What follows belongs to an exercise in optimizing a design on an open flow for small area, a short achievable clock period and few clock cycles; a production flow would make more cautious choices.
At most, simulation tests tie the RTL to the original design; equivalence was not proved.
Not every run is shown, and edits may drop behaviour that the tests do not exercise.
The RTL of runs 4 to 8 and 10 was laid out without a check of its function.

<file path="config.mk">
export PLATFORM = sky130hd
export DESIGN_NAME = bellmanford
export DESIGN_NICKNAME = bellmanford
export VERILOG_FILES = /design/flow/design.v
export SDC_FILE = /design/flow/constraint.sdc
export NUM_CORES = 4
export LEC_CHECK = 0
export CAP_MARGIN = 20
export CORE_MARGIN = 2
export CORE_UTILIZATION = 40
export SLEW_MARGIN = 20
</file>
<file path="constraint.sdc">
create_clock -name core_clock -period 5.0 [get_ports {clock}]
set_input_delay 1.0000 -clock core_clock [delete_from_list [all_inputs] [get_ports {clock}]]
set_output_delay 1.0000 -clock core_clock [all_outputs]
set_load 0.01 [all_outputs]
</file>
<file path="design.v">
module bellmanford (reset, clock, GMAR1, GMDR1, GMAR2, GMDR2, IMAR, IMDR, WMAR1, WMAR2, WMDR1, WMDR2, WMWDR, WMWAR, WMWE, OMAR, OMDR, OMWAR, OMWDR, OMWE, NegCycle, Finish);
input clock,reset;
output reg [12:0] GMAR1;
input wire [127:0] GMDR1;
output reg [12:0] GMAR2;
input wire [127:0] GMDR2;
output reg [12:0] IMAR;
input wire [7:0] IMDR;
output reg [12:0] WMAR1;
input wire [127:0] WMDR1;
output reg [12:0] WMAR2;
input wire [127:0] WMDR2;
output reg [12:0] WMWAR;
output reg [127:0] WMWDR;
output reg WMWE;
output wire [12:0] OMAR;
output wire [15:0] OMDR;
assign OMAR = 13'b0;
assign OMDR = 16'b0;
output reg [12:0] OMWAR;
output reg [15:0] OMWDR;
output reg OMWE;
output reg NegCycle;
output reg Finish;
parameter [4:0]  
Init    = 4'b0000,
Init1   = 4'b0001,
Init2   = 4'b0010,
Init3   = 4'b0011,
Upd_S   = 4'b0100,
Upd_D   = 4'b0101, 
BFA1    = 4'b0110,
BFA_Stall1 = 4'b0111,
BFA2    = 4'b1000,
BFA_Stall2    = 4'b1001,
BFA3    = 4'b1010,
BFA_Stall3 = 4'b1011,
BFA4    = 4'b1100,
BFA5    = 4'b1101,
BFA_Stall4 = 4'b1110,
BFA6    = 4'b1111,
OP1     = 5'b10000,
OP_Stall1 = 5'b10001,
OP2     = 5'b10010,
OP3     = 5'b10011,
OP4     = 5'b10100,
OP_Stall2 = 5'b10101,
Refresh1 = 5'b10110,
Refresh2 = 5'b10111,
End1 = 5'b11000,
End2 = 5'b11001,
End3 = 5'b11010;
reg [127:0] GMDR1_reg;
reg [127:0] GMDR2_reg;
reg [7:0] IMDR_reg;
reg [127:0] WMDR1_reg;
reg [127:0] WMDR2_reg;
always@(posedge clock)
begin
    GMDR1_reg <= GMDR1;
    GMDR2_reg <= GMDR2;
    IMDR_reg <= IMDR;
    WMDR1_reg <= WMDR1;
    WMDR2_reg <= WMDR2;
end
reg [7:0] NumNodes;
reg [7:0] NodeCounter;
reg [7:0] Ureg;
reg [7:0] NumLinks;
reg [7:0] LinkCounter;
reg [7:0] Vreg[0:8];
reg signed [7:0] Wreg[0:8];
reg signed [7:0] NewWeight;
reg [7:0] Sub;
reg BFA_flag;
reg signed [7:0] DistU;
reg First_Node;
reg NegativeCycleCheck;
reg FirstLine;
reg MultiLine;
reg [4:0]   current_state, next_state;
always@(posedge clock)
begin
       current_state <= next_state;
end
always@(posedge clock)
begin
	if(reset)
	begin
		WMWE <= 1'b0;
		OMWE <= 1'b0;
		Finish <= 1'b0;
		NegCycle <= 1'b0;
		GMAR1 <= 0;
		GMAR2 <= 0;
		IMAR <= 0;
		WMAR1 <= 0;
		WMAR2 <= 0;
		WMWAR <= 0;
		OMWAR <= 0;
		WMWDR <= 0;
	end
	else
	begin
    		casex(current_state)
    		Init:
    		    begin
                    GMAR1 <= 0;
                    GMAR2 <= 0;
                    IMAR <= 0;
                    WMWAR <= 0;
                    OMWAR <= 13'h1fff;
                    NodeCounter <= 8'h81;
                end
            Init1:
                begin
                end
            Init2:
                begin
                    GMAR1 <= GMAR1 + 1'b1;
                    if (NodeCounter == 8'h81)
                        begin
                            NumNodes <= GMDR1_reg[63:0] - 1'b1;
                            NodeCounter <= GMDR1_reg[7:0] - 2'b10;
    		    		    WMWAR <= WMWAR + 1'b1;
    		    		    WMWE <= 1'b1;
    		    		    WMWDR[127:107] <= 21'b100000000111111110000;
                            WMWDR[106:94] <= GMDR1_reg[12:0];
                        end
    		        else if(NodeCounter != 0)
    		    	    begin
    		    		    WMWAR <= WMWAR + 1'b1;
    		    		    WMWE <= 1'b1;
    		    		    WMWDR[127:107] <= 21'b100000000111111110000;
                            WMWDR[106:94] <= GMDR1_reg[12:0];
    		    		    NodeCounter <= NodeCounter - 8'b00000001;
    		    	    end
			        else
                        begin
                            WMWE <= 1'b0;
                            GMAR1 <= IMDR_reg - 1'b1;
                        end
                end
            Init3:
                begin
                     NodeCounter <= NumNodes;
                     IMAR <= IMAR + 1'b1;
                     OMWE <= 1'b0;
                     WMWE <= 1'b0;
                     GMAR1 <= IMAR + 1'b1;
                end
    		Upd_S:
                begin
				    WMWAR <= IMDR_reg;
                    WMWDR[127] = 1'b0;
                    WMWDR[126:119] = 0;
                    WMWDR[118:111] = IMDR_reg;
                    WMWDR[110:107] <= 4'b0010;
				    WMWE <= 1'b1;
				    WMAR1 <= IMDR_reg;                                       
                    NumLinks <= 0;
                    WMWDR[106:94] <= GMDR1_reg[12:0];
                end
            Upd_D:
                begin
				    WMWAR <= IMDR_reg;
                    WMWDR[127] = 1'b1;
                    WMWDR[126:119] = 8'h00;
                    WMWDR[118:111] = 8'hff;
                    WMWDR[110:107] <= 4'b0001;
				    WMWE <= 1'b1;
			    	WMAR2 <= GMDR2_reg[111:104];
                    WMWDR[106:94] <= GMDR1_reg[12:0];
                end
            BFA1:
                begin
                    IMAR <= IMAR - 1'b1;                                               
                    WMWE <= 1'b0;
                    First_Node <= 0;
                    NegativeCycleCheck <= 0;
                end
            BFA_Stall1:
                begin
                end
            BFA2:
                begin
                    FirstLine <= 1'b1;
                    casex(First_Node)
                        0:
                            begin
                                Ureg <= IMDR_reg;
                                NegativeCycleCheck <= 1'b1;
                                WMAR1 <= IMDR_reg;                                              
                                GMAR1 <= IMDR_reg - 1'b1;                                       
                                IMAR <= IMAR + 1'b1;
                            end
                        1:
                            begin
                                if(GMDR2_reg[127:120] == 0)
                                    begin
                                        NegativeCycleCheck <= 1'b0;
                                        Ureg <= GMDR1_reg[71:64];
                                        WMAR1 <= GMDR1_reg[71:64];                                
                                        NodeCounter <= NodeCounter - 1'b1;
                                        GMAR2 <= GMDR1_reg[71:64] - 1'b1;
                                    end
                                else if(WMDR1_reg[127] == 1'b0)
                                    begin
                                        Ureg <= WMAR1[7:0];
                                        GMAR2 <= WMAR1 - 1'b1;                            
                                    end
                                else if (WMDR1_reg[127] == 1'b1)
                                    begin
                                        if(WMAR1[7:0] == NumNodes)
                                            WMAR1 <= 0;
                                        else
                                            WMAR1 <= WMAR1 + 1'b1;
                                    end
                            end
                    endcase
                end
            BFA_Stall2:
                begin
                end
            BFA3:
                begin
                    GMAR1 <= 0;
                    if(First_Node == 1'b0)
                        GMAR2 <= GMDR1_reg[12:0];
                    else if (First_Node == 1'b1 && WMDR1_reg[127] == 1'b0)
                        GMAR2 <= GMDR2_reg[12:0];
                end
            BFA_Stall3:
                begin
                end
            BFA4:
                begin
                    if(FirstLine == 1'b1)
                        begin
                            DistU <= WMDR1_reg[126:119];
                            NumLinks <= GMDR2_reg[119:112];
                            if(GMDR2_reg[119:112] < 7)
                                begin
                                    MultiLine <= 1'b0;
                                    LinkCounter <= GMDR2_reg[119:112];
                                end
                            else
                                begin
                                    LinkCounter <= 7;
                                    MultiLine <= 1'b1;
                                end
				            Vreg[1] <= GMDR2_reg[111:104];
				            Wreg[1] <= GMDR2_reg[103:96];
				            Vreg[2] <= GMDR2_reg[95:88];
				            Wreg[2] <= GMDR2_reg[87:80];
				            Vreg[3] <= GMDR2_reg[79:72];
				            Wreg[3] <= GMDR2_reg[71:64]; 
				            Vreg[4] <= GMDR2_reg[63:56];
				            Wreg[4] <= GMDR2_reg[55:48]; 
				            Vreg[5] <= GMDR2_reg[47:40];
				            Wreg[5] <= GMDR2_reg[39:32]; 
				            Vreg[6] <= GMDR2_reg[31:24];
				            Wreg[6] <= GMDR2_reg[23:16];
				            Vreg[7] <= GMDR2_reg[15:8];
				            Wreg[7] <= GMDR2_reg[7:0];
                            Vreg[8] <= 0;
                            Wreg[8] <= 0;
                        end
                    else
                        begin
                            if(NumLinks > 8)
                                begin
                                    MultiLine <= 1'b1;
                                    LinkCounter <= 8;
                                end
                            else
                                begin
                                    MultiLine <= 1'b0;
                                    LinkCounter <= NumLinks;
                                end
                            Vreg[1] <= GMDR2_reg[127:120];
                            Wreg[1] <= GMDR2_reg[119:112];
				            Vreg[2] <= GMDR2_reg[111:104];
				            Wreg[2] <= GMDR2_reg[103:96];
				            Vreg[3] <= GMDR2_reg[95:88];
				            Wreg[3] <= GMDR2_reg[87:80];
				            Vreg[4] <= GMDR2_reg[79:72];
				            Wreg[4] <= GMDR2_reg[71:64]; 
				            Vreg[5] <= GMDR2_reg[63:56];
				            Wreg[5] <= GMDR2_reg[55:48]; 
				            Vreg[6] <= GMDR2_reg[47:40];
				            Wreg[6] <= GMDR2_reg[39:32]; 
				            Vreg[7] <= GMDR2_reg[31:24];
				            Wreg[7] <= GMDR2_reg[23:16];
				            Vreg[8] <= GMDR2_reg[15:8];
				            Wreg[8] <= GMDR2_reg[7:0];
                        end
                    Sub <= 0;
                end
            BFA5:
                begin
                    WMWE <= 1'b0;
                    if(WMDR1_reg[127] == 1'b1)
                    begin
                        NumLinks <= 0;
                        LinkCounter <= 0;
                    end
                    if (NumLinks == 0)
                    begin
                       First_Node <= 1'b1;
                    end
                    if(LinkCounter == 0 )
                    begin
                       FirstLine <= 1'b0;
                       GMAR2 <= GMAR2 + 1'b1;
                    end
                    if(NumLinks == 0 && LinkCounter == 0)
                        WMAR1 <= WMAR1 + 1'b1;
                    case(Sub)
                        0: 
                            begin
                                WMAR2 <= Vreg[1];
                                NewWeight <= DistU + Wreg[1];
                            end
                        1: 
                            begin
                                WMAR2 <= Vreg[2];  
                                NewWeight <= DistU + Wreg[2];
                            end
                        2:  
                            begin
                                WMAR2 <= Vreg[3];  
                                NewWeight <= DistU + Wreg[3];
                            end
                        3:  
                            begin
                                WMAR2 <= Vreg[4];  
                                NewWeight <= DistU + Wreg[4];
                            end
                        4:  
                            begin
                                WMAR2 <= Vreg[5];  
                                NewWeight <= DistU + Wreg[5];
                            end
                        5:  
                            begin
                                WMAR2 <= Vreg[6];  
                                NewWeight <= DistU + Wreg[6];
                            end
                        6:  
                            begin
                                WMAR2 <= Vreg[7];  
                                NewWeight <= DistU + Wreg[7];
                            end
                        7:  
                            begin
                                WMAR2 <= Vreg[8];  
                                NewWeight <= DistU + Wreg[8];
                            end
                    endcase
                end
            BFA_Stall4:
                begin
                end
            BFA6:
                begin
                   if($signed(WMDR2_reg[126:119]) > NewWeight || WMDR2_reg[127] == 1)
                    begin
                        NegativeCycleCheck <= 1'b1;
                        casex(Sub)
                            0:  begin
                                    WMWAR <= Vreg[1]; 
                                end
                            1:  begin
                                    WMWAR <= Vreg[2]; 
                                end
                            2:  begin 
                                    WMWAR <= Vreg[3]; 
                                end
                            3:  begin 
                                    WMWAR <= Vreg[4]; 
                                end
                            4:  begin 
                                    WMWAR <= Vreg[5]; 
                                end
                            5:  begin 
                                    WMWAR <= Vreg[6]; 
                                end
                            6:  begin 
                                    WMWAR <= Vreg[7]; 
                                end
                            7:  begin 
                                    WMWAR <= Vreg[8]; 
                                end
                        endcase
                        WMWDR[127] = 1'b0;
                        WMWDR[126:119] <= NewWeight;
                        WMWDR[118:111] <= Ureg;
                        WMWDR[110:107] <= WMDR2_reg[110:107];
                        WMWDR[106:94] <= WMDR2_reg[106:94];
                        WMWE <= 1'b1;
                   end
                   LinkCounter <= LinkCounter - 1'b1;
                   NumLinks <= NumLinks - 1'b1;
                   Sub <= Sub + 1'b1;
                end
            OP1:
                begin
                    WMAR2 <= IMDR_reg;
                end
            OP_Stall1:
                begin
                end
            OP2:
                begin
                    OMWAR <= OMWAR + 1'b1;
                    OMWDR <= WMDR2_reg[126:119];
                    OMWE <= 1'b1;
                    WMAR2 <= WMDR2_reg[118:111];
                end
            OP3:
                begin
                    OMWAR <= OMWAR + 1'b1;
                    OMWDR <= IMDR_reg;
                    OMWE <= 1'b1;
                    IMAR <= IMAR + 1'b1;
                end
            OP4:
                begin
                    OMWDR <= WMAR2;
                    OMWE <= 1'b1;
                    OMWAR <= OMWAR + 1'b1;
                    WMAR2 <= WMDR2_reg[118:111];
                    WMAR1 <= NumNodes;
                end
            OP_Stall2:
                begin
                    OMWE <= 1'b0;
                end
            End1:
                begin
                    if(IMDR_reg == 8'hff)
                    begin
                        NodeCounter <= NumNodes;
                        OMWDR <= 16'hFFFF;
                        OMWE <= 1'b1;
                        OMWAR <= OMWAR + 1'b1;
                    end
                    else
                    begin
                        OMWDR <= 8'h0;
                        OMWE <= 1'b1;
                        OMWAR <= OMWAR + 1'b1;
                    end
                end
            Refresh1:
                begin
                    OMWE <= 1'b0;
                    WMWAR <= NumNodes;
                    WMWDR[127:107] <= 21'b100000000111111110000;
                    WMWDR[106:94] <= WMDR1_reg[104:96];
                    WMWE <= 1'b1;
                    IMAR <= IMAR + 1'b1;
                end
            Refresh2:
                begin
                    WMWAR <= WMWAR - 1'b1;
                    WMWDR[127:107] <= 21'b100000000111111110000;
                    WMWE <= 1'b1;
                end
            End2:
                begin
                    OMWE <= 1'b0;
                    WMWE <= 1'b0;
                    Finish <= 1'b1; 
                end
            End3:
                begin
                    NegCycle <= 1'b1; 
                end
        endcase
	end
end
always@(*)
begin
	if(reset)
		next_state = Init;
	else if(current_state == Init)
        next_state = Init1;
    else if(current_state == Init1)
        next_state = Init2;
    else if(current_state == Init2)
	begin
		if (NodeCounter == 0)
			next_state = Init3;
        else
            next_state <= Init1;
	end
	else if(current_state == Init3)
			next_state = Upd_S;
	else if(current_state == Upd_S)
			next_state = Upd_D;
    else if(current_state == Upd_D)
            next_state = BFA1;
	else if(current_state == BFA1)
            next_state = BFA_Stall1;
    else if(current_state == BFA_Stall1)
            next_state = BFA2;
	else if(current_state == BFA2)
    begin
        if (WMDR1_reg[127] == 1'b1)
            next_state = BFA_Stall1;
        else if(First_Node == 1)
        begin
            if ((NegativeCycleCheck == 1'b0) && GMDR2_reg[127:120] == 8'h00 )
                next_state = OP1;
            else if((NodeCounter == 8'h01) && (NegativeCycleCheck == 1'b0) && GMDR2_reg[127:120] == 8'h00)
                next_state = OP1;
            else if((NodeCounter == 8'h01) && (NegativeCycleCheck == 1'b1))
                next_state = End3;
            else
                next_state = BFA_Stall2;
            end
        else if (WMDR1_reg[127] == 1'b0 && First_Node == 1'b0)
            next_state = BFA_Stall2;
        else if (WMDR1_reg[127] == 1'b1)
            next_state = BFA_Stall1;
        else
            next_state = BFA_Stall2;
    end
	else if(current_state == BFA_Stall2)
            next_state = BFA3;
	else if(current_state == BFA3)
    begin
        if(WMDR1_reg[127] == 1'b1)
            next_state = BFA2;
        else
            next_state = BFA_Stall3;
    end
	else if(current_state == BFA_Stall3)
    begin
        if(WMDR1_reg[127] == 1'b1)
            next_state = BFA5;
        else
            next_state = BFA4;
    end
	else if(current_state == BFA4)
            next_state = BFA5;
	else if(current_state == BFA5)
    begin
        if (WMDR1_reg[127] == 1'b1)
            next_state = BFA_Stall1;
        else if(NumLinks == 0 && LinkCounter == 0)
            next_state = BFA_Stall1;
        else if (NumLinks != 0 && LinkCounter == 0)
            next_state = BFA_Stall3;
        else
            next_state = BFA_Stall4;
    end
	else if(current_state == BFA_Stall4)
            next_state = BFA6;
	else if(current_state == BFA6)
            next_state = BFA5;
    else if(current_state == OP1)
            next_state = OP_Stall1;
    else if(current_state == OP_Stall1)
            next_state = OP2;
    else if(current_state == OP2)
            next_state = OP3;
    else if(current_state == OP3)
            next_state = OP4;
    else if(current_state == OP4)
        begin
            if(WMDR2_reg[108] == 1'b1)
                next_state = End1;
            else
                next_state = OP_Stall2;
        end
    else if(current_state == OP_Stall2)
            next_state = OP4;
    else if(current_state == Refresh1)
        next_state = Refresh2;
    else if(current_state == Refresh2)
        begin
            if(WMWAR == 0)
                next_state = Init3;
            else
                next_state = Refresh2;
        end
    else if(current_state == End1)
        begin
            if(IMDR_reg == 8'hFF)
                next_state = Refresh1;
            else
                next_state = End2;
        end
    else
        next_state = current_state;
end
endmodule
</file>
<file path="run.sh">
#!/bin/bash
# synth_recipe.tcl (not shown) runs the flow's synth.tcl, then flattens the netlist and writes it again
# the make line also repeats each setting of config.mk as NAME=value (left out here)
make -C /OpenROAD-flow-scripts/flow DESIGN_CONFIG=/design/flow/config.mk WORK_HOME=/design/flow/orfs CLKGATE_MAP_FILE= SYNTH_SCRIPT=/design/flow/synth_recipe.tcl finish
</file>
==> flow_summary.ini, run 1 <==
[setup_path]
worstSetupStartpoint = Sub[3]$_SDFFCE_PN0P_
crit_type = reg2reg
cp_num_buf_inv = 0
crit_family = simple AND/OR/NAND/NOR gates
cp-endpoint = NewWeight[6]$_DFFE_PP_
reg2reg_depth = 11
rrSetupSlack_ns = 1.08
critPathMaxFanout = 9

[logic_synthesis]
synth_area_leaders = dfxtp_1 (26%), edfxtp_1 (24%), mux2_2 (5.1%)
synth_compound_area_share_pct = 16.3
async_flop_share_pct = 0
synth_edf_count = 204
ys.warnings.count = 3
yosys-mux-area-fraction_pct = 5.64
synth_top_cell_by_area = dfxtp_1
ys.flop_type = dfxtp_1

[clock_tree]
cts_tree = yes
clk_pin_slew_ns = 0.06
postCtsHoldBufs = 0

[layout]
nNonClkBuffers = 412
area_growth_pct = 23.2
nMultiInputCombCells = 1725
stdcell_count = 3689
antenna_cells = 0

[sta]
setup_viol = 0
min_period_ns = 3.92
rsz0062_at_grt = no
slew_violations = 0
finClkSkew_ns = 0.0430
fmax_ghz = 0.255

[detailed_routing]
routed_via_density = 5.58
wl_met2_microns = 40000
met1Wirelength_microns = 37100
vias = 20600
drc = 0
top_layer = met5
routed_wirelength_microns = 85200

[status]
status = complete, no violations

[placed_design]
hpwl_microns = 62400
place_inst = 3577

[hold_path]
hold_path_depth = 0
min_from = WMDR1_reg[121]$_DFF_P_

[global_routing]
antenna_found_initial = 5
grt-busiest-layer = met2
first_global_vias = 19600
grt.overflow.total = 0

[floorplan]
rows = 92
Testbench counts for the RTL of run 1, summed over its fixed seeds: cycles 225,425.
run 1: cell usage in the layout (no fill, tap or decap), drive strengths merged, types with 14 or more instances in the layout:
cell type / Yosys / final
conb: 1 / 128
ha: 49 / 49
inv: 51 / 54
clkbuf: 109 / 93
and3: 19 / 19
o22ai: 21 / 21
edfxtp: 204 / 204
a21oi: 145 / 145
mux2: 115 / 115
a221oi: 24 / 24
xor2: 50 / 50
a22oi: 70 / 70
dfxtp: 338 / 338
xnor2: 76 / 76
a31oi: 23 / 23
o221ai: 19 / 19
or3: 15 / 15
nand2b: 22 / 22
clkinv: 1 / 14
nand2: 183 / 183
nor2: 178 / 178
a211oi: 44 / 44
nor4: 26 / 26
a311oi: 36 / 36
a222oi: 18 / 18
a21o: 14 / 14
nor3: 66 / 66
buf: 184 / 63
nand4: 34 / 34
nand3: 65 / 65
o21ai: 104 / 104
clkdlybuf4s50: 0 / 349
nor2b: 27 / 27
mux2i: 15 / 15
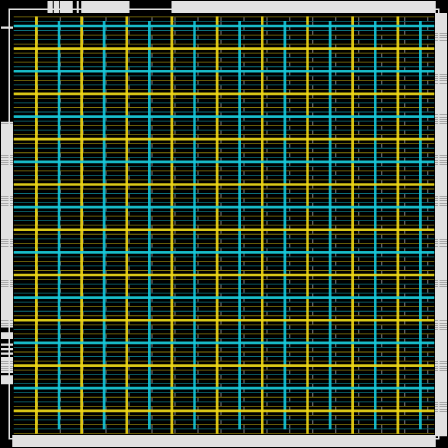
**Above:** run 1 (power grid).
Pins as bars on the die edge. Tap cells in gray.
legend:
  VDD:
    color: cyan
  VSS:
    color: yellow
tap cells: 846
met5 straps: 18
die height: 257 microns

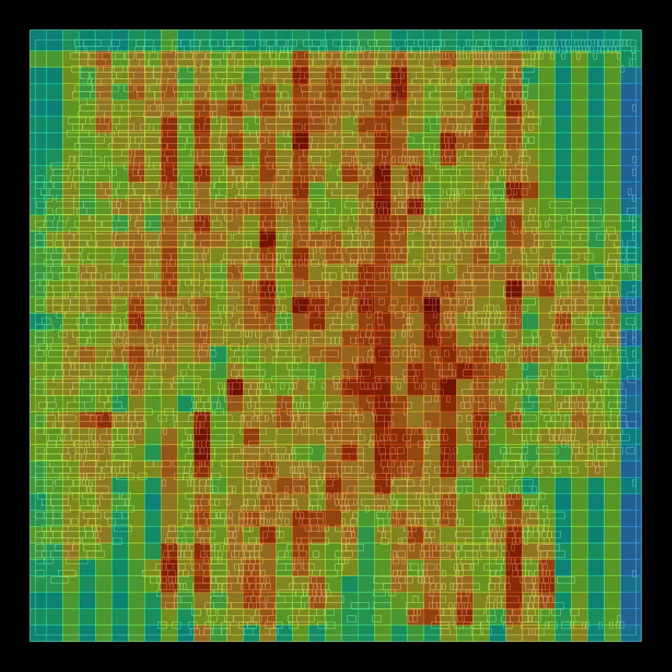
**Above:** run 1 (routing congestion).
WL per Instance: 23.1 microns
total track usage: 24.7%
GR Util met2: 39.7%
met1 GRT Util: 34.1%
met3 usage: 4.19%

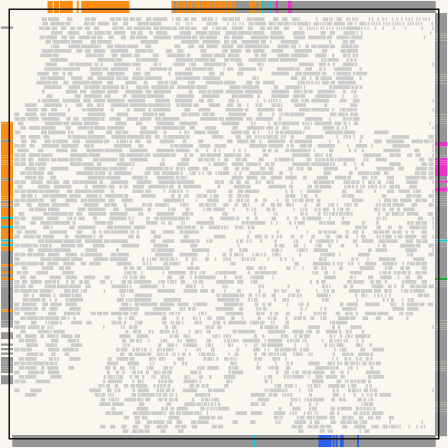
**Above:** run 1 (pin placement).
Pins as bars across the die edge, other pins in gray.
legend:
  `Finish`:
    color: green
    pins: 1
    direction: output
    edge: east
  `OMWDR`:
    color: magenta
    pins: 16
    direction: output
    edge: 13 east, 3 north
  `GMAR1`:
    color: blue
    pins: 13
    direction: output
    edge: south
  `GMDR2`:
    color: orange
    pins: 128
    direction: input
    edge: 75 north, 53 west
  `IMDR`:
    color: cyan
    pins: 8
    direction: input
    edge: 4 west, 2 north, 1 south, 1 east
all pins by edge: 276 south, 218 north, 187 east, 109 west
DIE WIDTH: 257 microns
IO Port Bufs: 350

--- run 2 (changed files replaced; the others as in run 1) ---
==> design.v <==
module bellmanford (reset, clock, GMAR1, GMDR1, GMAR2, GMDR2, IMAR, IMDR, WMAR1, WMAR2, WMDR1, WMDR2, WMWDR, WMWAR, WMWE, OMAR, OMDR, OMWAR, OMWDR, OMWE, NegCycle, Finish);
input clock,reset;
output wire [12:0] GMAR1;
input wire [127:0] GMDR1;
output wire [12:0] GMAR2;
input wire [127:0] GMDR2;
output reg [12:0] IMAR;
input wire [7:0] IMDR;
output wire [12:0] WMAR1;
input wire [127:0] WMDR1;
output wire [12:0] WMAR2;
input wire [127:0] WMDR2;
output wire [12:0] WMWAR;
output wire [127:0] WMWDR;
output reg WMWE;
output wire [12:0] OMAR;
output wire [15:0] OMDR;
assign OMAR = 13'b0;
assign OMDR = 16'b0;
output reg [12:0] OMWAR;
output reg [15:0] OMWDR;
output reg OMWE;
output reg NegCycle;
output reg Finish;
localparam [3:0] QS = 4'd0,    
                 NS = 4'd1,    
                 E  = 4'd2,    
                 NX = 4'd3,    
                 OA = 4'd4,    
                 OB = 4'd5,    
                 OC = 4'd6,    
                 OD = 4'd7,    
                 DN = 4'd8,    
                 NG = 4'd9;    
reg [3:0] st;
reg [6:0] N;           
reg [6:0] U;           
reg [6:0] src;
reg [7:0] DistU;
reg [6:0] iv;          
reg [7:0] iw;          
reg [5:0] icnt;        
reg [2:0] fslot;       
reg [12:0] fline;      
reg [6:0] pass;
reg ncc;               
reg nproc;             
reg [63:0] dirty;      
reg [6:0] wa;          
reg [7:0] wdist;
reg [6:0] wpred;
reg [6:0] X;           
wire [6:0] Um1 = U - 7'd1;
assign GMAR1 = (st == QS) ? 13'd0 : {6'd0, Um1};
assign GMAR2 = (st == NS) ? GMDR1[12:0] : fline;
assign WMAR1 = {6'd0, U};
wire [6:0] rd2 = (st == E) ? iv : X;
assign WMAR2 = {6'd0, rd2};
assign WMWAR = {6'd0, wa};
assign WMWDR = {99'd0, 1'b0, wpred, wdist, IMAR};
wire fwd2 = WMWE && (wa == rd2);
wire [7:0] rdist2 = fwd2 ? wdist : WMDR2[20:13];
wire [6:0] rpred2 = fwd2 ? wpred : WMDR2[27:21];
wire valid2 = fwd2 || (WMDR2[12:0] == IMAR);
wire [7:0] nw = DistU + iw;
wire relax = !valid2 || ($signed(rdist2) > $signed(nw));
wire relax_now = (st == E) && relax;
reg [15:0] slotw;
always @(*) begin
    case (fslot)
        3'd0: slotw = GMDR2[127:112];
        3'd1: slotw = GMDR2[111:96];
        3'd2: slotw = GMDR2[95:80];
        3'd3: slotw = GMDR2[79:64];
        3'd4: slotw = GMDR2[63:48];
        3'd5: slotw = GMDR2[47:32];
        3'd6: slotw = GMDR2[31:16];
        default: slotw = GMDR2[15:0];
    endcase
end
function [6:0] pe8;    
    input [7:0] x;
    begin
        casez (x)
            8'b???????1: pe8 = {1'b1, 3'b0, 3'd0};
            8'b??????10: pe8 = {1'b1, 3'b0, 3'd1};
            8'b?????100: pe8 = {1'b1, 3'b0, 3'd2};
            8'b????1000: pe8 = {1'b1, 3'b0, 3'd3};
            8'b???10000: pe8 = {1'b1, 3'b0, 3'd4};
            8'b??100000: pe8 = {1'b1, 3'b0, 3'd5};
            8'b?1000000: pe8 = {1'b1, 3'b0, 3'd6};
            8'b10000000: pe8 = {1'b1, 3'b0, 3'd7};
            default:     pe8 = 7'd0;
        endcase
    end
endfunction
function [6:0] pe64;   
    input [63:0] x;
    reg [7:0] g;
    reg [6:0] gi, li;
    integer k;
    begin
        for (k = 0; k < 8; k = k + 1) g[k] = |x[8*k +: 8];
        gi = pe8(g);
        li = pe8(x[8*gi[2:0] +: 8]);
        pe64 = {gi[6], gi[2:0], li[2:0]};
    end
endfunction
reg [63:0] gtU;        
integer p;
always @(*) for (p = 0; p < 64; p = p + 1) gtU[p] = (p >= U);
wire [6:0] pa = pe64(dirty & gtU);
wire [6:0] pn = pe64(dirty);
wire has_abv = pa[6];
wire has_any = pn[6];
wire [6:0] first_abv = {1'b0, pa[5:0]} + 7'd1;
wire [6:0] first_any = {1'b0, pn[5:0]} + 7'd1;
wire v_abv = relax_now && (iv > U);
wire n_abv_has = has_abv || v_abv;
wire [6:0] n_abv = (has_abv && !(v_abv && iv < first_abv)) ? first_abv : iv;
wire n_any_has = has_any || relax_now;
wire [6:0] n_any = (has_any && !(relax_now && iv < first_any)) ? first_any : iv;
wire ncc_eff = ncc || relax_now;
wire [7:0] L = GMDR2[119:112];
wire done = (st == NX) || (st == E && icnt == 6'd0);
always @(posedge clock) begin
    if (reset) begin
        st <= QS;
        IMAR <= 13'd0;
        OMWAR <= 13'h1fff;
        OMWE <= 1'b0;
        WMWE <= 1'b0;
        Finish <= 1'b0;
        NegCycle <= 1'b0;
    end else begin
        case (st)
        QS: begin
            N <= GMDR1[6:0] - 7'd1;
            U <= IMDR[6:0];
            src <= IMDR[6:0];
            WMWE <= 1'b1;
            wa <= IMDR[6:0];
            wdist <= 8'd0;
            wpred <= IMDR[6:0];
            dirty <= 64'd0;
            pass <= 7'd1;
            ncc <= 1'b1;
            nproc <= 1'b0;
            IMAR <= IMAR + 13'd1;
            OMWE <= 1'b0;
            st <= NS;
        end
        NS: begin
            DistU <= (WMWE && wa == U) ? wdist : WMDR1[20:13];
            dirty[Um1[5:0]] <= 1'b0;
            WMWE <= 1'b0;
            if (U == N) nproc <= 1'b1;
            iv <= GMDR2[110:104];
            iw <= GMDR2[103:96];
            icnt <= L[5:0] - 6'd1;
            fslot <= 3'd2;
            fline <= GMDR1[12:0];
            st <= (L == 8'd0) ? NX : E;
        end
        E: begin
            if (relax) begin
                WMWE <= 1'b1;
                wa <= iv;
                wdist <= nw;
                wpred <= U;
                dirty[iv - 7'd1] <= 1'b1;
                ncc <= 1'b1;
            end else
                WMWE <= 1'b0;
            if (icnt != 6'd0) begin
                iv <= slotw[14:8];
                iw <= slotw[7:0];
                icnt <= icnt - 6'd1;
                fslot <= fslot + 3'd1;
                if (fslot == 3'd7) fline <= fline + 13'd1;
            end
        end
        NX: begin
            WMWE <= 1'b0;
        end
        OA: begin
            OMWDR <= {8'd0, rdist2};
            OMWE <= 1'b1;
            OMWAR <= OMWAR + 13'd1;
            X <= rpred2;
            WMWE <= 1'b0;
            st <= OB;
        end
        OB: begin
            OMWDR <= {8'd0, IMDR};
            OMWAR <= OMWAR + 13'd1;
            IMAR <= IMAR + 13'd1;
            st <= OC;
        end
        OC: begin
            OMWDR <= {9'd0, X};
            OMWAR <= OMWAR + 13'd1;
            X <= rpred2;
            if (X == src) st <= OD;
        end
        OD: begin
            OMWDR <= (IMDR == 8'hff) ? 16'hffff : 16'h0000;
            OMWAR <= OMWAR + 13'd1;
            if (IMDR == 8'hff) begin
                IMAR <= IMAR + 13'd1;
                st <= QS;
            end else
                st <= DN;
        end
        DN: begin
            OMWE <= 1'b0;
            Finish <= 1'b1;
        end
        NG: begin
            WMWE <= 1'b0;
            NegCycle <= 1'b1;
        end
        default: st <= QS;
        endcase
        if (done) begin
            X <= IMDR[6:0];
            if (n_abv_has) begin
                U <= n_abv;
                st <= NS;
            end else if (pass == 7'd1 && !nproc && n_any_has) begin
                U <= n_any;
                st <= NS;
            end else if (!ncc_eff || !n_any_has) begin
                st <= OA;
            end else if (pass == N) begin
                st <= NG;
            end else begin
                pass <= pass + 7'd1;
                ncc <= 1'b0;
                U <= n_any;
                st <= NS;
            end
        end
    end
end
endmodule
==> run 2 against run 1 <==
The flow now stops in 3_2_place_iop. Area after synthesis shrank 30%. Synthesized cell count shrank 16%.
==> flow_summary.ini, run 2 <==
[logic_synthesis]
ys_seq_area_share_pct = 33.5
netlist_area_sq_um = 17900
ys.warnings.count = 1
ys.flop_type = edfxtp_1
synth_cell_types = 104
synth_commonest_cells = nand2_1 (199), o21ai_0 (183), buf_4 (179)
ys_ff_latch = 211
synth_area_leaders = edfxtp_1 (30%), buf_4 (7.5%), o21ai_0 (5.1%)
synth_top_area_share_pct = 29.7
synthCells = 2079
yosysMostFrequentCell = nand2_1
async_flop_share_pct = 0
synth_edf_count = 177
synth_top_cell_by_area = edfxtp_1
syn_area_per_cell_sq_um = 8.61

[status]
firstError = [ERROR PPL-0024] Number of IO pins (790) exceeds maximum number of available positions (774). Increase the die perimeter from 861.98um to 1074.40um.
status = stopped before the end
stop_stage = 3_2_place_iop

[floorplan]
rows = 77
die-height_microns = 215
initial_core_util_pct = 40.5
die_x_microns = 215
Testbench counts for the RTL of run 2, summed over its fixed seeds: cycles 26,344.
-- run 2: cells by family after synthesis --
group           share of synthesized area, %
xor+xnor                                5.92
mux                                     3.59
fa+ha+maj                               4.57
compound gates                          23.2
simple gates                            17.7
buf+inv                                 11.4
other cells                           0.0210
flops                                   33.5
--- run 3 (diff from run 2) ---
--- a/design.v
+++ b/design.v
@@ -51,4 +51,9 @@
 reg [6:0] wpred;
 reg [6:0] X;           
+reg ep, rst_d;         
+always @(posedge clock) begin
+    rst_d <= reset;
+    if (reset && !rst_d) ep <= !ep;
+end
 wire [6:0] Um1 = U - 7'd1;
 assign GMAR1 = (st == QS) ? 13'd0 : {6'd0, Um1};
@@ -58,9 +63,9 @@
 assign WMAR2 = {6'd0, rd2};
 assign WMWAR = {6'd0, wa};
-assign WMWDR = {99'd0, 1'b0, wpred, wdist, IMAR};
+assign WMWDR = {99'd0, wpred, wdist, ep, IMAR};
 wire fwd2 = WMWE && (wa == rd2);
-wire [7:0] rdist2 = fwd2 ? wdist : WMDR2[20:13];
-wire [6:0] rpred2 = fwd2 ? wpred : WMDR2[27:21];
-wire valid2 = fwd2 || (WMDR2[12:0] == IMAR);
+wire [7:0] rdist2 = fwd2 ? wdist : WMDR2[21:14];
+wire [6:0] rpred2 = fwd2 ? wpred : WMDR2[28:22];
+wire valid2 = fwd2 || (WMDR2[13:0] == {ep, IMAR});
 wire [7:0] nw = DistU + iw;
 wire relax = !valid2 || ($signed(rdist2) > $signed(nw));
@@ -152,5 +157,5 @@
         end
         NS: begin
-            DistU <= (WMWE && wa == U) ? wdist : WMDR1[20:13];
+            DistU <= (WMWE && wa == U) ? wdist : WMDR1[21:14];
             dirty[Um1[5:0]] <= 1'b0;
             WMWE <= 1'b0;
--- a/config.mk
+++ b/config.mk
@@ -7,5 +7,5 @@
 export LEC_CHECK = 0
 export CAP_MARGIN = 20
-export CORE_MARGIN = 2
-export CORE_UTILIZATION = 40
+export CORE_AREA = 5 5 275 275
+export DIE_AREA = 0 0 280 280
 export SLEW_MARGIN = 20
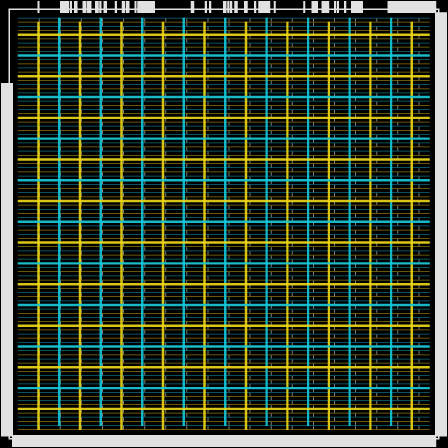
**Above:** run 3 (power grid).
Pins as bars on the die edge. Tap cells in gray.
core area: 72600 sq um

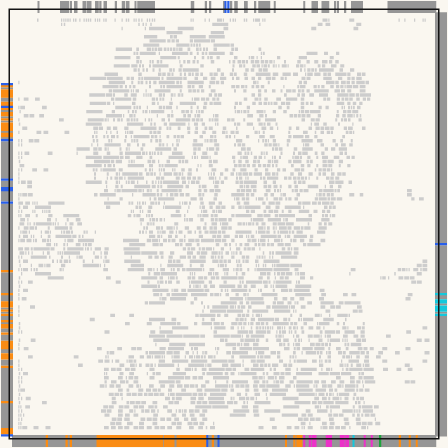
**Above:** run 3 (pin placement).
Pins as bars across the die edge, other pins in gray.
legend:
  `GMAR1`:
    color: blue
    pins: 13
    direction: output
    edge: 8 west, 2 north, 2 south, 1 east
  `IMDR`:
    color: cyan
    pins: 8
    direction: input
    edge: 7 east, 1 south
  `GMDR2`:
    color: orange
    pins: 128
    direction: input
    edge: 88 south, 40 west
  `Finish`:
    color: green
    pins: 1
    direction: output
    edge: south
  `OMWDR`:
    color: magenta
    pins: 16
    direction: output
    edge: south
all pins by edge: 301 south, 204 east, 170 west, 115 north
IO Port Bufs: 295
die height: 280 microns

==> run 3 against run 2 <==
The layout now fails its checks (setup timing). Area after synthesis about the same. Synthesized cell count down 1.1%.
==> flow_summary.ini, run 3 <==
[sta]
setup_ws_ns = -0.995
hold_viol_final = 0
tns_ns = -6.57
slew_headroom_pct = 35.5
rsz0062_at_grt = yes
finClkSkew_ns = 0.0166
slew_violations = 0
min_period_ns = 6.00
finalCritPeriodShare_pct = 120
setup_viol = 10

[placed_design]
dp_slack_ns = -1.40
hpwl_microns = 80400

[layout]
fin_area_sq_um = 25800
area_growth_pct = 44.3
stdcell_count = 3687
finish.utilization_pct = 35.6
largest_register_ffs = 64
final_cell_mix = buf_4 (422), clkdlybuf4s50_1 (295), nand2_1 (232)
layout_commonest_cell = buf_4
nets = 3292

[setup_path]
worstSetupStartpoint = U[1]$_DFFE_PN_
worstPathRequired_ns = 5.41
crit_type = reg2reg
crit_arrival_ns = 6.41
rr_endpoint = U[1]$_DFFE_PN_
slowest_stage = edfxtp_1
worstSetupEndpointType = flip-flop
worst_setup_path_start_kind = flip-flop
rrSetupSlack_ns = -1.0
critPathMaxFanout = 7
reg2reg_depth = 30
reg2reg_from = U[1]$_DFFE_PN_

[logic_synthesis]
synth_top_family_by_area = compound AO/OA/AOI/OAI gates
async_flop_share_pct = 0
synthSimpleGateAreaFrac_pct = 18.0
synth_top_cell_by_area = edfxtp_1
synth_compound_area_share_pct = 23.1
synth_edf_count = 178
ys_seq_area_share_pct = 33.8
synth_commonest_cells = nand2_1 (238), buf_4 (188), edfxtp_1 (178)
yosysMostFrequentCell = nand2_1
yosys-mux-area-fraction_pct = 3.87
ys.flop_type = edfxtp_1
synth_cell_types = 104
synth_xor_area_share_pct = 6.12
synth_top_area_share_pct = 29.9
syn_area_per_cell_sq_um = 8.71
synth_area_leaders = edfxtp_1 (30%), buf_4 (7.9%), nand2_1 (5.0%)
netlist_area_sq_um = 17900
ys_ff_latch = 213
synth_fa_ha_area_share_pct = 4.24
synthCells = 2056
ys.warnings.count = 1

[clock_tree]
clkSinkCount = 213
clk_latency_ns = 0.57
numCtsBuffers = 26
cts-root-buf = clkbuf_16
htreeDepth = 1
clk_pin_slew_ns = 0.06
clock_path_buffers = 3

[hold_path]
worst_hold_path_type = reg2reg
min_from = rst_d$_DFF_P_
worstHoldEndpoint = ep$_DFFE_PP_
hold_path_depth = 1

[global_routing]
grt_max_degree = 75
first_global_vias = 18300
met2_usage_pct = 36.5
grt.overflow.total = 0
antenna_found_initial = 13
grt_pass1_wl_microns = 135000
track_usage_pct = 23.5
grt_use_met1_pct = 31.3
use_met3_pct = 5.67

[detailed_routing]
drt_iter0_drc = 2237
ant_nets = 0
drc = 0
vias = 19300
routed_wirelength_microns = 97600
routed_via_density = 5.24

[floorplan]
rows = 99
initial_core_util_pct = 24.7
die_x_microns = 280
pin_count = 790
die-area_sq_um = 78400

[status]
status = finished with violations
so.violations = setup timing

[run]
cap_violations = 0
Testbench counts for the RTL of run 3, summed over its fixed seeds: cycles 26,344.
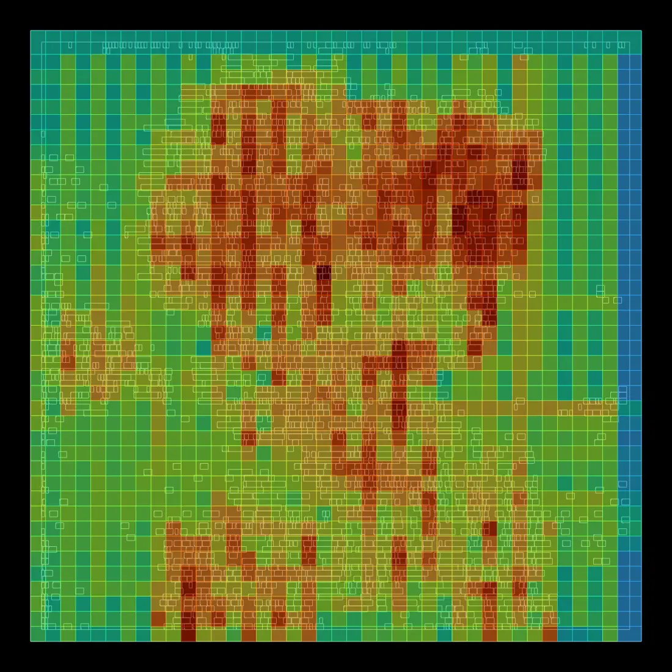
**Above:** run 3 (routing congestion).
WL per Instance: 26.5 microns
busiest layer in global routing: met2

[run 3: cell count changes after synthesis, sizes merged, moves of 7 or more]
cell	delta
xnor2	-9
nand2	+40
a211oi	+7
a21o	-13
a22o	+26
a21oi	-25
clkbuf	-22
a22oi	-8
o21ai	-7
nor2b	-17
mux2	+12
nor2	+7
mux2i	-9
xor2	+13
[run 3: timing repair]
item | in CTS | in global routing
pin swaps | 48 | 19
hold buffers | 0 | 0
resized for setup | 83 | 30
cloned | 1 | 0
endpoints found under the setup margin | 15 | 15
buffers inserted | 30 | 4
[run 3: area by class of cell]
cell class                      count  area (sq um)
Fill cell                        7582         46800
Multi-Input combinational cell   1671         11100
Timing Repair Buffer              747          6530
Sequential cell                   213          6050
Tap cell                          959          1200
Clock buffer                       38           723
Inverter                           51           199
Clock inverter                      7          47.5
Antenna cell                        1          2.50
[run 3: worst max-delay path, delay by kind of cell (launching register included)]
family          cells  cell delay (ns)
compound gates     13             2.57
simple gates        8             1.38
flops               1             0.48
buf+inv             6             0.79
fa+ha+maj           2             0.42
xor+xnor            1             0.20
[run 3: layer usage]
layer,share of wire (%),wire length [microns]
met1,41,40400
met5,0.088,86
met4,5.4,5320
met3,9.4,9190
met2,44,42600
**Run 3: logic cells by family**

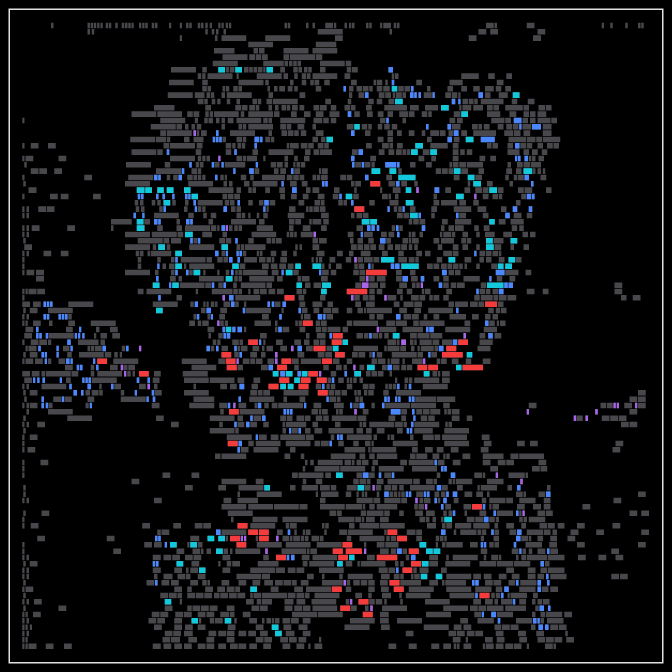

## Run 4: files that changed since run 3, shown whole
==> design.v <==
module bellmanford (reset, clock, GMAR1, GMDR1, GMAR2, GMDR2, IMAR, IMDR, WMAR1, WMAR2, WMDR1, WMDR2, WMWDR, WMWAR, WMWE, OMAR, OMDR, OMWAR, OMWDR, OMWE, NegCycle, Finish);
input clock,reset;
output wire [12:0] GMAR1;
input wire [127:0] GMDR1;
output wire [12:0] GMAR2;
input wire [127:0] GMDR2;
output reg [12:0] IMAR;
input wire [7:0] IMDR;
output wire [12:0] WMAR1;
input wire [127:0] WMDR1;
output wire [12:0] WMAR2;
input wire [127:0] WMDR2;
output wire [12:0] WMWAR;
output wire [127:0] WMWDR;
output reg WMWE;
output wire [12:0] OMAR;
output wire [15:0] OMDR;
assign OMAR = 13'b0;
assign OMDR = 16'b0;
output reg [12:0] OMWAR;
output reg [15:0] OMWDR;
output reg OMWE;
output reg NegCycle;
output reg Finish;
localparam [3:0] QS = 4'd0,    
                 NS = 4'd1,    
                 E  = 4'd2,    
                 NX = 4'd3,    
                 PK = 4'd4,    
                 OA = 4'd5,    
                 OB = 4'd6,    
                 OC = 4'd7,    
                 OD = 4'd8,    
                 DN = 4'd9,    
                 NG = 4'd10;   
reg [3:0] st;
reg [5:0] Nm1;         
reg [5:0] U;           
reg [5:0] src;
reg [7:0] DistU;
reg [5:0] iv;          
reg [7:0] iw;          
reg [5:0] icnt;        
reg [2:0] fslot;       
reg [12:0] fline;      
reg [5:0] passm1;      
reg ncc;               
reg nproc;             
reg [63:0] dirty;      
reg [5:0] nxt;         
reg nxt_has;
reg fresh;             
reg fwdf;              
reg [5:0] wa;          
reg [7:0] wdist;
reg [5:0] wpred;
reg [5:0] X;           
reg ep, rst_d;         
always @(posedge clock) begin
    rst_d <= reset;
    if (reset && !rst_d) ep <= !ep;
end
wire fwd2 = (st == E) ? fwdf : (WMWE && (wa == X));
wire [7:0] rdist2 = fwd2 ? wdist : WMDR2[21:14];
wire valid2 = fwd2 || (WMDR2[13:0] == {ep, IMAR});
wire [7:0] nw = DistU + iw;
wire relax = (st == E) && (!valid2 || ($signed(rdist2) > $signed(nw)));
function [6:0] pe8;    
    input [7:0] x;
    begin
        casez (x)
            8'b???????1: pe8 = {1'b1, 3'b0, 3'd0};
            8'b??????10: pe8 = {1'b1, 3'b0, 3'd1};
            8'b?????100: pe8 = {1'b1, 3'b0, 3'd2};
            8'b????1000: pe8 = {1'b1, 3'b0, 3'd3};
            8'b???10000: pe8 = {1'b1, 3'b0, 3'd4};
            8'b??100000: pe8 = {1'b1, 3'b0, 3'd5};
            8'b?1000000: pe8 = {1'b1, 3'b0, 3'd6};
            8'b10000000: pe8 = {1'b1, 3'b0, 3'd7};
            default:     pe8 = 7'd0;
        endcase
    end
endfunction
function [6:0] pe64;   
    input [63:0] x;
    reg [7:0] g;
    reg [6:0] gi, li;
    integer k;
    begin
        for (k = 0; k < 8; k = k + 1) g[k] = |x[8*k +: 8];
        gi = pe8(g);
        li = pe8(x[8*gi[2:0] +: 8]);
        pe64 = {gi[6], gi[2:0], li[2:0]};
    end
endfunction
function [63:0] above;   
    input [5:0] a;
    integer k;
    begin
        for (k = 0; k < 64; k = k + 1) above[k] = (k > a);
    end
endfunction
wire [63:0] mask1 = (st == PK) ? 64'hffffffffffffffff : above(U);
wire [6:0] pe_u = pe64(dirty & mask1);        
wire [6:0] pe_n = pe64(dirty & above(nxt));   
wire wa_c = WMWE && (wa > U);
wire iv_c = relax && (iv > U);
wire wa_lt = !nxt_has || (wa < nxt);
wire iv_lt = !nxt_has || (iv < nxt);
wire iv_lt_wa = iv < wa;
wire keep_nxt = !(wa_c && wa_lt) && !(iv_c && iv_lt);   
wire abv_has = nxt_has || wa_c || iv_c;
wire [5:0] abv_alt = (iv_c && (!wa_c || iv_lt_wa)) ? iv : wa;
wire [63:0] own = fresh ? (64'd1 << U) : 64'd0;
wire any_has = (|(dirty & ~own)) || relax;
wire ncc_eff = ncc || relax;
wire done = (st == NX) || (st == E && icnt == 6'd0);
wire ahead = (st == E) && (icnt == 6'd0);
wire [5:0] Ur = ahead ? nxt : U;
assign GMAR1 = (st == QS) ? 13'd0 : {7'd0, Ur};
assign GMAR2 = (st == NS || ahead) ? GMDR1[12:0] : fline;
assign WMAR1 = {7'd0, Ur};
assign WMAR2 = {7'd0, (st == E) ? iv : X};
assign WMWAR = {7'd0, wa};
assign WMWDR = {100'd0, wpred, wdist, ep, IMAR};
reg [13:0] slotw;
always @(*) begin
    case (fslot)
        3'd0: slotw = {GMDR2[125:120], GMDR2[119:112]};
        3'd1: slotw = {GMDR2[109:104], GMDR2[103:96]};
        3'd2: slotw = {GMDR2[93:88], GMDR2[87:80]};
        3'd3: slotw = {GMDR2[77:72], GMDR2[71:64]};
        3'd4: slotw = {GMDR2[61:56], GMDR2[55:48]};
        3'd5: slotw = {GMDR2[45:40], GMDR2[39:32]};
        3'd6: slotw = {GMDR2[29:24], GMDR2[23:16]};
        default: slotw = {GMDR2[13:8], GMDR2[7:0]};
    endcase
end
wire [5:0] L = GMDR2[117:112];
wire [5:0] v1 = GMDR2[109:104] - 6'd1;    
always @(posedge clock) begin
    if (reset) begin
        st <= QS;
        IMAR <= 13'd0;
        OMWAR <= 13'h1fff;
        OMWE <= 1'b0;
        WMWE <= 1'b0;
        Finish <= 1'b0;
        NegCycle <= 1'b0;
    end else begin
        case (st)
        QS: begin
            Nm1 <= GMDR1[5:0] - 6'd2;
            U <= IMDR[5:0] - 6'd1;
            src <= IMDR[5:0] - 6'd1;
            WMWE <= 1'b1;
            wa <= IMDR[5:0] - 6'd1;
            wdist <= 8'd0;
            wpred <= IMDR[5:0] - 6'd1;
            dirty <= 64'd0;
            passm1 <= 6'd0;
            ncc <= 1'b1;
            nproc <= 1'b0;
            IMAR <= IMAR + 13'd1;
            OMWE <= 1'b0;
            st <= NS;
        end
        NS: begin
            DistU <= (WMWE && wa == U) ? wdist : WMDR1[21:14];
            dirty[U] <= 1'b0;
            WMWE <= 1'b0;
            fwdf <= 1'b0;
            nxt <= pe_u[5:0];
            nxt_has <= pe_u[6];
            if (U == Nm1) nproc <= 1'b1;
            iv <= v1;
            iw <= GMDR2[103:96];
            icnt <= L - 6'd1;
            fslot <= 3'd2;
            fline <= GMDR1[12:0];
            st <= (L == 6'd0) ? NX : E;
        end
        E: begin
            nxt <= pe_u[5:0];
            nxt_has <= pe_u[6];
            WMWE <= relax;
            wa <= iv;
            wdist <= nw;
            wpred <= U;
            if (fresh) dirty[U] <= 1'b0;
            if (relax) begin
                dirty[iv] <= 1'b1;
                ncc <= 1'b1;
            end
            if (icnt != 6'd0) begin
                fwdf <= relax && (slotw[13:8] - 6'd1 == iv);
                iv <= slotw[13:8] - 6'd1;
                iw <= slotw[7:0];
                icnt <= icnt - 6'd1;
                fslot <= fslot + 3'd1;
                if (fslot == 3'd7) fline <= fline + 13'd1;
            end
        end
        NX: begin
            WMWE <= 1'b0;
            if (fresh) dirty[U] <= 1'b0;
        end
        PK: begin
            U <= pe_u[5:0];
            st <= NS;
        end
        OA: begin
            OMWDR <= {8'd0, rdist2};
            OMWE <= 1'b1;
            OMWAR <= OMWAR + 13'd1;
            X <= fwd2 ? wpred : WMDR2[27:22];
            WMWE <= 1'b0;
            st <= OB;
        end
        OB: begin
            OMWDR <= {8'd0, IMDR};
            OMWAR <= OMWAR + 13'd1;
            IMAR <= IMAR + 13'd1;
            st <= OC;
        end
        OC: begin
            OMWDR <= {10'd0, X} + 16'd1;
            OMWAR <= OMWAR + 13'd1;
            X <= WMDR2[27:22];
            if (X == src) st <= OD;
        end
        OD: begin
            OMWDR <= (IMDR == 8'hff) ? 16'hffff : 16'h0000;
            OMWAR <= OMWAR + 13'd1;
            if (IMDR == 8'hff) begin
                IMAR <= IMAR + 13'd1;
                st <= QS;
            end else
                st <= DN;
        end
        DN: begin
            OMWE <= 1'b0;
            Finish <= 1'b1;
        end
        NG: begin
            WMWE <= 1'b0;
            NegCycle <= 1'b1;
        end
        default: st <= QS;
        endcase
        fresh <= 1'b0;
        if (ahead) begin
            nxt <= pe_n[5:0];
            nxt_has <= pe_n[6];
            DistU <= (relax && iv == nxt) ? nw :
                     (WMWE && wa == nxt) ? wdist : WMDR1[21:14];
            if (nxt == Nm1 && nxt_has) nproc <= 1'b1;
            fwdf <= relax && (v1 == iv);
            iv <= v1;
            iw <= GMDR2[103:96];
            icnt <= L - 6'd1;
            fslot <= 3'd2;
            fline <= GMDR1[12:0];
        end
        if (done) begin
            X <= IMDR[5:0] - 6'd1;
            if (abv_has) begin
                if (keep_nxt && nxt_has && st == E) begin
                    U <= nxt;
                    fresh <= 1'b1;
                    st <= (L == 6'd0) ? NX : E;
                end else begin
                    U <= keep_nxt ? nxt : abv_alt;
                    st <= NS;
                end
            end else if (passm1 == 6'd0 && !nproc && any_has) begin
                st <= PK;
            end else if (!ncc_eff || !any_has) begin
                st <= OA;
            end else if (passm1 == Nm1) begin
                st <= NG;
            end else begin
                passm1 <= passm1 + 6'd1;
                ncc <= 1'b0;
                st <= PK;
            end
        end
    end
end
endmodule
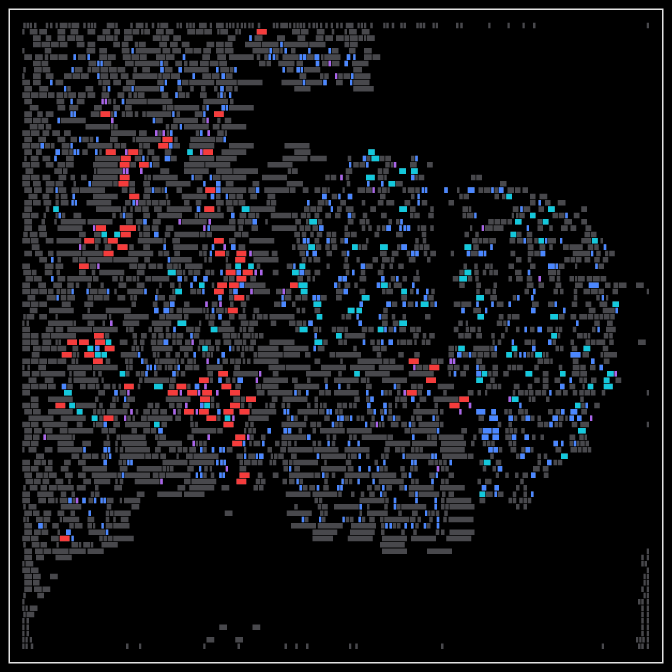
**Above:** run 4 (logic cells by family).
legend:
  NAND gates:
    color: blue
    cells: 436
    most_used: nand2_1
    where: spread over the die
  AND-OR and OR-AND gates:
    color: cyan
    cells: 90
    most_used: o21a_1
  inverters:
    color: purple
    cells: 68
    most_used: inv_1
  adder and majority cells:
    color: red
    cells: 76
    most_used: ha_1
final non-filler cell total: 3862
multi-input gate share of total cell area: 48.1%
commonest non-fill, non-tap cell in the layout: nand2_1

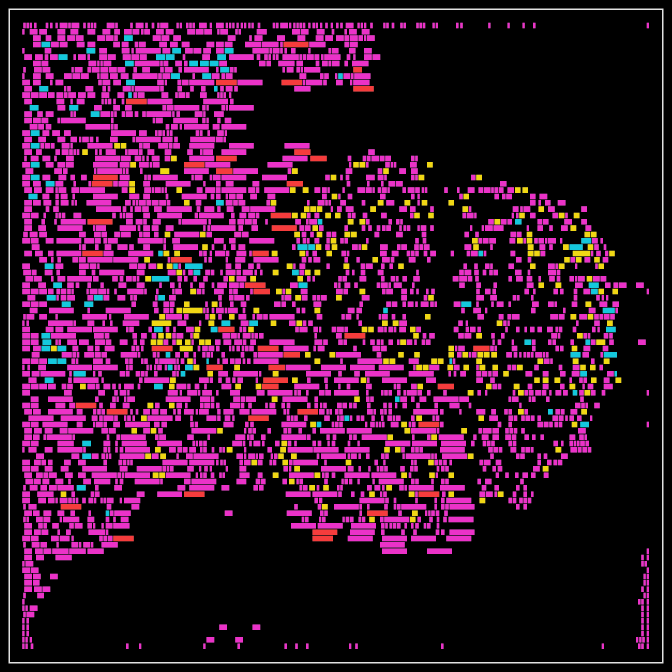
**Above:** run 4 (drive-strength map).
legend:
  drive 6 and up:
    color: red
    cells: 45
  drive 1 or less:
    color: magenta
    cells: 2495
  drive 3 to 4:
    color: yellow
    cells: 266
  drive 2:
    color: cyan
    cells: 93
Post-Layout Inst Area: 25900 sq um
Plain + repair buffers: 553
P&R area growth vs syn: 28.9%
min setup slack post-route: -0.0200 ns

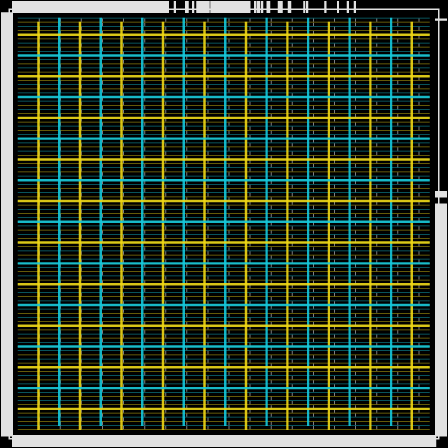
**Above:** run 4 (power grid).
Pins as bars on the die edge. Tap cells in gray.
legend:
  VDD:
    color: cyan
  VSS:
    color: yellow
met5 straps: 19
signal pins: 790
DIE WIDTH: 280 microns

==> run 4 against run 3 <==
Still fails the layout checks on setup timing. Sequential cell count is 1 higher. Area after synthesis grew 12%. Cell area rose by 0.28%. Register-to-register slack improved by 0.98 ns. Clock skew grew 0.022 ns. Core utilization grew 0.10 points. Via count up 11%. Sequential share of layout area up 0.074 points. Cell count up 4.7%. Count of clock-buffer cells in the layout shrank 8.
==> flow_summary.ini, run 4 <==
[layout]
final-nonclk-buf-share_pct = 19.3
area.share.sequential_pct = 23.5
regArea_sq_um = 6080
clock_buffers = 30
fill_cells = 7691
multiInputGateArea_sq_um = 12500
nets = 3478
nMultiInputCombCells = 2019
layout-drive-gt1-share_pct = 13.9
clock_area_share_pct = 3.44
final_cell_mix = nand2_1 (288), clkdlybuf4s50_1 (281), buf_4 (259)
dominant_cells = multi-input combinational cells
inverters = 68
seq_cell_count = 214
largest_register_ffs = 64

[sta]
slew_headroom_pct = 25.1
min_period_ns = 5.02
finClkSkew_ns = 0.0387
setup_viol = 1
slew_violations = 0
finalCritPeriodShare_pct = 100
hold_viol_final = 0
setup_ws_ns = -0.0200

[status]
status = finished with violations
so.violations = setup timing

[detailed_routing]
routed_via_density = 5.57
drc = 0
vias = 21500
drt_iter0_drc = 2644
drt-wirelength-per-cell_microns = 25.2
ant_nets = 0

[clock_tree]
clock_path_buffers = 3
clk_pin_slew_ns = 0.06
htreeDepth = 1
cts_setup_buffers = 0
numCtsBuffers = 25
postCtsHoldBufs = 0

[setup_path]
reg2reg_depth = 16
critPathMaxFanout = 8
cp_num_buf_inv = 3
crit_arrival_ns = 5.43
slowest_stage = nor4_1
worstSetupStartpoint = U[0]$_DFFE_PN_
rrSetupSlack_ns = -0.02
worstPathRequired_ns = 5.41
reg2reg_from = U[0]$_DFFE_PN_
crit_family = simple AND/OR/NAND/NOR gates
worstSetupEndpointType = flip-flop
cp.depth = 16

[global_routing]
grt_pass1_wl_microns = 139000
grt_use_met1_pct = 29.7
antenna_found_initial = 11
first_global_vias = 20800
grt_max_degree = 65
track_usage_pct = 23.4
grt.overflow.total = 0
grt-busiest-layer = met2
met2_usage_pct = 36.5

[logic_synthesis]
ys_ff_latch = 214
synth_edf_count = 179
async_flop_share_pct = 0
ys_seq_area_share_pct = 30.2
synthCells = 2466
synth_cell_types = 101
yosysMostFrequentCell = nand2_1
syn_area_per_cell_sq_um = 8.15
synth_top_cell_by_area = edfxtp_1
ys.warnings.count = 1

[placed_design]
hpwl_microns = 75700
io_buffers = 281
dp_slack_ns = -0.0512

[hold_path]
hold_path_depth = 2
min_from = OMWAR[12]$_SDFFE_PP1N_
worst_hold_path_type = reg2reg
worstHoldEndpoint = OMWAR[12]$_SDFFE_PP1N_

[floorplan]
initial_core_util_pct = 27.7
nWellTaps = 959
pin_count = 790
die-area_sq_um = 78400

[run]
cap_violations = 0
-- run 4: metrics by stage --
| step | setup TNS [ns] | instance area [sq um] | utilization [%] |
|---|---|---|---|
| floorplan | 0 | 20700 | - |
| global placement | -0.0225 | 24900 | 34.3 |
| detailed placement | -0.0998 | 24900 | 34.3 |
| CTS | 0 | 25800 | 35.6 |
| global route | -0.740 | 25900 | 35.7 |
| finish | -0.0200 | 25900 | 35.7 |
-- run 4: logic make-up (layout without fill, tap and decap cells) --
group                    Yosys count  in the layout  share of synthesized area, %
AND/OR/NAND/NOR                  830            830                          20.1
adder cells (fa/ha/maj)           76             76                          4.76
AO/OA/AOI/OAI                    743            743                          23.7
XOR/XNOR                         126            126                          5.49
flip-flops                       214            214                          30.2
buffers and inverters            389            666                          11.0
other                              1            161                        0.0187
multiplexers                      87             87                          4.62
-- run 4: metal layers --
metal | wire length (microns) | share of wire, %
met3 | 10600 | 11
met1 | 38100 | 39
met2 | 42700 | 44
met4 | 5720 | 5.9
met5 | 34 | 0.035
**Run 4: routing congestion**

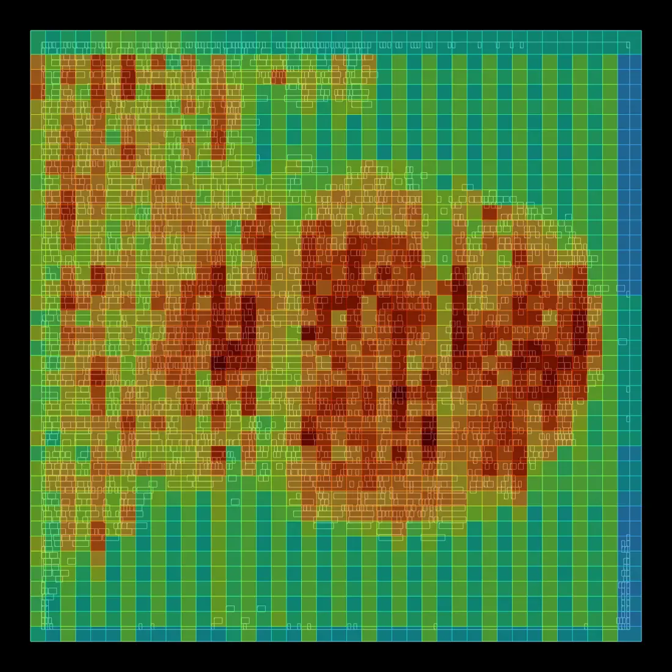

--- run 5 (diff from run 4) ---
--- a/config.mk
+++ b/config.mk
@@ -6,6 +6,8 @@
 export NUM_CORES = 4
 export LEC_CHECK = 0
+export ABC_CLOCK_PERIOD_IN_PS = 3000
 export CAP_MARGIN = 20
 export CORE_AREA = 5 5 275 275
 export DIE_AREA = 0 0 280 280
+export SETUP_SLACK_MARGIN = 1.5
 export SLEW_MARGIN = 20
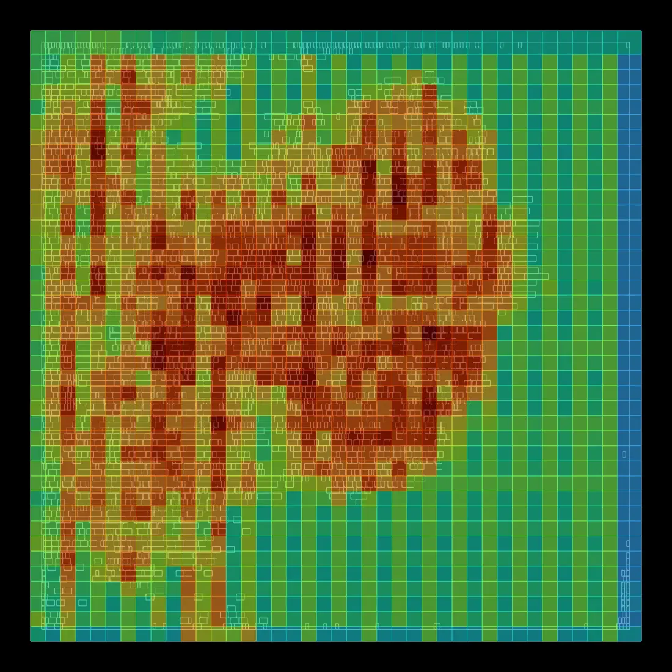
**Above:** run 5 (routing congestion).
total track usage: 22.8%
fin util: 38.3%
met1 GRT Util: 27.1%

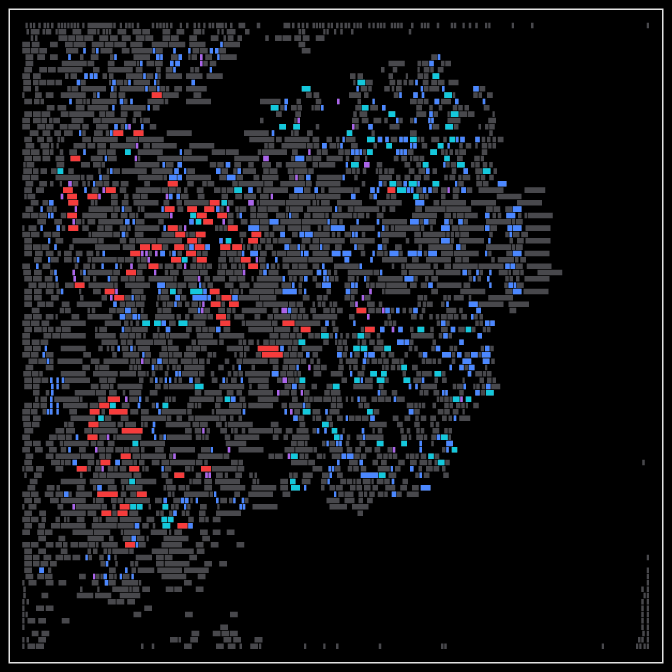
**Above:** run 5 (logic cells by family).
legend:
  inverters:
    color: purple
    cells: 69
    most_used: inv_1
  AND-OR and OR-AND gates:
    color: cyan
    cells: 90
    most_used: o21a_1
  adder and majority cells:
    color: red
    cells: 76
    most_used: ha_1
  NAND gates:
    color: blue
    cells: 436
    most_used: nand2_1
final non-filler cell total: 3895
commonest non-fill, non-tap cell in the layout: clkdlybuf4s50_1
multi-input gate share of total cell area: 49.5%

==> run 5 against run 4 <==
Worst setup slack improved by 0.61 ns. Fmax is 14% higher. Clock skew decreased by 0.0047 ns. Cell count increased by 0.85%. Now clean on timing, DRC and antenna. Core utilization is 2.6 points higher. Register-to-register slack gained 0.61 ns. Sequential cell count stayed put.
==> flow_summary.ini, run 5 <==
[status]
status = complete, no violations

[layout]
final_cell_mix = clkdlybuf4s50_1 (256), nand2_1 (234), buf_4 (233)
multiInputGateArea_sq_um = 13800
nNonClkBuffers = 586
area_growth_pct = 38.2
dominant_cells = multi-input combinational cells
largest_register_ffs = 64
area.share.sequential_pct = 21.9
clock_area_share_pct = 2.92
regArea_sq_um = 6090
nMultiInputCombCells = 2019
clock_buffers = 37
inverters = 69
fin_area_sq_um = 27800
layout-drive-gt1-share_pct = 23.4
fill_cells = 7395

[clock_tree]
htreeDepth = 1
numCtsBuffers = 26
postCtsHoldBufs = 0
clock_path_buffers = 3
clk_pin_slew_ns = 0.06
cts_setup_buffers = 87

[detailed_routing]
top_layer = met5
met1Wirelength_microns = 34500
drt_iter0_drc = 2971
routed_via_density = 5.58
ant_nets = 0

[floorplan]
die_x_microns = 280
initial_core_util_pct = 27.7

[setup_path]
cp_num_buf_inv = 5
critPathMaxFanout = 5
worstSetupEndpointType = flip-flop
crit_family = compound AO/OA/AOI/OAI gates
reg2reg_from = iw[0]$_DFFE_PP_
slowest_stage = edfxtp_1

[logic_synthesis]
syn_area_per_cell_sq_um = 8.15
yosysMostFrequentCell = nand2_1
yosys-mux-area-fraction_pct = 4.62
synth_compound_area_share_pct = 23.7
ys.warnings.count = 1
synth_cell_types = 101
ys_seq_area_share_pct = 30.2
ys_ff_latch = 214
synth_top_cell_by_area = edfxtp_1
synth_edf_count = 179

[sta]
finalCritPeriodShare_pct = 88.2
slew_headroom_pct = 28.5
tns_ns = 0
hold_viol_final = 0

[placed_design]
io_buffers = 281
hpwl_microns = 73800

[global_routing]
grt.overflow.total = 0
antenna_found_initial = 1
grt_pass1_wl_microns = 136000

[hold_path]
worst_hold_path_type = reg2reg
worstHoldEndpoint = OMWAR[12]$_SDFFE_PP1N_

[run]
cap_violations = 0
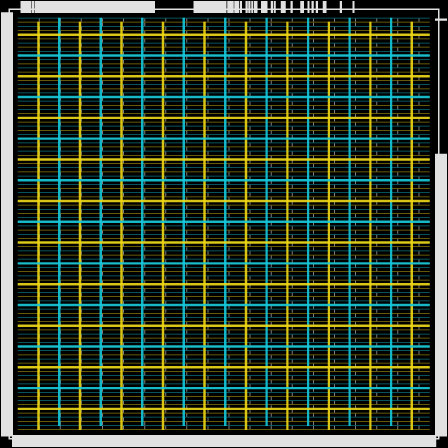
**Above:** run 5 (power grid).
Pins as bars on the die edge. Tap cells in gray.
legend:
  VDD:
    color: cyan
  VSS:
    color: yellow
rows: 99
met5 straps: 19
met1 rails: 100
signal pins: 790
tap cells: 959

==> run 5: cell types whose count changed in the layout (fill, tap and decap cells not counted), moves of 32 or more <==
cell / change
a21oi_1: -58
buf_6: +58
a21oi_2: +57
nand2_1: -54
o21ai_0: -34
nand2_2: +32
==> run 5: how the worst max path moves through the flow <==
| stage | from | endpoint | depth (start not counted) |
|---|---|---|---|
| 5_1_grt | wa[5]$_DFFE_PP_ | U[0]$_DFFE_PN_ | 20 |
| 6_report | iw[0]$_DFFE_PP_ | passm1[4]$_DFFE_PN_ | 22 |
| 2_1_floorplan | st[1]$_SDFFE_PP0P_ | U[1]$_DFFE_PN_ | 22 |
| 4_1_cts | st[1]$_SDFFE_PP0P_ | U[0]$_DFFE_PN_ | 21 |
| 3_3_place_gp | st[0]$_SDFFE_PP0P_ | U[0]$_DFFE_PN_ | 18 |
| 3_5_place_dp | st[0]$_SDFFE_PP0P_ | U[0]$_DFFE_PN_ | 18 |
==> run 5: cells by family after synthesis <==
kind of cell,count (synthesis)
and+or+nand+nor,830
muxes,87
buffers and inverters,389
adders and majority gates,76
DFF,214
xor gates and xnor gates,126
AOI/OAI and AO/OA,743
other,1
**Run 5: pin placement**

Pins as bars across the die edge, other pins in gray.
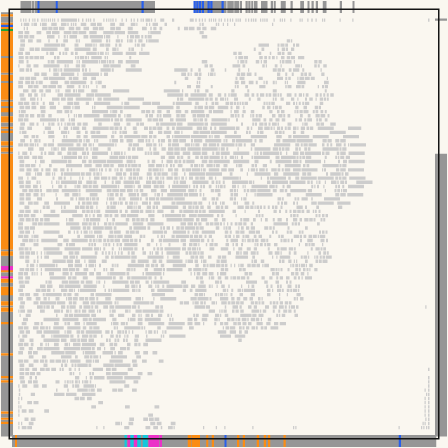

--- run 6 (diff from run 5) ---
--- a/config.mk
+++ b/config.mk
@@ -6,8 +6,8 @@
 export NUM_CORES = 4
 export LEC_CHECK = 0
-export ABC_CLOCK_PERIOD_IN_PS = 3000
+export ABC_CLOCK_PERIOD_IN_PS = 2000
 export CAP_MARGIN = 20
 export CORE_AREA = 5 5 275 275
 export DIE_AREA = 0 0 280 280
-export SETUP_SLACK_MARGIN = 1.5
+export SETUP_SLACK_MARGIN = 2.5
 export SLEW_MARGIN = 20
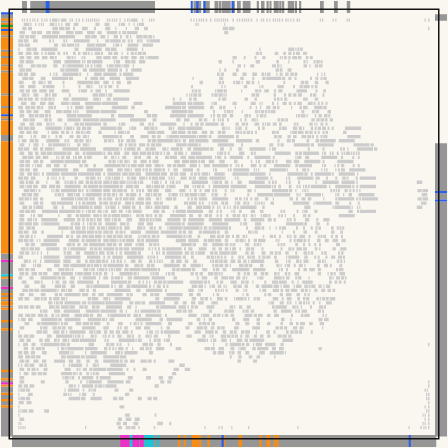
**Above:** run 6 (pin placement).
Pins as bars across the die edge, other pins in gray.
IO Port Bufs: 281

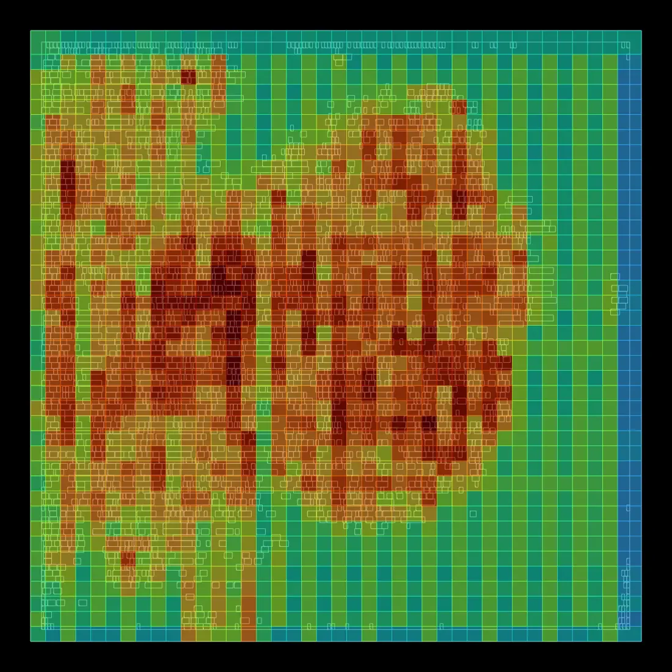
**Above:** run 6 (routing congestion).
met3 usage: 6.29%
fin util: 40.4%
met1 GRT Util: 29.8%

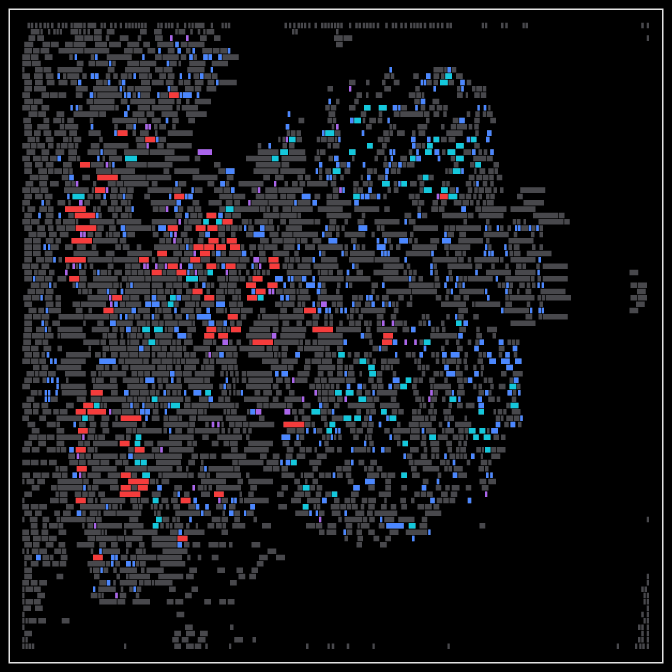
**Above:** run 6 (logic cells by family).
legend:
  AND-OR and OR-AND gates:
    color: cyan
    cells: 90
    most_used: o21a_1
  inverters:
    color: purple
    cells: 69
    most_used: inv_1
  NAND gates:
    color: blue
    cells: 436
    most_used: nand2_1
  adder and majority cells:
    color: red
    cells: 76
    most_used: ha_1
multi-input gate share of total cell area: 47.7%
commonest non-fill, non-tap cell in the layout: buf_4
final non-filler cell total: 4037

==> run 6 against run 5 <==
Still clean. Non-clock buffer count is 140 higher. Count of clock-buffer cells in the layout fell by 5. Register-to-register slack worse by 0.04 ns. Fmax fell by 0.86%. Die area stayed put. Cell area rose by 5.5%. Highest routed layer unchanged.
==> flow_summary.ini, run 6 <==
[status]
status = complete, no violations

[logic_synthesis]
syn_area_per_cell_sq_um = 8.15
yosysMostFrequentCell = nand2_1
synth_top_cell_by_area = edfxtp_1
ys.warnings.count = 1
ys_seq_area_share_pct = 30.2
synth_area_leaders = edfxtp_1 (27%), buf_4 (6.9%), o21ai_0 (6.1%)
yosys-mux-area-fraction_pct = 4.62

[floorplan]
die_x_microns = 280
initial_core_util_pct = 27.7

[layout]
fin_area_sq_um = 29300
area_growth_pct = 45.8
largest_register_ffs = 64
final_cell_mix = buf_4 (327), nand2_1 (257), o21ai_0 (211)

[detailed_routing]
routed_via_density = 5.58
drt_iter0_drc = 2774
ant_nets = 0
drt-wirelength-per-cell_microns = 25.6
met1Wirelength_microns = 38000

[setup_path]
critPathMaxFanout = 6
crit_family = compound AO/OA/AOI/OAI gates
cp_num_buf_inv = 1
slowest_stage = edfxtp_1
worstSetupEndpointType = flip-flop

[placed_design]
hpwl_microns = 77800

[clock_tree]
numCtsBuffers = 26
cts_setup_buffers = 165
htreeDepth = 1
postCtsHoldBufs = 0
clk_pin_slew_ns = 0.06
clock_path_buffers = 3

[global_routing]
grt_pass1_wl_microns = 145000
grt.overflow.total = 0
antenna_found_initial = 2

[run]
cap_violations = 0

[sta]
finalCritPeriodShare_pct = 89.0
tns_ns = 0
slew_headroom_pct = 27.2
[run 6: cell counts after synthesis]
No cell type changed its count.
[run 6: layout make-up]
cell class | count | area, sq um | share of cell area, %
repair inverters | 1 | 7.51 | 0.0256
repair buffers | 726 | 6890 | 23.5
flip-flops and latches | 214 | 6110 | 20.8
multi-input cells | 2021 | 14000 | 47.7
clock buffers | 32 | 694 | 2.37
inverters | 68 | 288 | 0.982
well taps | 959 | 1200 | 4.10
clock inverters | 16 | 136 | 0.465
[run 6: final timing paths]
check | start | cells past startpoint | endpoint | slack (ns)
setup / recovery | X[3]$_DFFE_PP_ | 18 | U[0]$_DFFE_PN_ | 0.55
hold / removal | rst_d$_DFF_P_ | 1 | ep$_DFFE_PP_ | 0.50
hold reg to reg | rst_d$_DFF_P_ | 1 | ep$_DFFE_PP_ | 0.50
setup reg to reg | X[3]$_DFFE_PP_ | 18 | U[0]$_DFFE_PN_ | 0.55
**Run 6: drive-strength map**

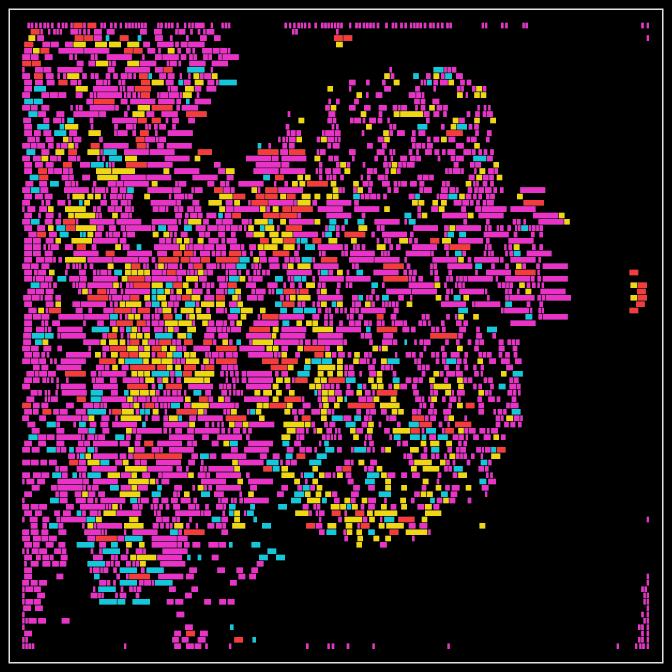

--- run 7 (diff from run 6) ---
--- a/design.v
+++ b/design.v
@@ -40,5 +40,5 @@
 reg [7:0] DistU;
 reg [5:0] iv;          
-reg [7:0] iw;          
+reg [7:0] nw;          
 reg [5:0] icnt;        
 reg [2:0] fslot;       
@@ -64,5 +64,4 @@
 wire [7:0] rdist2 = fwd2 ? wdist : WMDR2[21:14];
 wire valid2 = fwd2 || (WMDR2[13:0] == {ep, IMAR});
-wire [7:0] nw = DistU + iw;
 wire relax = (st == E) && (!valid2 || ($signed(rdist2) > $signed(nw)));
 function [6:0] pe8;    
@@ -112,7 +111,5 @@
 wire abv_has = nxt_has || wa_c || iv_c;
 wire [5:0] abv_alt = (iv_c && (!wa_c || iv_lt_wa)) ? iv : wa;
-wire [63:0] own = fresh ? (64'd1 << U) : 64'd0;
-wire any_has = (|(dirty & ~own)) || relax;
-wire ncc_eff = ncc || relax;
+wire has_d = |dirty;
 wire done = (st == NX) || (st == E && icnt == 6'd0);
 wire ahead = (st == E) && (icnt == 6'd0);
@@ -138,4 +135,6 @@
 end
 wire [5:0] L = GMDR2[117:112];
+wire [7:0] dU = (WMWE && wa == U) ? wdist : WMDR1[21:14];
+wire [7:0] dN = (WMWE && wa == nxt) ? wdist : WMDR1[21:14];
 wire [5:0] v1 = GMDR2[109:104] - 6'd1;    
 always @(posedge clock) begin
@@ -167,5 +166,6 @@
         end
         NS: begin
-            DistU <= (WMWE && wa == U) ? wdist : WMDR1[21:14];
+            DistU <= dU;
+            nw <= dU + GMDR2[103:96];
             dirty[U] <= 1'b0;
             WMWE <= 1'b0;
@@ -175,5 +175,4 @@
             if (U == Nm1) nproc <= 1'b1;
             iv <= v1;
-            iw <= GMDR2[103:96];
             icnt <= L - 6'd1;
             fslot <= 3'd2;
@@ -196,5 +195,5 @@
                 fwdf <= relax && (slotw[13:8] - 6'd1 == iv);
                 iv <= slotw[13:8] - 6'd1;
-                iw <= slotw[7:0];
+                nw <= DistU + slotw[7:0];
                 icnt <= icnt - 6'd1;
                 fslot <= fslot + 3'd1;
@@ -207,6 +206,17 @@
         end
         PK: begin
+            X <= IMDR[5:0] - 6'd1;
             U <= pe_u[5:0];
-            st <= NS;
+            if (passm1 == 6'd0 && !nproc && has_d) begin
+                st <= NS;
+            end else if (!ncc || !has_d) begin
+                st <= OA;
+            end else if (passm1 == Nm1) begin
+                st <= NG;
+            end else begin
+                passm1 <= passm1 + 6'd1;
+                ncc <= 1'b0;
+                st <= NS;
+            end
         end
         OA: begin
@@ -253,10 +263,9 @@
             nxt <= pe_n[5:0];
             nxt_has <= pe_n[6];
-            DistU <= (relax && iv == nxt) ? nw :
-                     (WMWE && wa == nxt) ? wdist : WMDR1[21:14];
+            DistU <= (relax && iv == nxt) ? nw : dN;
+            nw <= (relax && iv == nxt) ? nw + GMDR2[103:96] : dN + GMDR2[103:96];
             if (nxt == Nm1 && nxt_has) nproc <= 1'b1;
             fwdf <= relax && (v1 == iv);
             iv <= v1;
-            iw <= GMDR2[103:96];
             icnt <= L - 6'd1;
             fslot <= 3'd2;
@@ -264,5 +273,4 @@
         end
         if (done) begin
-            X <= IMDR[5:0] - 6'd1;
             if (abv_has) begin
                 if (keep_nxt && nxt_has && st == E) begin
@@ -274,15 +282,6 @@
                     st <= NS;
                 end
-            end else if (passm1 == 6'd0 && !nproc && any_has) begin
+            end else
                 st <= PK;
-            end else if (!ncc_eff || !any_has) begin
-                st <= OA;
-            end else if (passm1 == Nm1) begin
-                st <= NG;
-            end else begin
-                passm1 <= passm1 + 6'd1;
-                ncc <= 1'b0;
-                st <= PK;
-            end
         end
     end
--- a/config.mk
+++ b/config.mk
@@ -6,8 +6,8 @@
 export NUM_CORES = 4
 export LEC_CHECK = 0
-export ABC_CLOCK_PERIOD_IN_PS = 2000
+export ABC_CLOCK_PERIOD_IN_PS = 3000
 export CAP_MARGIN = 20
 export CORE_AREA = 5 5 275 275
 export DIE_AREA = 0 0 280 280
-export SETUP_SLACK_MARGIN = 2.5
+export SETUP_SLACK_MARGIN = 1.5
 export SLEW_MARGIN = 20
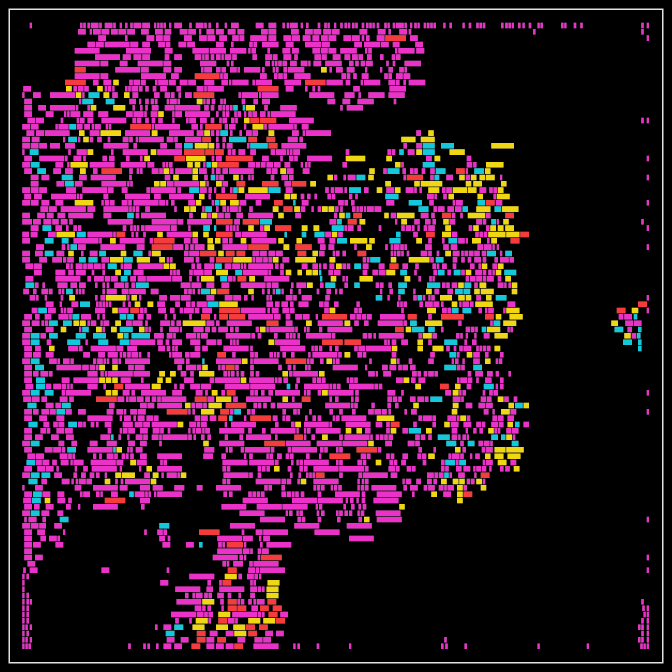
**Above:** run 7 (drive-strength map).
P&R area growth vs syn: 35.5%
Post-Layout Inst Area: 27600 sq um
min setup slack post-route: -0.222 ns
Plain + repair buffers: 579

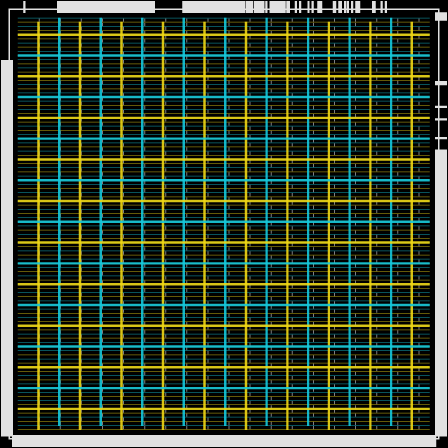
**Above:** run 7 (power grid).
Pins as bars on the die edge. Tap cells in gray.
legend:
  VSS:
    color: yellow
  VDD:
    color: cyan
met5 straps: 19
met1 rails: 100
met4 straps: 19
tap cells: 959
rows: 99

==> run 7 against run 6 <==
The layout now fails its checks (setup timing). Cell count shrank 3.4%. Register-to-register slack lost 0.77 ns. Synthesized cell count grew 0.49%. Sequential share of layout area grew 1.2 points. Critical path depth grew 9. Highest routed layer is now met4.
==> flow_summary.ini, run 7 <==
[setup_path]
slowest_stage = edfxtp_1
rrSetupSlack_ns = -0.22
cp-endpoint = nw[7]$_DFFE_PP_
worstSetupStartpoint = X[3]$_DFFE_PP_
rr_endpoint = nw[7]$_DFFE_PP_
critPathMaxFanout = 7

[detailed_routing]
drt-wirelength-per-cell_microns = 23.2
routed_via_density = 5.45
ant_nets = 0

[logic_synthesis]
synth_top_cell_by_area = edfxtp_1
synth_area_leaders = edfxtp_1 (26%), buf_4 (7.1%), ha_1 (5.4%)

[layout]
clock_area_share_pct = 2.92
final-nonclk-buf-share_pct = 19.8
clock_buffers = 33
seq_cell_count = 214
inverters = 87
regArea_sq_um = 6080
area.share.sequential_pct = 22.1
multiInputGateArea_sq_um = 13700

[status]
status = finished with violations
so.violations = setup timing

[hold_path]
worstHoldEndpoint = NegCycle$_SDFFE_PP0P_
hold_path_depth = 2

[global_routing]
grt_use_met1_pct = 27.2
grt_pass1_wl_microns = 130000
grt.overflow.total = 0
antenna_found_initial = 1

[clock_tree]
clock_path_buffers = 3
postCtsHoldBufs = 0
htreeDepth = 1
cts_setup_buffers = 75
clk_pin_slew_ns = 0.07

[placed_design]
io_buffers = 281
hpwl_microns = 68100

[sta]
tns_ns = -0.632
setup_ws_ns = -0.222
setup_viol = 4

[run]
cap_violations = 0
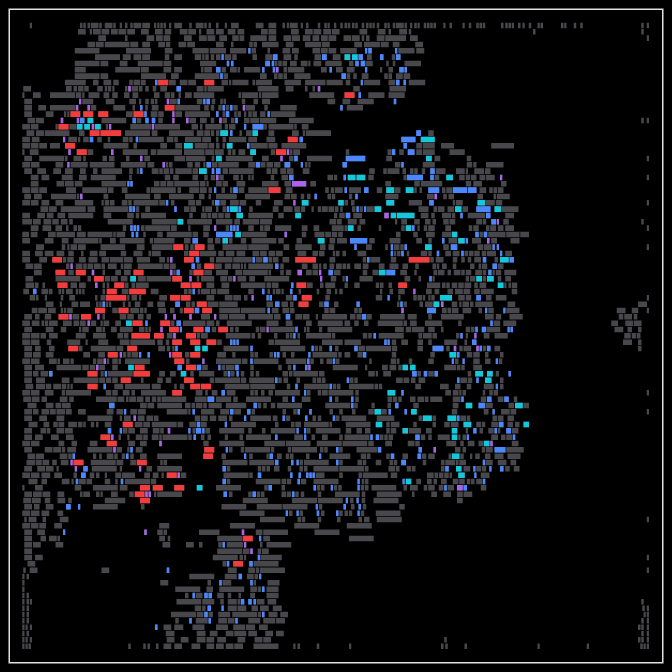
**Above:** run 7 (logic cells by family).
legend:
  adder and majority cells:
    color: red
    cells: 92
    most_used: ha_1
  NAND gates:
    color: blue
    cells: 366
    most_used: nand2_1
  inverters:
    color: purple
    cells: 87
    most_used: inv_1
  AND-OR and OR-AND gates:
    color: cyan
    cells: 79
    most_used: o21a_1
final non-filler cell total: 3901
multi-input gate share of total cell area: 49.6%
commonest non-fill, non-tap cell in the layout: clkdlybuf4s50_1

-- run 7: cells by family (layout without fill, tap and decap cells) --
family                   after synthesis  count (layout)  synth area share, %
buffers and inverters                403             710                 11.3
multiplexers                         101             101                 5.34
XOR/XNOR                             141             141                 6.07
other                                  1             158               0.0184
adder cells (fa/ha/maj)               92              92                 5.76
flip-flops                           214             214                 29.9
AO/OA/AOI/OAI                        716             716                 22.2
AND/OR/NAND/NOR                      810             810                 19.5
-- run 7: metrics by stage --
step | cell area, sq um | setup slack (ns) | utilization (%) | cells
2_1_floorplan | 21100 | -0.235 | - | 2634
4_1_cts | 26800 | -0.176 | 37.0 | 3871
3_5_place_dp | 24600 | -0.461 | 33.9 | 3746
3_3_place_gp | 24600 | -0.467 | 33.9 | 3746
6_report | 27600 | -0.222 | 38.0 | 3901
5_1_grt | 27600 | -0.546 | 38.0 | 3900
-- run 7: critical path: cells and delay by family, from the launching register on --
family / cells / cell delay, ns
buf+inv: 1 / 0.21
flops: 1 / 0.41
xor+xnor: 3 / 0.44
fa+ha+maj: 2 / 0.45
mux: 1 / 0.35
compound gates: 17 / 2.67
simple gates: 3 / 0.47
**Run 7: pin placement**

Pins as bars across the die edge, other pins in gray.
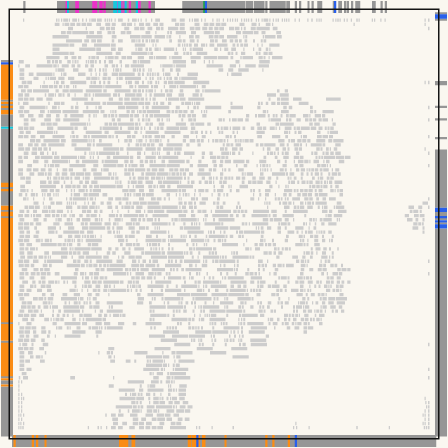

--- run 8 (diff from run 7) ---
--- a/design.v
+++ b/design.v
@@ -61,5 +61,5 @@
     if (reset && !rst_d) ep <= !ep;
 end
-wire fwd2 = (st == E) ? fwdf : (WMWE && (wa == X));
+wire fwd2 = fwdf;
 wire [7:0] rdist2 = fwd2 ? wdist : WMDR2[21:14];
 wire valid2 = fwd2 || (WMDR2[13:0] == {ep, IMAR});
@@ -100,7 +100,6 @@
     end
 endfunction
-wire [63:0] mask1 = (st == PK) ? 64'hffffffffffffffff : above(U);
-wire [6:0] pe_u = pe64(dirty & mask1);        
-wire [6:0] pe_n = pe64(dirty & above(nxt));   
+wire [63:0] mask1 = (st == PK) ? 64'hffffffffffffffff : above((st == NS) ? U : nxt);
+wire [6:0] pe_u = pe64(dirty & mask1);
 wire wa_c = WMWE && (wa > U);
 wire iv_c = relax && (iv > U);
@@ -112,4 +111,6 @@
 wire [5:0] abv_alt = (iv_c && (!wa_c || iv_lt_wa)) ? iv : wa;
 wire has_d = |dirty;
+wire [5:0] nmin = keep_nxt ? nxt : abv_alt;
+wire nmin_has = abv_has;
 wire done = (st == NX) || (st == E && icnt == 6'd0);
 wire ahead = (st == E) && (icnt == 6'd0);
@@ -181,6 +182,6 @@
         end
         E: begin
-            nxt <= pe_u[5:0];
-            nxt_has <= pe_u[6];
+            nxt <= nmin;
+            nxt_has <= nmin_has;
             WMWE <= relax;
             wa <= iv;
@@ -207,4 +208,6 @@
         PK: begin
             X <= IMDR[5:0] - 6'd1;
+            WMWE <= 1'b0;
+            fwdf <= 1'b0;
             U <= pe_u[5:0];
             if (passm1 == 6'd0 && !nproc && has_d) begin
@@ -261,8 +264,8 @@
         fresh <= 1'b0;
         if (ahead) begin
-            nxt <= pe_n[5:0];
-            nxt_has <= pe_n[6];
-            DistU <= (relax && iv == nxt) ? nw : dN;
-            nw <= (relax && iv == nxt) ? nw + GMDR2[103:96] : dN + GMDR2[103:96];
+            nxt <= pe_u[5:0];
+            nxt_has <= pe_u[6];
+            DistU <= dN;
+            nw <= dN + GMDR2[103:96];
             if (nxt == Nm1 && nxt_has) nproc <= 1'b1;
             fwdf <= relax && (v1 == iv);
@@ -274,5 +277,5 @@
         if (done) begin
             if (abv_has) begin
-                if (keep_nxt && nxt_has && st == E) begin
+                if (keep_nxt && nxt_has && st == E && !(relax && iv == nxt)) begin
                     U <= nxt;
                     fresh <= 1'b1;
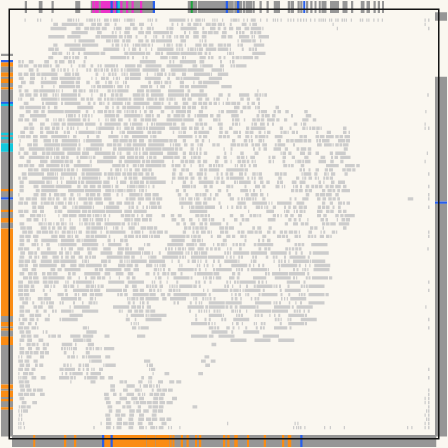
**Above:** run 8 (pin placement).
Pins as bars across the die edge, other pins in gray.

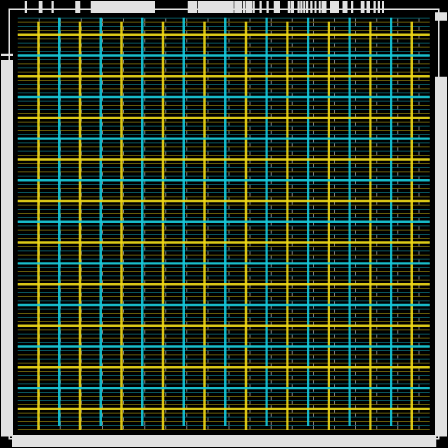
**Above:** run 8 (power grid).
Pins as bars on the die edge. Tap cells in gray.

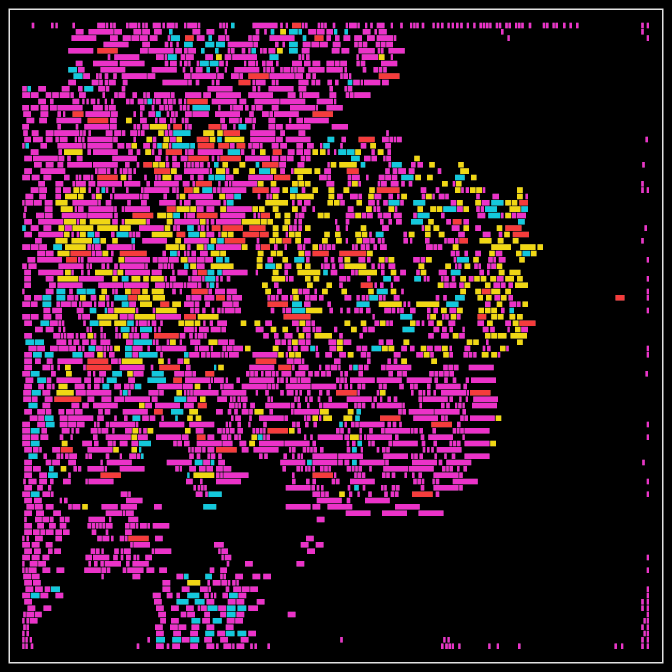
**Above:** run 8 (drive-strength map).
legend:
  drive 6 and up:
    color: red
    cells: 93
  drive 2:
    color: cyan
    cells: 197
  drive 1 or less:
    color: magenta
    cells: 2156
  drive 3 to 4:
    color: yellow
    cells: 384
P&R area growth vs syn: 41.4%
Post-Layout Inst Area: 26900 sq um

==> run 8 against run 7 <==
Critical path type unchanged. Area after synthesis decreased by 6.4%. Synthesized cell count shrank 7.6%. Now clean on timing, DRC and antenna. Register-to-register slack improved by 0.38 ns. Sequential cell count is the same.
==> flow_summary.ini, run 8 <==
[status]
status = complete, no violations

[setup_path]
cp_num_buf_inv = 2
reg2reg_depth = 15
slowest_stage = or4b_4
crit_chain = or4b_4, mux2i_4, buf_4, o211ai_1, a222oi_1, nand4_1, o21bai_4, a211o_1, buf_12, a222oi_1, a21oi_1, a211o_1, or2_1, a2111o_1, o221ai_1
crit_type = reg2reg
rrSetupSlack_ns = 0.16
crit_family = compound AO/OA/AOI/OAI gates
worstSetupStartpoint = st[3]$_SDFFE_PP0P_
rr_endpoint = U[2]$_DFFE_PN_
reg2reg_from = st[3]$_SDFFE_PP0P_
cp.depth = 15
critPathMaxFanout = 5
cp-endpoint = U[2]$_DFFE_PN_

[logic_synthesis]
synth_top_family_by_area = compound AO/OA/AOI/OAI gates
synthCells = 2290
async_flop_share_pct = 0
yosys-mux-area-fraction_pct = 6.06
ys.flop_type = edfxtp_1
synth_fa_ha_area_share_pct = 5.96
netlist_area_sq_um = 19100
synthSimpleGateAreaFrac_pct = 18.9
synth_top_cell_by_area = edfxtp_1
synth_compound_area_share_pct = 19.4
synth_area_leaders = edfxtp_1 (28%), buf_4 (7.1%), ha_1 (5.6%)
synth_xor_area_share_pct = 6.34
synth_cell_types = 86
synth_commonest_cells = nand2_1 (242), nor2_1 (212), o21ai_0 (184)
synth_edf_count = 179

[layout]
regArea_sq_um = 6080
largest_register_ffs = 64
layout_commonest_cell = buf_4
fill_cells = 7475
nets = 3421
multiInputGateArea_sq_um = 12600

[detailed_routing]
top_layer = met5
drt-wirelength-per-cell_microns = 22.4
met1Wirelength_microns = 34800
ant_nets = 0
routed_via_density = 5.24
wl_met2_microns = 39100
wl_met3_microns = 6990
drt_iter0_drc = 2017
drc = 0

[global_routing]
met2_usage_pct = 33.2
grt_pass1_wl_microns = 121000
first_global_vias = 18700
grt-busiest-layer = met2
grt.overflow.total = 0
grt_use_met1_pct = 26.6
use_met3_pct = 3.26
antenna_found_initial = 2

[clock_tree]
cts_tree = yes
cts_setup_buffers = 80
clock_path_buffers = 3
postCtsHoldBufs = 0
numCtsBuffers = 26
clk_latency_ns = 0.55
htreeDepth = 1
clk_pin_slew_ns = 0.06
clkSinkCount = 214
cts-root-buf = clkbuf_16

[placed_design]
io_buffers = 281
place_area_sq_um = 23800
hpwl_microns = 65300

[floorplan]
die-height_microns = 280
rows = 99
die_x_microns = 280
pin_count = 790
initial_core_util_pct = 26.3

[sta]
setup_viol = 0
hold_viol_final = 0
slew_violations = 0
worst_pin_slew_ns = 1.20
finClkSkew_ns = 0.0170
tns_ns = 0

[hold_path]
worstHoldEndpoint = NegCycle$_SDFFE_PP0P_
min_from = NegCycle$_SDFFE_PP0P_
hold_path_depth = 2

[run]
cap_violations = 0
[run 8: changes by cell type in the layout (fill, tap and decap cells not counted), sizes merged, moves of 8 or more]
cell         previous run  this run
dlygate4sd2             4        18
a21oi                 201       158
a31oi                  35        27
o21ai                 218       187
nor4                   24        39
buf                   317       362
nor3                   58        47
clkbuf                 33        47
nor2b                  30        10
o21a                   30        13
and2                   30        17
[run 8: cell type report]
| cell class | count | area share [%] |
|---|---|---|
| clock inverter | 10 | 0.395 |
| timing repair buffer | 638 | 21.9 |
| clock buffer | 38 | 2.77 |
| tap | 959 | 4.45 |
| inverter | 83 | 1.21 |
| sequential | 214 | 22.6 |
| multi-input combinational | 1847 | 46.7 |
[run 8: metrics by stage]
| step | hold WS, ns | setup slack, ns | std cells | utilization [%] |
|---|---|---|---|---|
| after detailed placement | 0.467 | -0.0239 | 3615 | 32.8 |
| after floorplan | 0.485 | 0.977 | 2446 | - |
| final | 0.486 | 0.160 | 3789 | 37.1 |
| after global placement | 0.457 | -0.0915 | 3615 | 32.8 |
| after global routing | 0.527 | 0.0644 | 3789 | 37.1 |
| after CTS | 0.484 | 0.226 | 3751 | 36.0 |
**Run 8: routing congestion**

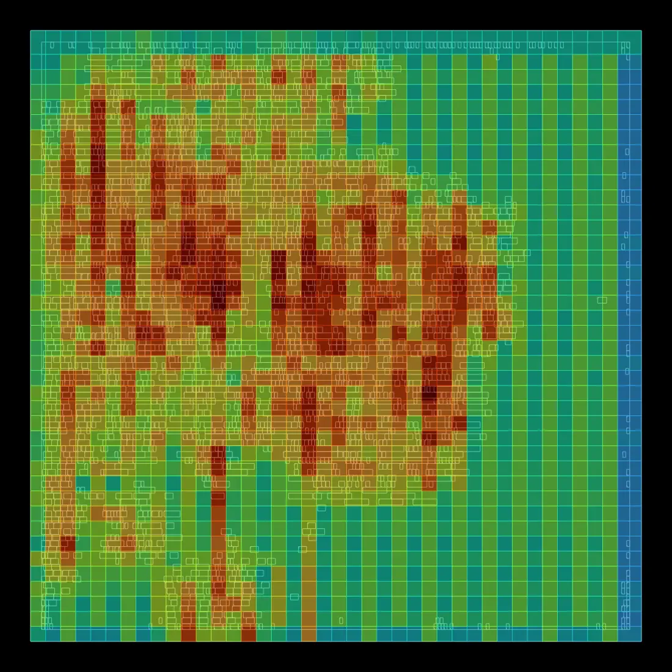

--- run 9 (diff from run 8) ---
--- a/design.v
+++ b/design.v
@@ -20,5 +20,5 @@
 output reg [12:0] OMWAR;
 output reg [15:0] OMWDR;
-output reg OMWE;
+output wire OMWE;
 output reg NegCycle;
 output reg Finish;
@@ -40,5 +40,5 @@
 reg [7:0] DistU;
 reg [5:0] iv;          
-reg [7:0] nw;          
+reg [7:0] iw;          
 reg [5:0] icnt;        
 reg [2:0] fslot;       
@@ -49,4 +49,5 @@
 reg [63:0] dirty;      
 reg [5:0] nxt;         
+reg nxt_all;           
 reg nxt_has;
 reg fresh;             
@@ -64,5 +65,11 @@
 wire [7:0] rdist2 = fwd2 ? wdist : WMDR2[21:14];
 wire valid2 = fwd2 || (WMDR2[13:0] == {ep, IMAR});
-wire relax = (st == E) && (!valid2 || ($signed(rdist2) > $signed(nw)));
+wire [7:0] nw = DistU + iw;
+wire [7:0] ca = rdist2 ^ 8'h80;
+wire [7:0] cb = nw ^ 8'h80;
+wire gt_hi = ca[7:4] > cb[7:4];
+wire eq_hi = ca[7:4] == cb[7:4];
+wire gt_lo = ca[3:0] > cb[3:0];
+wire relax = (st == E) && (!valid2 || gt_hi || (eq_hi && gt_lo));
 function [6:0] pe8;    
     input [7:0] x;
@@ -84,11 +91,16 @@
     input [63:0] x;
     reg [7:0] g;
-    reg [6:0] gi, li;
+    reg [6:0] gi, t;
+    reg [2:0] li;
     integer k;
     begin
+        li = 3'd0;
         for (k = 0; k < 8; k = k + 1) g[k] = |x[8*k +: 8];
         gi = pe8(g);
-        li = pe8(x[8*gi[2:0] +: 8]);
-        pe64 = {gi[6], gi[2:0], li[2:0]};
+        for (k = 0; k < 8; k = k + 1) begin
+            t = pe8(x[8*k +: 8]);
+            if (gi[2:0] == k) li = t[2:0];
+        end
+        pe64 = {gi[6], gi[2:0], li};
     end
 endfunction
@@ -100,5 +112,5 @@
     end
 endfunction
-wire [63:0] mask1 = (st == PK) ? 64'hffffffffffffffff : above((st == NS) ? U : nxt);
+wire [63:0] mask1 = nxt_all ? 64'hffffffffffffffff : above(nxt);
 wire [6:0] pe_u = pe64(dirty & mask1);
 wire wa_c = WMWE && (wa > U);
@@ -111,4 +123,8 @@
 wire [5:0] abv_alt = (iv_c && (!wa_c || iv_lt_wa)) ? iv : wa;
 wire has_d = |dirty;
+wire clr_u = (st == NS) || fresh;
+wire [63:0] dirty_n = (st == QS) ? 64'd0 :
+    ((dirty & ~({63'd0, clr_u} << U)) | ({63'd0, relax} << iv));
+always @(posedge clock) dirty <= dirty_n;
 wire [5:0] nmin = keep_nxt ? nxt : abv_alt;
 wire nmin_has = abv_has;
@@ -122,4 +138,13 @@
 assign WMWAR = {7'd0, wa};
 assign WMWDR = {100'd0, wpred, wdist, ep, IMAR};
+assign OMWE = (st == OA) || (st == OB) || (st == OC) || (st == OD);
+always @(*) begin
+    case (st)
+        OA: OMWDR = {8'd0, rdist2};
+        OB: OMWDR = {8'd0, IMDR};
+        OC: OMWDR = {10'd0, X} + 16'd1;
+        default: OMWDR = (IMDR == 8'hff) ? 16'hffff : 16'h0000;
+    endcase
+end
 reg [13:0] slotw;
 always @(*) begin
@@ -143,6 +168,5 @@
         st <= QS;
         IMAR <= 13'd0;
-        OMWAR <= 13'h1fff;
-        OMWE <= 1'b0;
+        OMWAR <= 13'd0;
         WMWE <= 1'b0;
         Finish <= 1'b0;
@@ -153,4 +177,6 @@
             Nm1 <= GMDR1[5:0] - 6'd2;
             U <= IMDR[5:0] - 6'd1;
+            nxt <= IMDR[5:0] - 6'd1;
+            nxt_all <= 1'b0;
             src <= IMDR[5:0] - 6'd1;
             WMWE <= 1'b1;
@@ -158,16 +184,13 @@
             wdist <= 8'd0;
             wpred <= IMDR[5:0] - 6'd1;
-            dirty <= 64'd0;
             passm1 <= 6'd0;
             ncc <= 1'b1;
             nproc <= 1'b0;
             IMAR <= IMAR + 13'd1;
-            OMWE <= 1'b0;
             st <= NS;
         end
         NS: begin
             DistU <= dU;
-            nw <= dU + GMDR2[103:96];
-            dirty[U] <= 1'b0;
+            iw <= GMDR2[103:96];
             WMWE <= 1'b0;
             fwdf <= 1'b0;
@@ -188,7 +211,5 @@
             wdist <= nw;
             wpred <= U;
-            if (fresh) dirty[U] <= 1'b0;
             if (relax) begin
-                dirty[iv] <= 1'b1;
                 ncc <= 1'b1;
             end
@@ -196,5 +217,5 @@
                 fwdf <= relax && (slotw[13:8] - 6'd1 == iv);
                 iv <= slotw[13:8] - 6'd1;
-                nw <= DistU + slotw[7:0];
+                iw <= slotw[7:0];
                 icnt <= icnt - 6'd1;
                 fslot <= fslot + 3'd1;
@@ -204,5 +225,4 @@
         NX: begin
             WMWE <= 1'b0;
-            if (fresh) dirty[U] <= 1'b0;
         end
         PK: begin
@@ -211,4 +231,6 @@
             fwdf <= 1'b0;
             U <= pe_u[5:0];
+            nxt <= pe_u[5:0];
+            nxt_all <= 1'b0;
             if (passm1 == 6'd0 && !nproc && has_d) begin
                 st <= NS;
@@ -224,6 +246,4 @@
         end
         OA: begin
-            OMWDR <= {8'd0, rdist2};
-            OMWE <= 1'b1;
             OMWAR <= OMWAR + 13'd1;
             X <= fwd2 ? wpred : WMDR2[27:22];
@@ -232,5 +252,4 @@
         end
         OB: begin
-            OMWDR <= {8'd0, IMDR};
             OMWAR <= OMWAR + 13'd1;
             IMAR <= IMAR + 13'd1;
@@ -238,5 +257,4 @@
         end
         OC: begin
-            OMWDR <= {10'd0, X} + 16'd1;
             OMWAR <= OMWAR + 13'd1;
             X <= WMDR2[27:22];
@@ -244,15 +262,14 @@
         end
         OD: begin
-            OMWDR <= (IMDR == 8'hff) ? 16'hffff : 16'h0000;
             OMWAR <= OMWAR + 13'd1;
             if (IMDR == 8'hff) begin
                 IMAR <= IMAR + 13'd1;
                 st <= QS;
-            end else
+            end else begin
+                Finish <= 1'b1;
                 st <= DN;
+            end
         end
         DN: begin
-            OMWE <= 1'b0;
-            Finish <= 1'b1;
         end
         NG: begin
@@ -267,5 +284,5 @@
             nxt_has <= pe_u[6];
             DistU <= dN;
-            nw <= dN + GMDR2[103:96];
+            iw <= GMDR2[103:96];
             if (nxt == Nm1 && nxt_has) nproc <= 1'b1;
             fwdf <= relax && (v1 == iv);
@@ -283,8 +300,11 @@
                 end else begin
                     U <= keep_nxt ? nxt : abv_alt;
+                    nxt <= keep_nxt ? nxt : abv_alt;
                     st <= NS;
                 end
-            end else
+            end else begin
+                nxt_all <= 1'b1;
                 st <= PK;
+            end
         end
     end
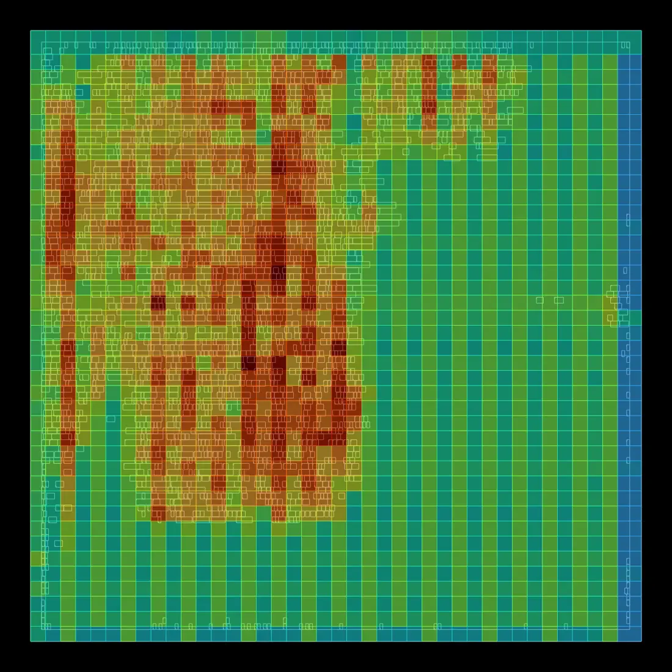
**Above:** run 9 (routing congestion).
WL per Instance: 19.4 microns
met1 GRT Util: 20.0%
met3 usage: 2.60%
fin util: 30.8%
total track usage: 15.1%

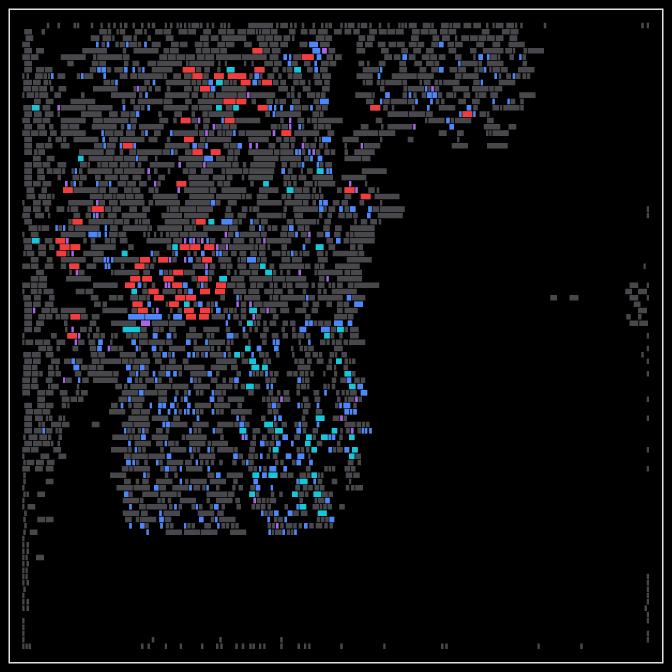
**Above:** run 9 (logic cells by family).
legend:
  adder and majority cells:
    color: red
    cells: 64
    most_used: ha_1
  NAND gates:
    color: blue
    cells: 326
    most_used: nand2_1
  AND-OR and OR-AND gates:
    color: cyan
    cells: 56
    most_used: o21a_1
  inverters:
    color: purple
    cells: 64
    most_used: inv_1
final non-filler cell total: 3359
multi-input gate share of total cell area: 47.0%

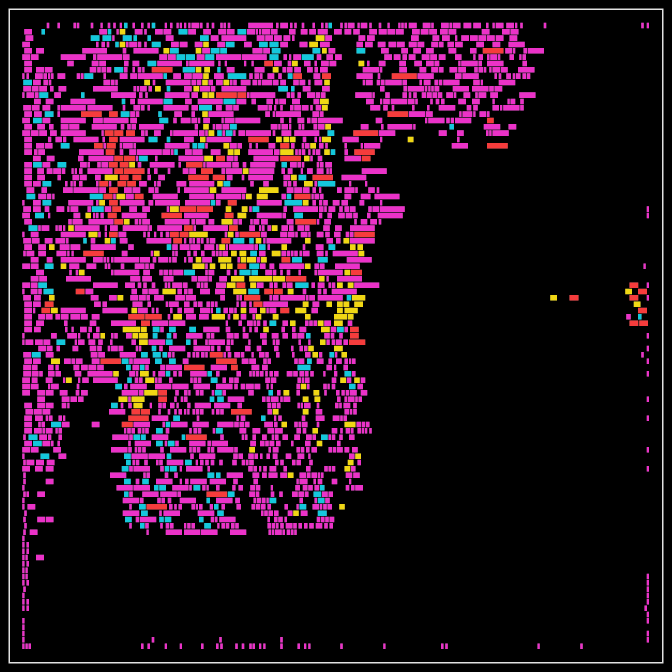
**Above:** run 9 (drive-strength map).
legend:
  drive 3 to 4:
    color: yellow
    cells: 176
  drive 2:
    color: cyan
    cells: 189
  drive 1 or less:
    color: magenta
    cells: 1927
  drive 6 and up:
    color: red
    cells: 108
Plain + repair buffers: 464
Post-Layout Inst Area: 22400 sq um
min setup slack post-route: 0.452 ns

==> run 9 against run 8 <==
Cell count shrank 11%. Via count shrank 17%.
==> flow_summary.ini, run 9 <==
[layout]
multiInputGateArea_sq_um = 10500
fill_cells = 7667
layout_commonest_cell = clkdlybuf4s50_1
regArea_sq_um = 5180
final-nonclk-buf-share_pct = 19.8
seq_cell_count = 205
clock_area_share_pct = 3.56
nets = 2969
inverters = 64
area.share.sequential_pct = 23.1
dominant_cells = multi-input combinational cells
area_growth_pct = 37.1

[logic_synthesis]
synthCells = 2014
ys.flop_type = edfxtp_1
synth_compound_area_share_pct = 20.9
synth_xor_area_share_pct = 6.11
synth_top_cell_by_area = edfxtp_1
synth_top_family_by_area = compound AO/OA/AOI/OAI gates
async_flop_share_pct = 0
synth_cell_types = 82
synth_area_leaders = edfxtp_1 (20%), dfxtp_1 (12%), buf_4 (8.2%)

[clock_tree]
cts-root-buf = clkbuf_16
postCtsHoldBufs = 0
cts_tree = yes
clock_path_buffers = 3
htreeDepth = 1
clk_latency_ns = 0.56
clk_pin_slew_ns = 0.06

[placed_design]
io_buffers = 281
place_inst = 3201
place_area_sq_um = 19800
hpwl_microns = 48800
dp_slack_ns = 0.357

[sta]
finClkSkew_ns = 0.0246
setup_viol = 0
slew_violations = 0
worst_pin_slew_ns = 1.20
tns_ns = 0

[floorplan]
pin_count = 790
die_x_microns = 280
rows = 99

[global_routing]
met2_usage_pct = 25.0
grt_pass1_wl_microns = 94600
first_global_vias = 15500
grt-busiest-layer = met2
grt.overflow.total = 0

[detailed_routing]
ant_nets = 0
drc = 0
drt_iter0_drc = 1291

[setup_path]
crit_family = compound AO/OA/AOI/OAI gates

[status]
status = complete, no violations
Testbench counts for the RTL of run 9, summed over its fixed seeds: cycles 23,209.
==> run 9: cell count changes after synthesis, moves of 23 or more <==
cell and change:
a21oi_1 +29, dfxtp_1 +63, edfxtp_1 -72, ha_1 -23, nand3_1 -24, nor2_1 -59
==> run 9: worst paths after layout <==
path                       startpoint                   to  slack, ns  depth (start not counted)
hold / removal    Finish$_SDFFE_PP0P_  Finish$_SDFFE_PP0P_       0.47                          2
setup / recovery      iw[1]$_DFFE_PP_     nxt[0]$_DFFE_PN_       0.45                         20
setup reg to reg      iw[1]$_DFFE_PP_     nxt[0]$_DFFE_PN_       0.45                         20
hold reg to reg   Finish$_SDFFE_PP0P_  Finish$_SDFFE_PP0P_       0.47                          2
==> run 9: per-layer routing <==
layer / up-vias / routed length, microns / share of wire [%]
met4: 2 / 2290 / 3.5
met2: 865 / 30500 / 47
met5: - / 13 / 0.020
met3: 125 / 5730 / 8.8
met1: 7853 / 26600 / 41
li1: 7706 / - / -
==> run 9: worst min-delay path: stages, from the launching register on <==
cell and delay, ns:
dfxtp_1 0.33, nor2_1 0.05, nor2_1 0.06
**Run 9: power grid**

Pins as bars on the die edge. Tap cells in gray.
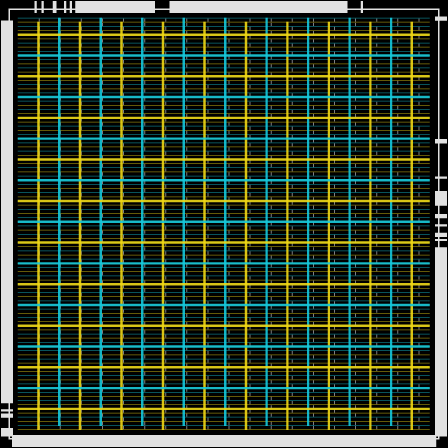

--- run 10 (diff from run 9) ---
--- a/design.v
+++ b/design.v
@@ -62,14 +62,35 @@
     if (reset && !rst_d) ep <= !ep;
 end
+function [7:0] add8;
+    input [7:0] a, b;
+    reg [8:0] c;
+    integer k;
+    begin
+        c[0] = 1'b0;
+        for (k = 0; k < 8; k = k + 1)
+            c[k+1] = (a[k] & b[k]) | ((a[k] ^ b[k]) & c[k]);
+        add8 = a ^ b ^ c[7:0];
+    end
+endfunction
+function lt8;          
+    input [7:0] a, b;
+    integer k;
+    begin
+        lt8 = 1'b0;
+        for (k = 0; k < 8; k = k + 1)
+            lt8 = (!a[k] && b[k]) || (!(a[k] ^ b[k]) && lt8);
+    end
+endfunction
+function lt6;          
+    input [5:0] a, b;
+    begin
+        lt6 = lt8({2'b00, a}, {2'b00, b});
+    end
+endfunction
 wire fwd2 = fwdf;
 wire [7:0] rdist2 = fwd2 ? wdist : WMDR2[21:14];
 wire valid2 = fwd2 || (WMDR2[13:0] == {ep, IMAR});
-wire [7:0] nw = DistU + iw;
-wire [7:0] ca = rdist2 ^ 8'h80;
-wire [7:0] cb = nw ^ 8'h80;
-wire gt_hi = ca[7:4] > cb[7:4];
-wire eq_hi = ca[7:4] == cb[7:4];
-wire gt_lo = ca[3:0] > cb[3:0];
-wire relax = (st == E) && (!valid2 || gt_hi || (eq_hi && gt_lo));
+wire [7:0] nw = add8(DistU, iw);
+wire relax = (st == E) && (!valid2 || lt8(nw ^ 8'h80, rdist2 ^ 8'h80));
 function [6:0] pe8;    
     input [7:0] x;
@@ -114,9 +135,9 @@
 wire [63:0] mask1 = nxt_all ? 64'hffffffffffffffff : above(nxt);
 wire [6:0] pe_u = pe64(dirty & mask1);
-wire wa_c = WMWE && (wa > U);
-wire iv_c = relax && (iv > U);
-wire wa_lt = !nxt_has || (wa < nxt);
-wire iv_lt = !nxt_has || (iv < nxt);
-wire iv_lt_wa = iv < wa;
+wire wa_c = WMWE && lt6(U, wa);
+wire iv_c = relax && lt6(U, iv);
+wire wa_lt = !nxt_has || lt6(wa, nxt);
+wire iv_lt = !nxt_has || lt6(iv, nxt);
+wire iv_lt_wa = lt6(iv, wa);
 wire keep_nxt = !(wa_c && wa_lt) && !(iv_c && iv_lt);   
 wire abv_has = nxt_has || wa_c || iv_c;
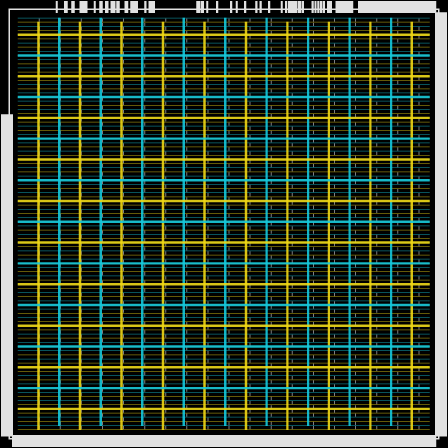
**Above:** run 10 (power grid).
Pins as bars on the die edge. Tap cells in gray.

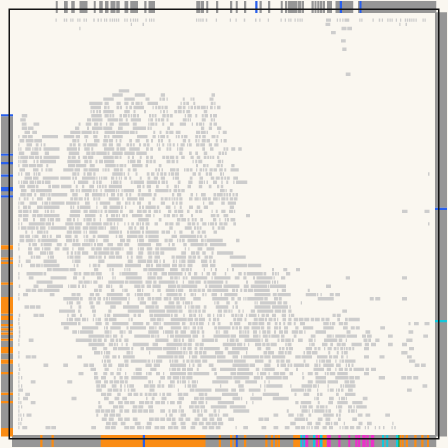
**Above:** run 10 (pin placement).
Pins as bars across the die edge, other pins in gray.
legend:
  `GMAR1`:
    color: blue
    pins: 13
    direction: output
    edge: 7 west, 3 north, 2 south, 1 east
  `Finish`:
    color: green
    pins: 1
    direction: output
    edge: south
  `GMDR2`:
    color: orange
    pins: 128
    direction: input
    edge: 97 south, 31 west
  `OMWDR`:
    color: magenta
    pins: 16
    direction: output
    edge: south
  `IMDR`:
    color: cyan
    pins: 8
    direction: input
    edge: 7 south, 1 east

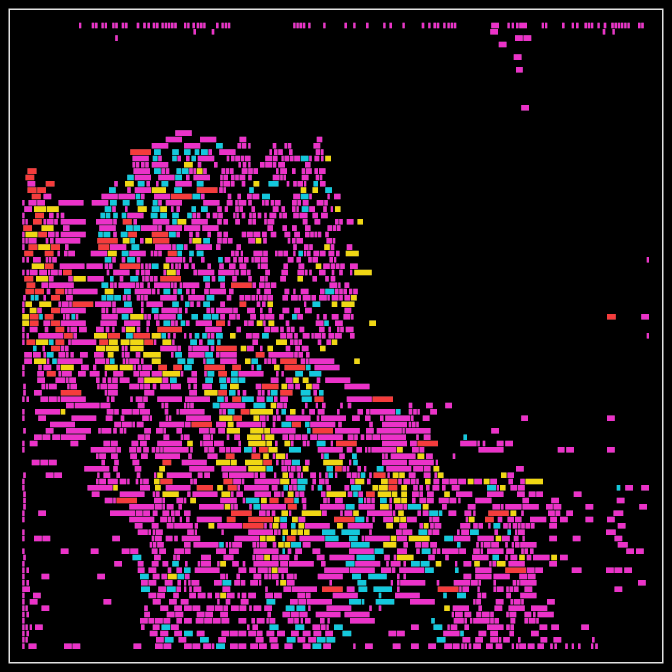
**Above:** run 10 (drive-strength map).
legend:
  drive 6 and up:
    color: red
    cells: 107
  drive 1 or less:
    color: magenta
    cells: 1811
  drive 2:
    color: cyan
    cells: 242
  drive 3 to 4:
    color: yellow
    cells: 188
min setup slack post-route: -0.0806 ns
P&R area growth vs syn: 37.8%
Post-Layout Inst Area: 22600 sq um
Plain + repair buffers: 433

==> run 10 against run 9 <==
Now fails the layout checks on setup timing. Critical path type unchanged. Sequential share of layout area shrank 0.21 points. Count of clock-buffer cells in the layout grew 4. Cell count shrank 1.5%. Fmax shrank 10%. Non-clock buffer count shrank 31. Die area is the same. Critical path depth grew 3. Register-to-register slack lost 0.53 ns.
==> flow_summary.ini, run 10 <==
[status]
status = finished with violations
so.violations = setup timing

[layout]
finish.utilization_pct = 31.2
multiInputGateArea_sq_um = 11000
stdcell_count = 3308
regArea_sq_um = 5190
nets = 2913
fill_cells = 7676
seq_cell_count = 205

[placed_design]
dp_slack_ns = -0.313
io_buffers = 281

[floorplan]
rows = 99
die_x_microns = 280
pin_count = 790

[logic_synthesis]
synth_compound_area_share_pct = 22.2
synthCells = 1999
async_flop_share_pct = 0
synth_area_leaders = edfxtp_1 (20%), dfxtp_1 (12%), buf_4 (8.2%)
synth_top_family_by_area = compound AO/OA/AOI/OAI gates
synth_xor_area_share_pct = 5.93

[sta]
worst_pin_slew_ns = 1.08
tns_ns = -0.201
setup_ws_ns = -0.0806
setup_viol = 7

[detailed_routing]
wl_met2_microns = 34500

[global_routing]
grt-busiest-layer = met2
grt.overflow.total = 0
first_global_vias = 15500
grt_use_met1_pct = 25.2

[hold_path]
hold_path_depth = 2

[clock_tree]
clk_latency_ns = 0.55
clk_pin_slew_ns = 0.06
==> run 10: cell count changes after synthesis, moves of 8 or more <==
cell and change:
xnor2_1 -13, inv_1 +8, nand2_1 -41, a21oi_1 -31, o22ai_1 -8, or3_1 -10
nand3_1 +15, mux2i_1 -19, buf_2 +9, nor4_1 +15, a22oi_1 +14
==> run 10: worst paths after layout <==
check | from | end | slack, ns
setup / recovery | DistU[0]$_DFFE_PP_ | nxt[2]$_DFFE_PN_ | -0.08
hold / removal | Finish$_SDFFE_PP0P_ | Finish$_SDFFE_PP0P_ | 0.46
setup reg to reg | DistU[0]$_DFFE_PP_ | nxt[2]$_DFFE_PN_ | -0.08
hold reg to reg | Finish$_SDFFE_PP0P_ | Finish$_SDFFE_PP0P_ | 0.46
==> run 10: critical path, delay by kind of cell, from the launching register on <==
| kind | cells | cell delay, ns |
|---|---|---|
| flip-flops | 1 | 0.36 |
| XOR/XNOR | 2 | 0.33 |
| AND/OR/NAND/NOR | 3 | 0.45 |
| buffers and inverters | 4 | 0.37 |
| AO/OA/AOI/OAI | 6 | 0.95 |
| adder cells (fa/ha/maj) | 8 | 2.39 |

==> notes/layouts.md <==
Pictures saved along the way, in no particular order.

Drive-strength map.
panel A
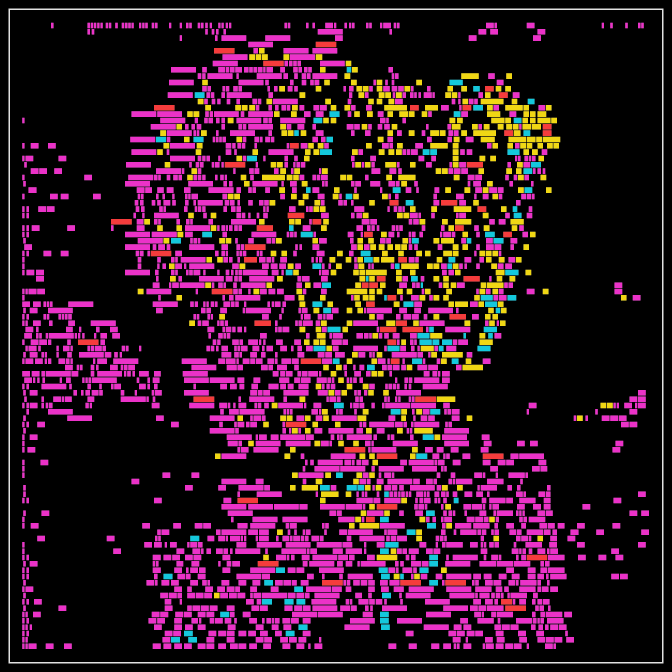
panel B
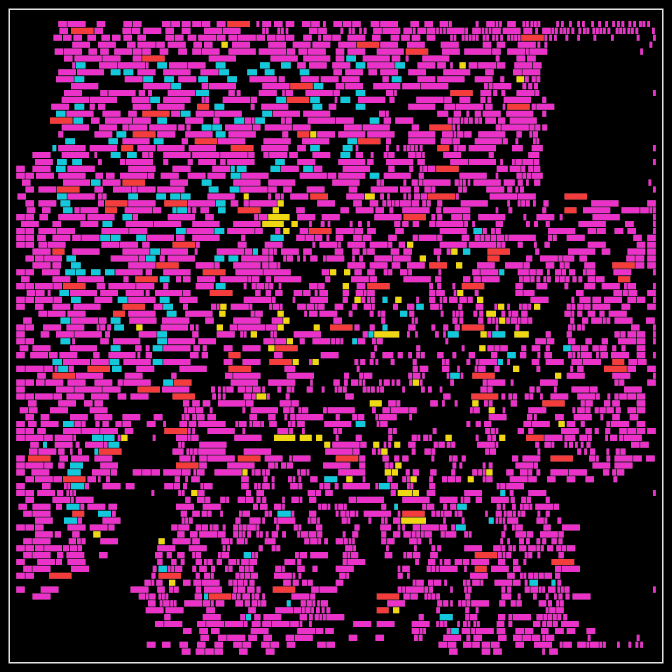
panel C
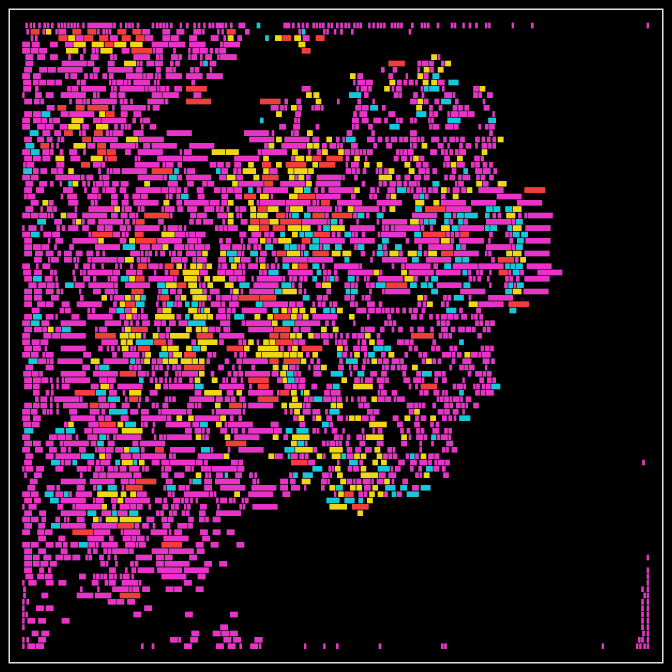
run 5: panel C
run 3: panel A
run 1: panel B

Key to panel A:
legend:
  drive 2:
    color: cyan
    cells: 116
  drive 3 to 4:
    color: yellow
    cells: 478
  drive 1 or less:
    color: magenta
    cells: 2073
  drive 6 and up:
    color: red
    cells: 60


==> notes/layouts.md <==
Pictures saved along the way, in no particular order.

Logic cells by family.
picture 1
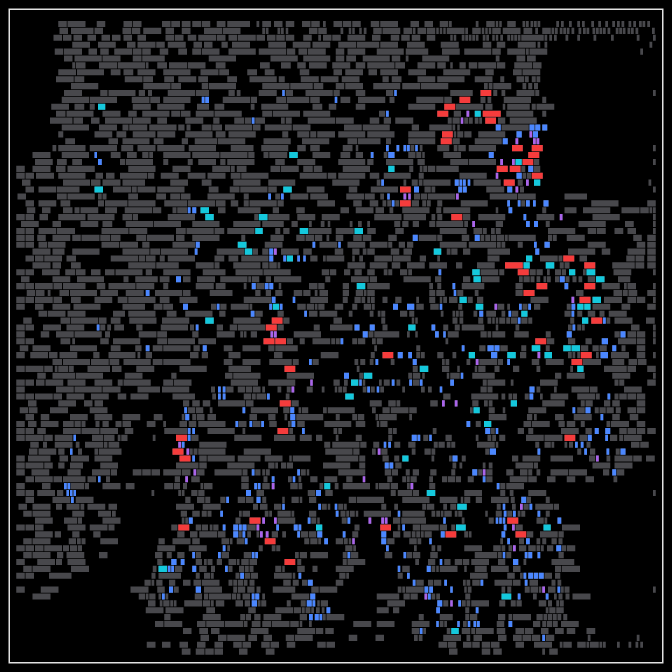
picture 2
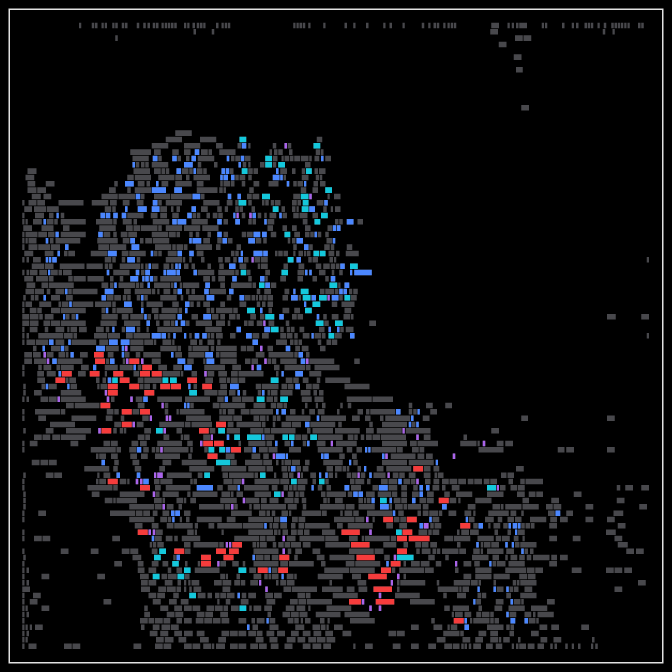
picture 3
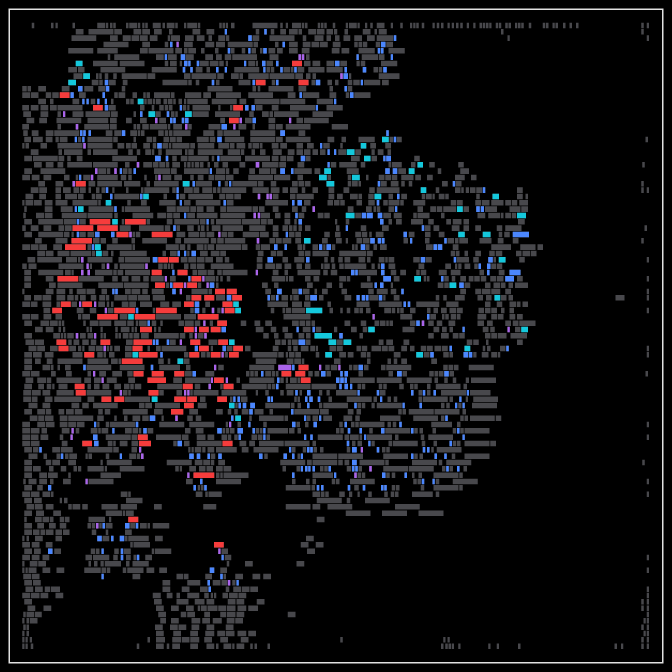
run 1 -> picture 1
run 8 -> picture 3
run 10 -> picture 2

what the ideal ports hide:
In the flow no input, the clock included, has a driving cell. The finished layouts below were timed again as built, in two steps. Step 1, drivers: a clkbuf_16 drives clock and a buf_2 each remaining input, both assumed. Step 2 also shifts input and output timing later by t, the mid clock arrival at the registers, as if the neighbouring blocks saw the same clock. a / b / c = no drivers / after step 1 / after step 2; a / b = the first two.
| run | t (ns) | setup slack, ns | worst hold slack (ns) | latest minus earliest clock arrival (ns) |
|---|---|---|---|---|
| run 1 | 0.701 | 1.076 / 1.076 / 1.076 | 0.403 / 0.403 / 0.403 | 0.043 / 0.043 |
| run 3 | 0.625 | -0.995 / -0.995 / -0.995 | 0.508 / 0.508 / 0.508 | 0.017 / 0.017 |
| run 4 | 0.619 | -0.020 / -0.020 / -0.020 | 0.492 / 0.492 / 0.492 | 0.040 / 0.040 |
| run 5 | 0.608 | 0.589 / 0.589 / 0.362 | 0.498 / 0.498 / 0.498 | 0.034 / 0.034 |
| run 6 | 0.599 | 0.551 / 0.551 / 0.296 | 0.503 / 0.503 / 0.503 | 0.016 / 0.016 |
| run 7 | 0.584 | -0.222 / -0.222 / -0.408 | 0.477 / 0.477 / 0.477 | 0.012 / 0.012 |
| run 8 | 0.597 | 0.160 / 0.160 / 0.160 | 0.486 / 0.486 / 0.486 | 0.018 / 0.018 |
| run 9 | 0.593 | 0.452 / 0.452 / 0.437 | 0.473 / 0.473 / 0.473 | 0.025 / 0.025 |
| run 10 | 0.601 | -0.081 / -0.081 / -0.081 | 0.460 / 0.460 / 0.460 | 0.027 / 0.028 |
For run 6, which loses most, drivers alone change the setup slack by 0.000 ns; drivers and shift together by -0.255 ns.
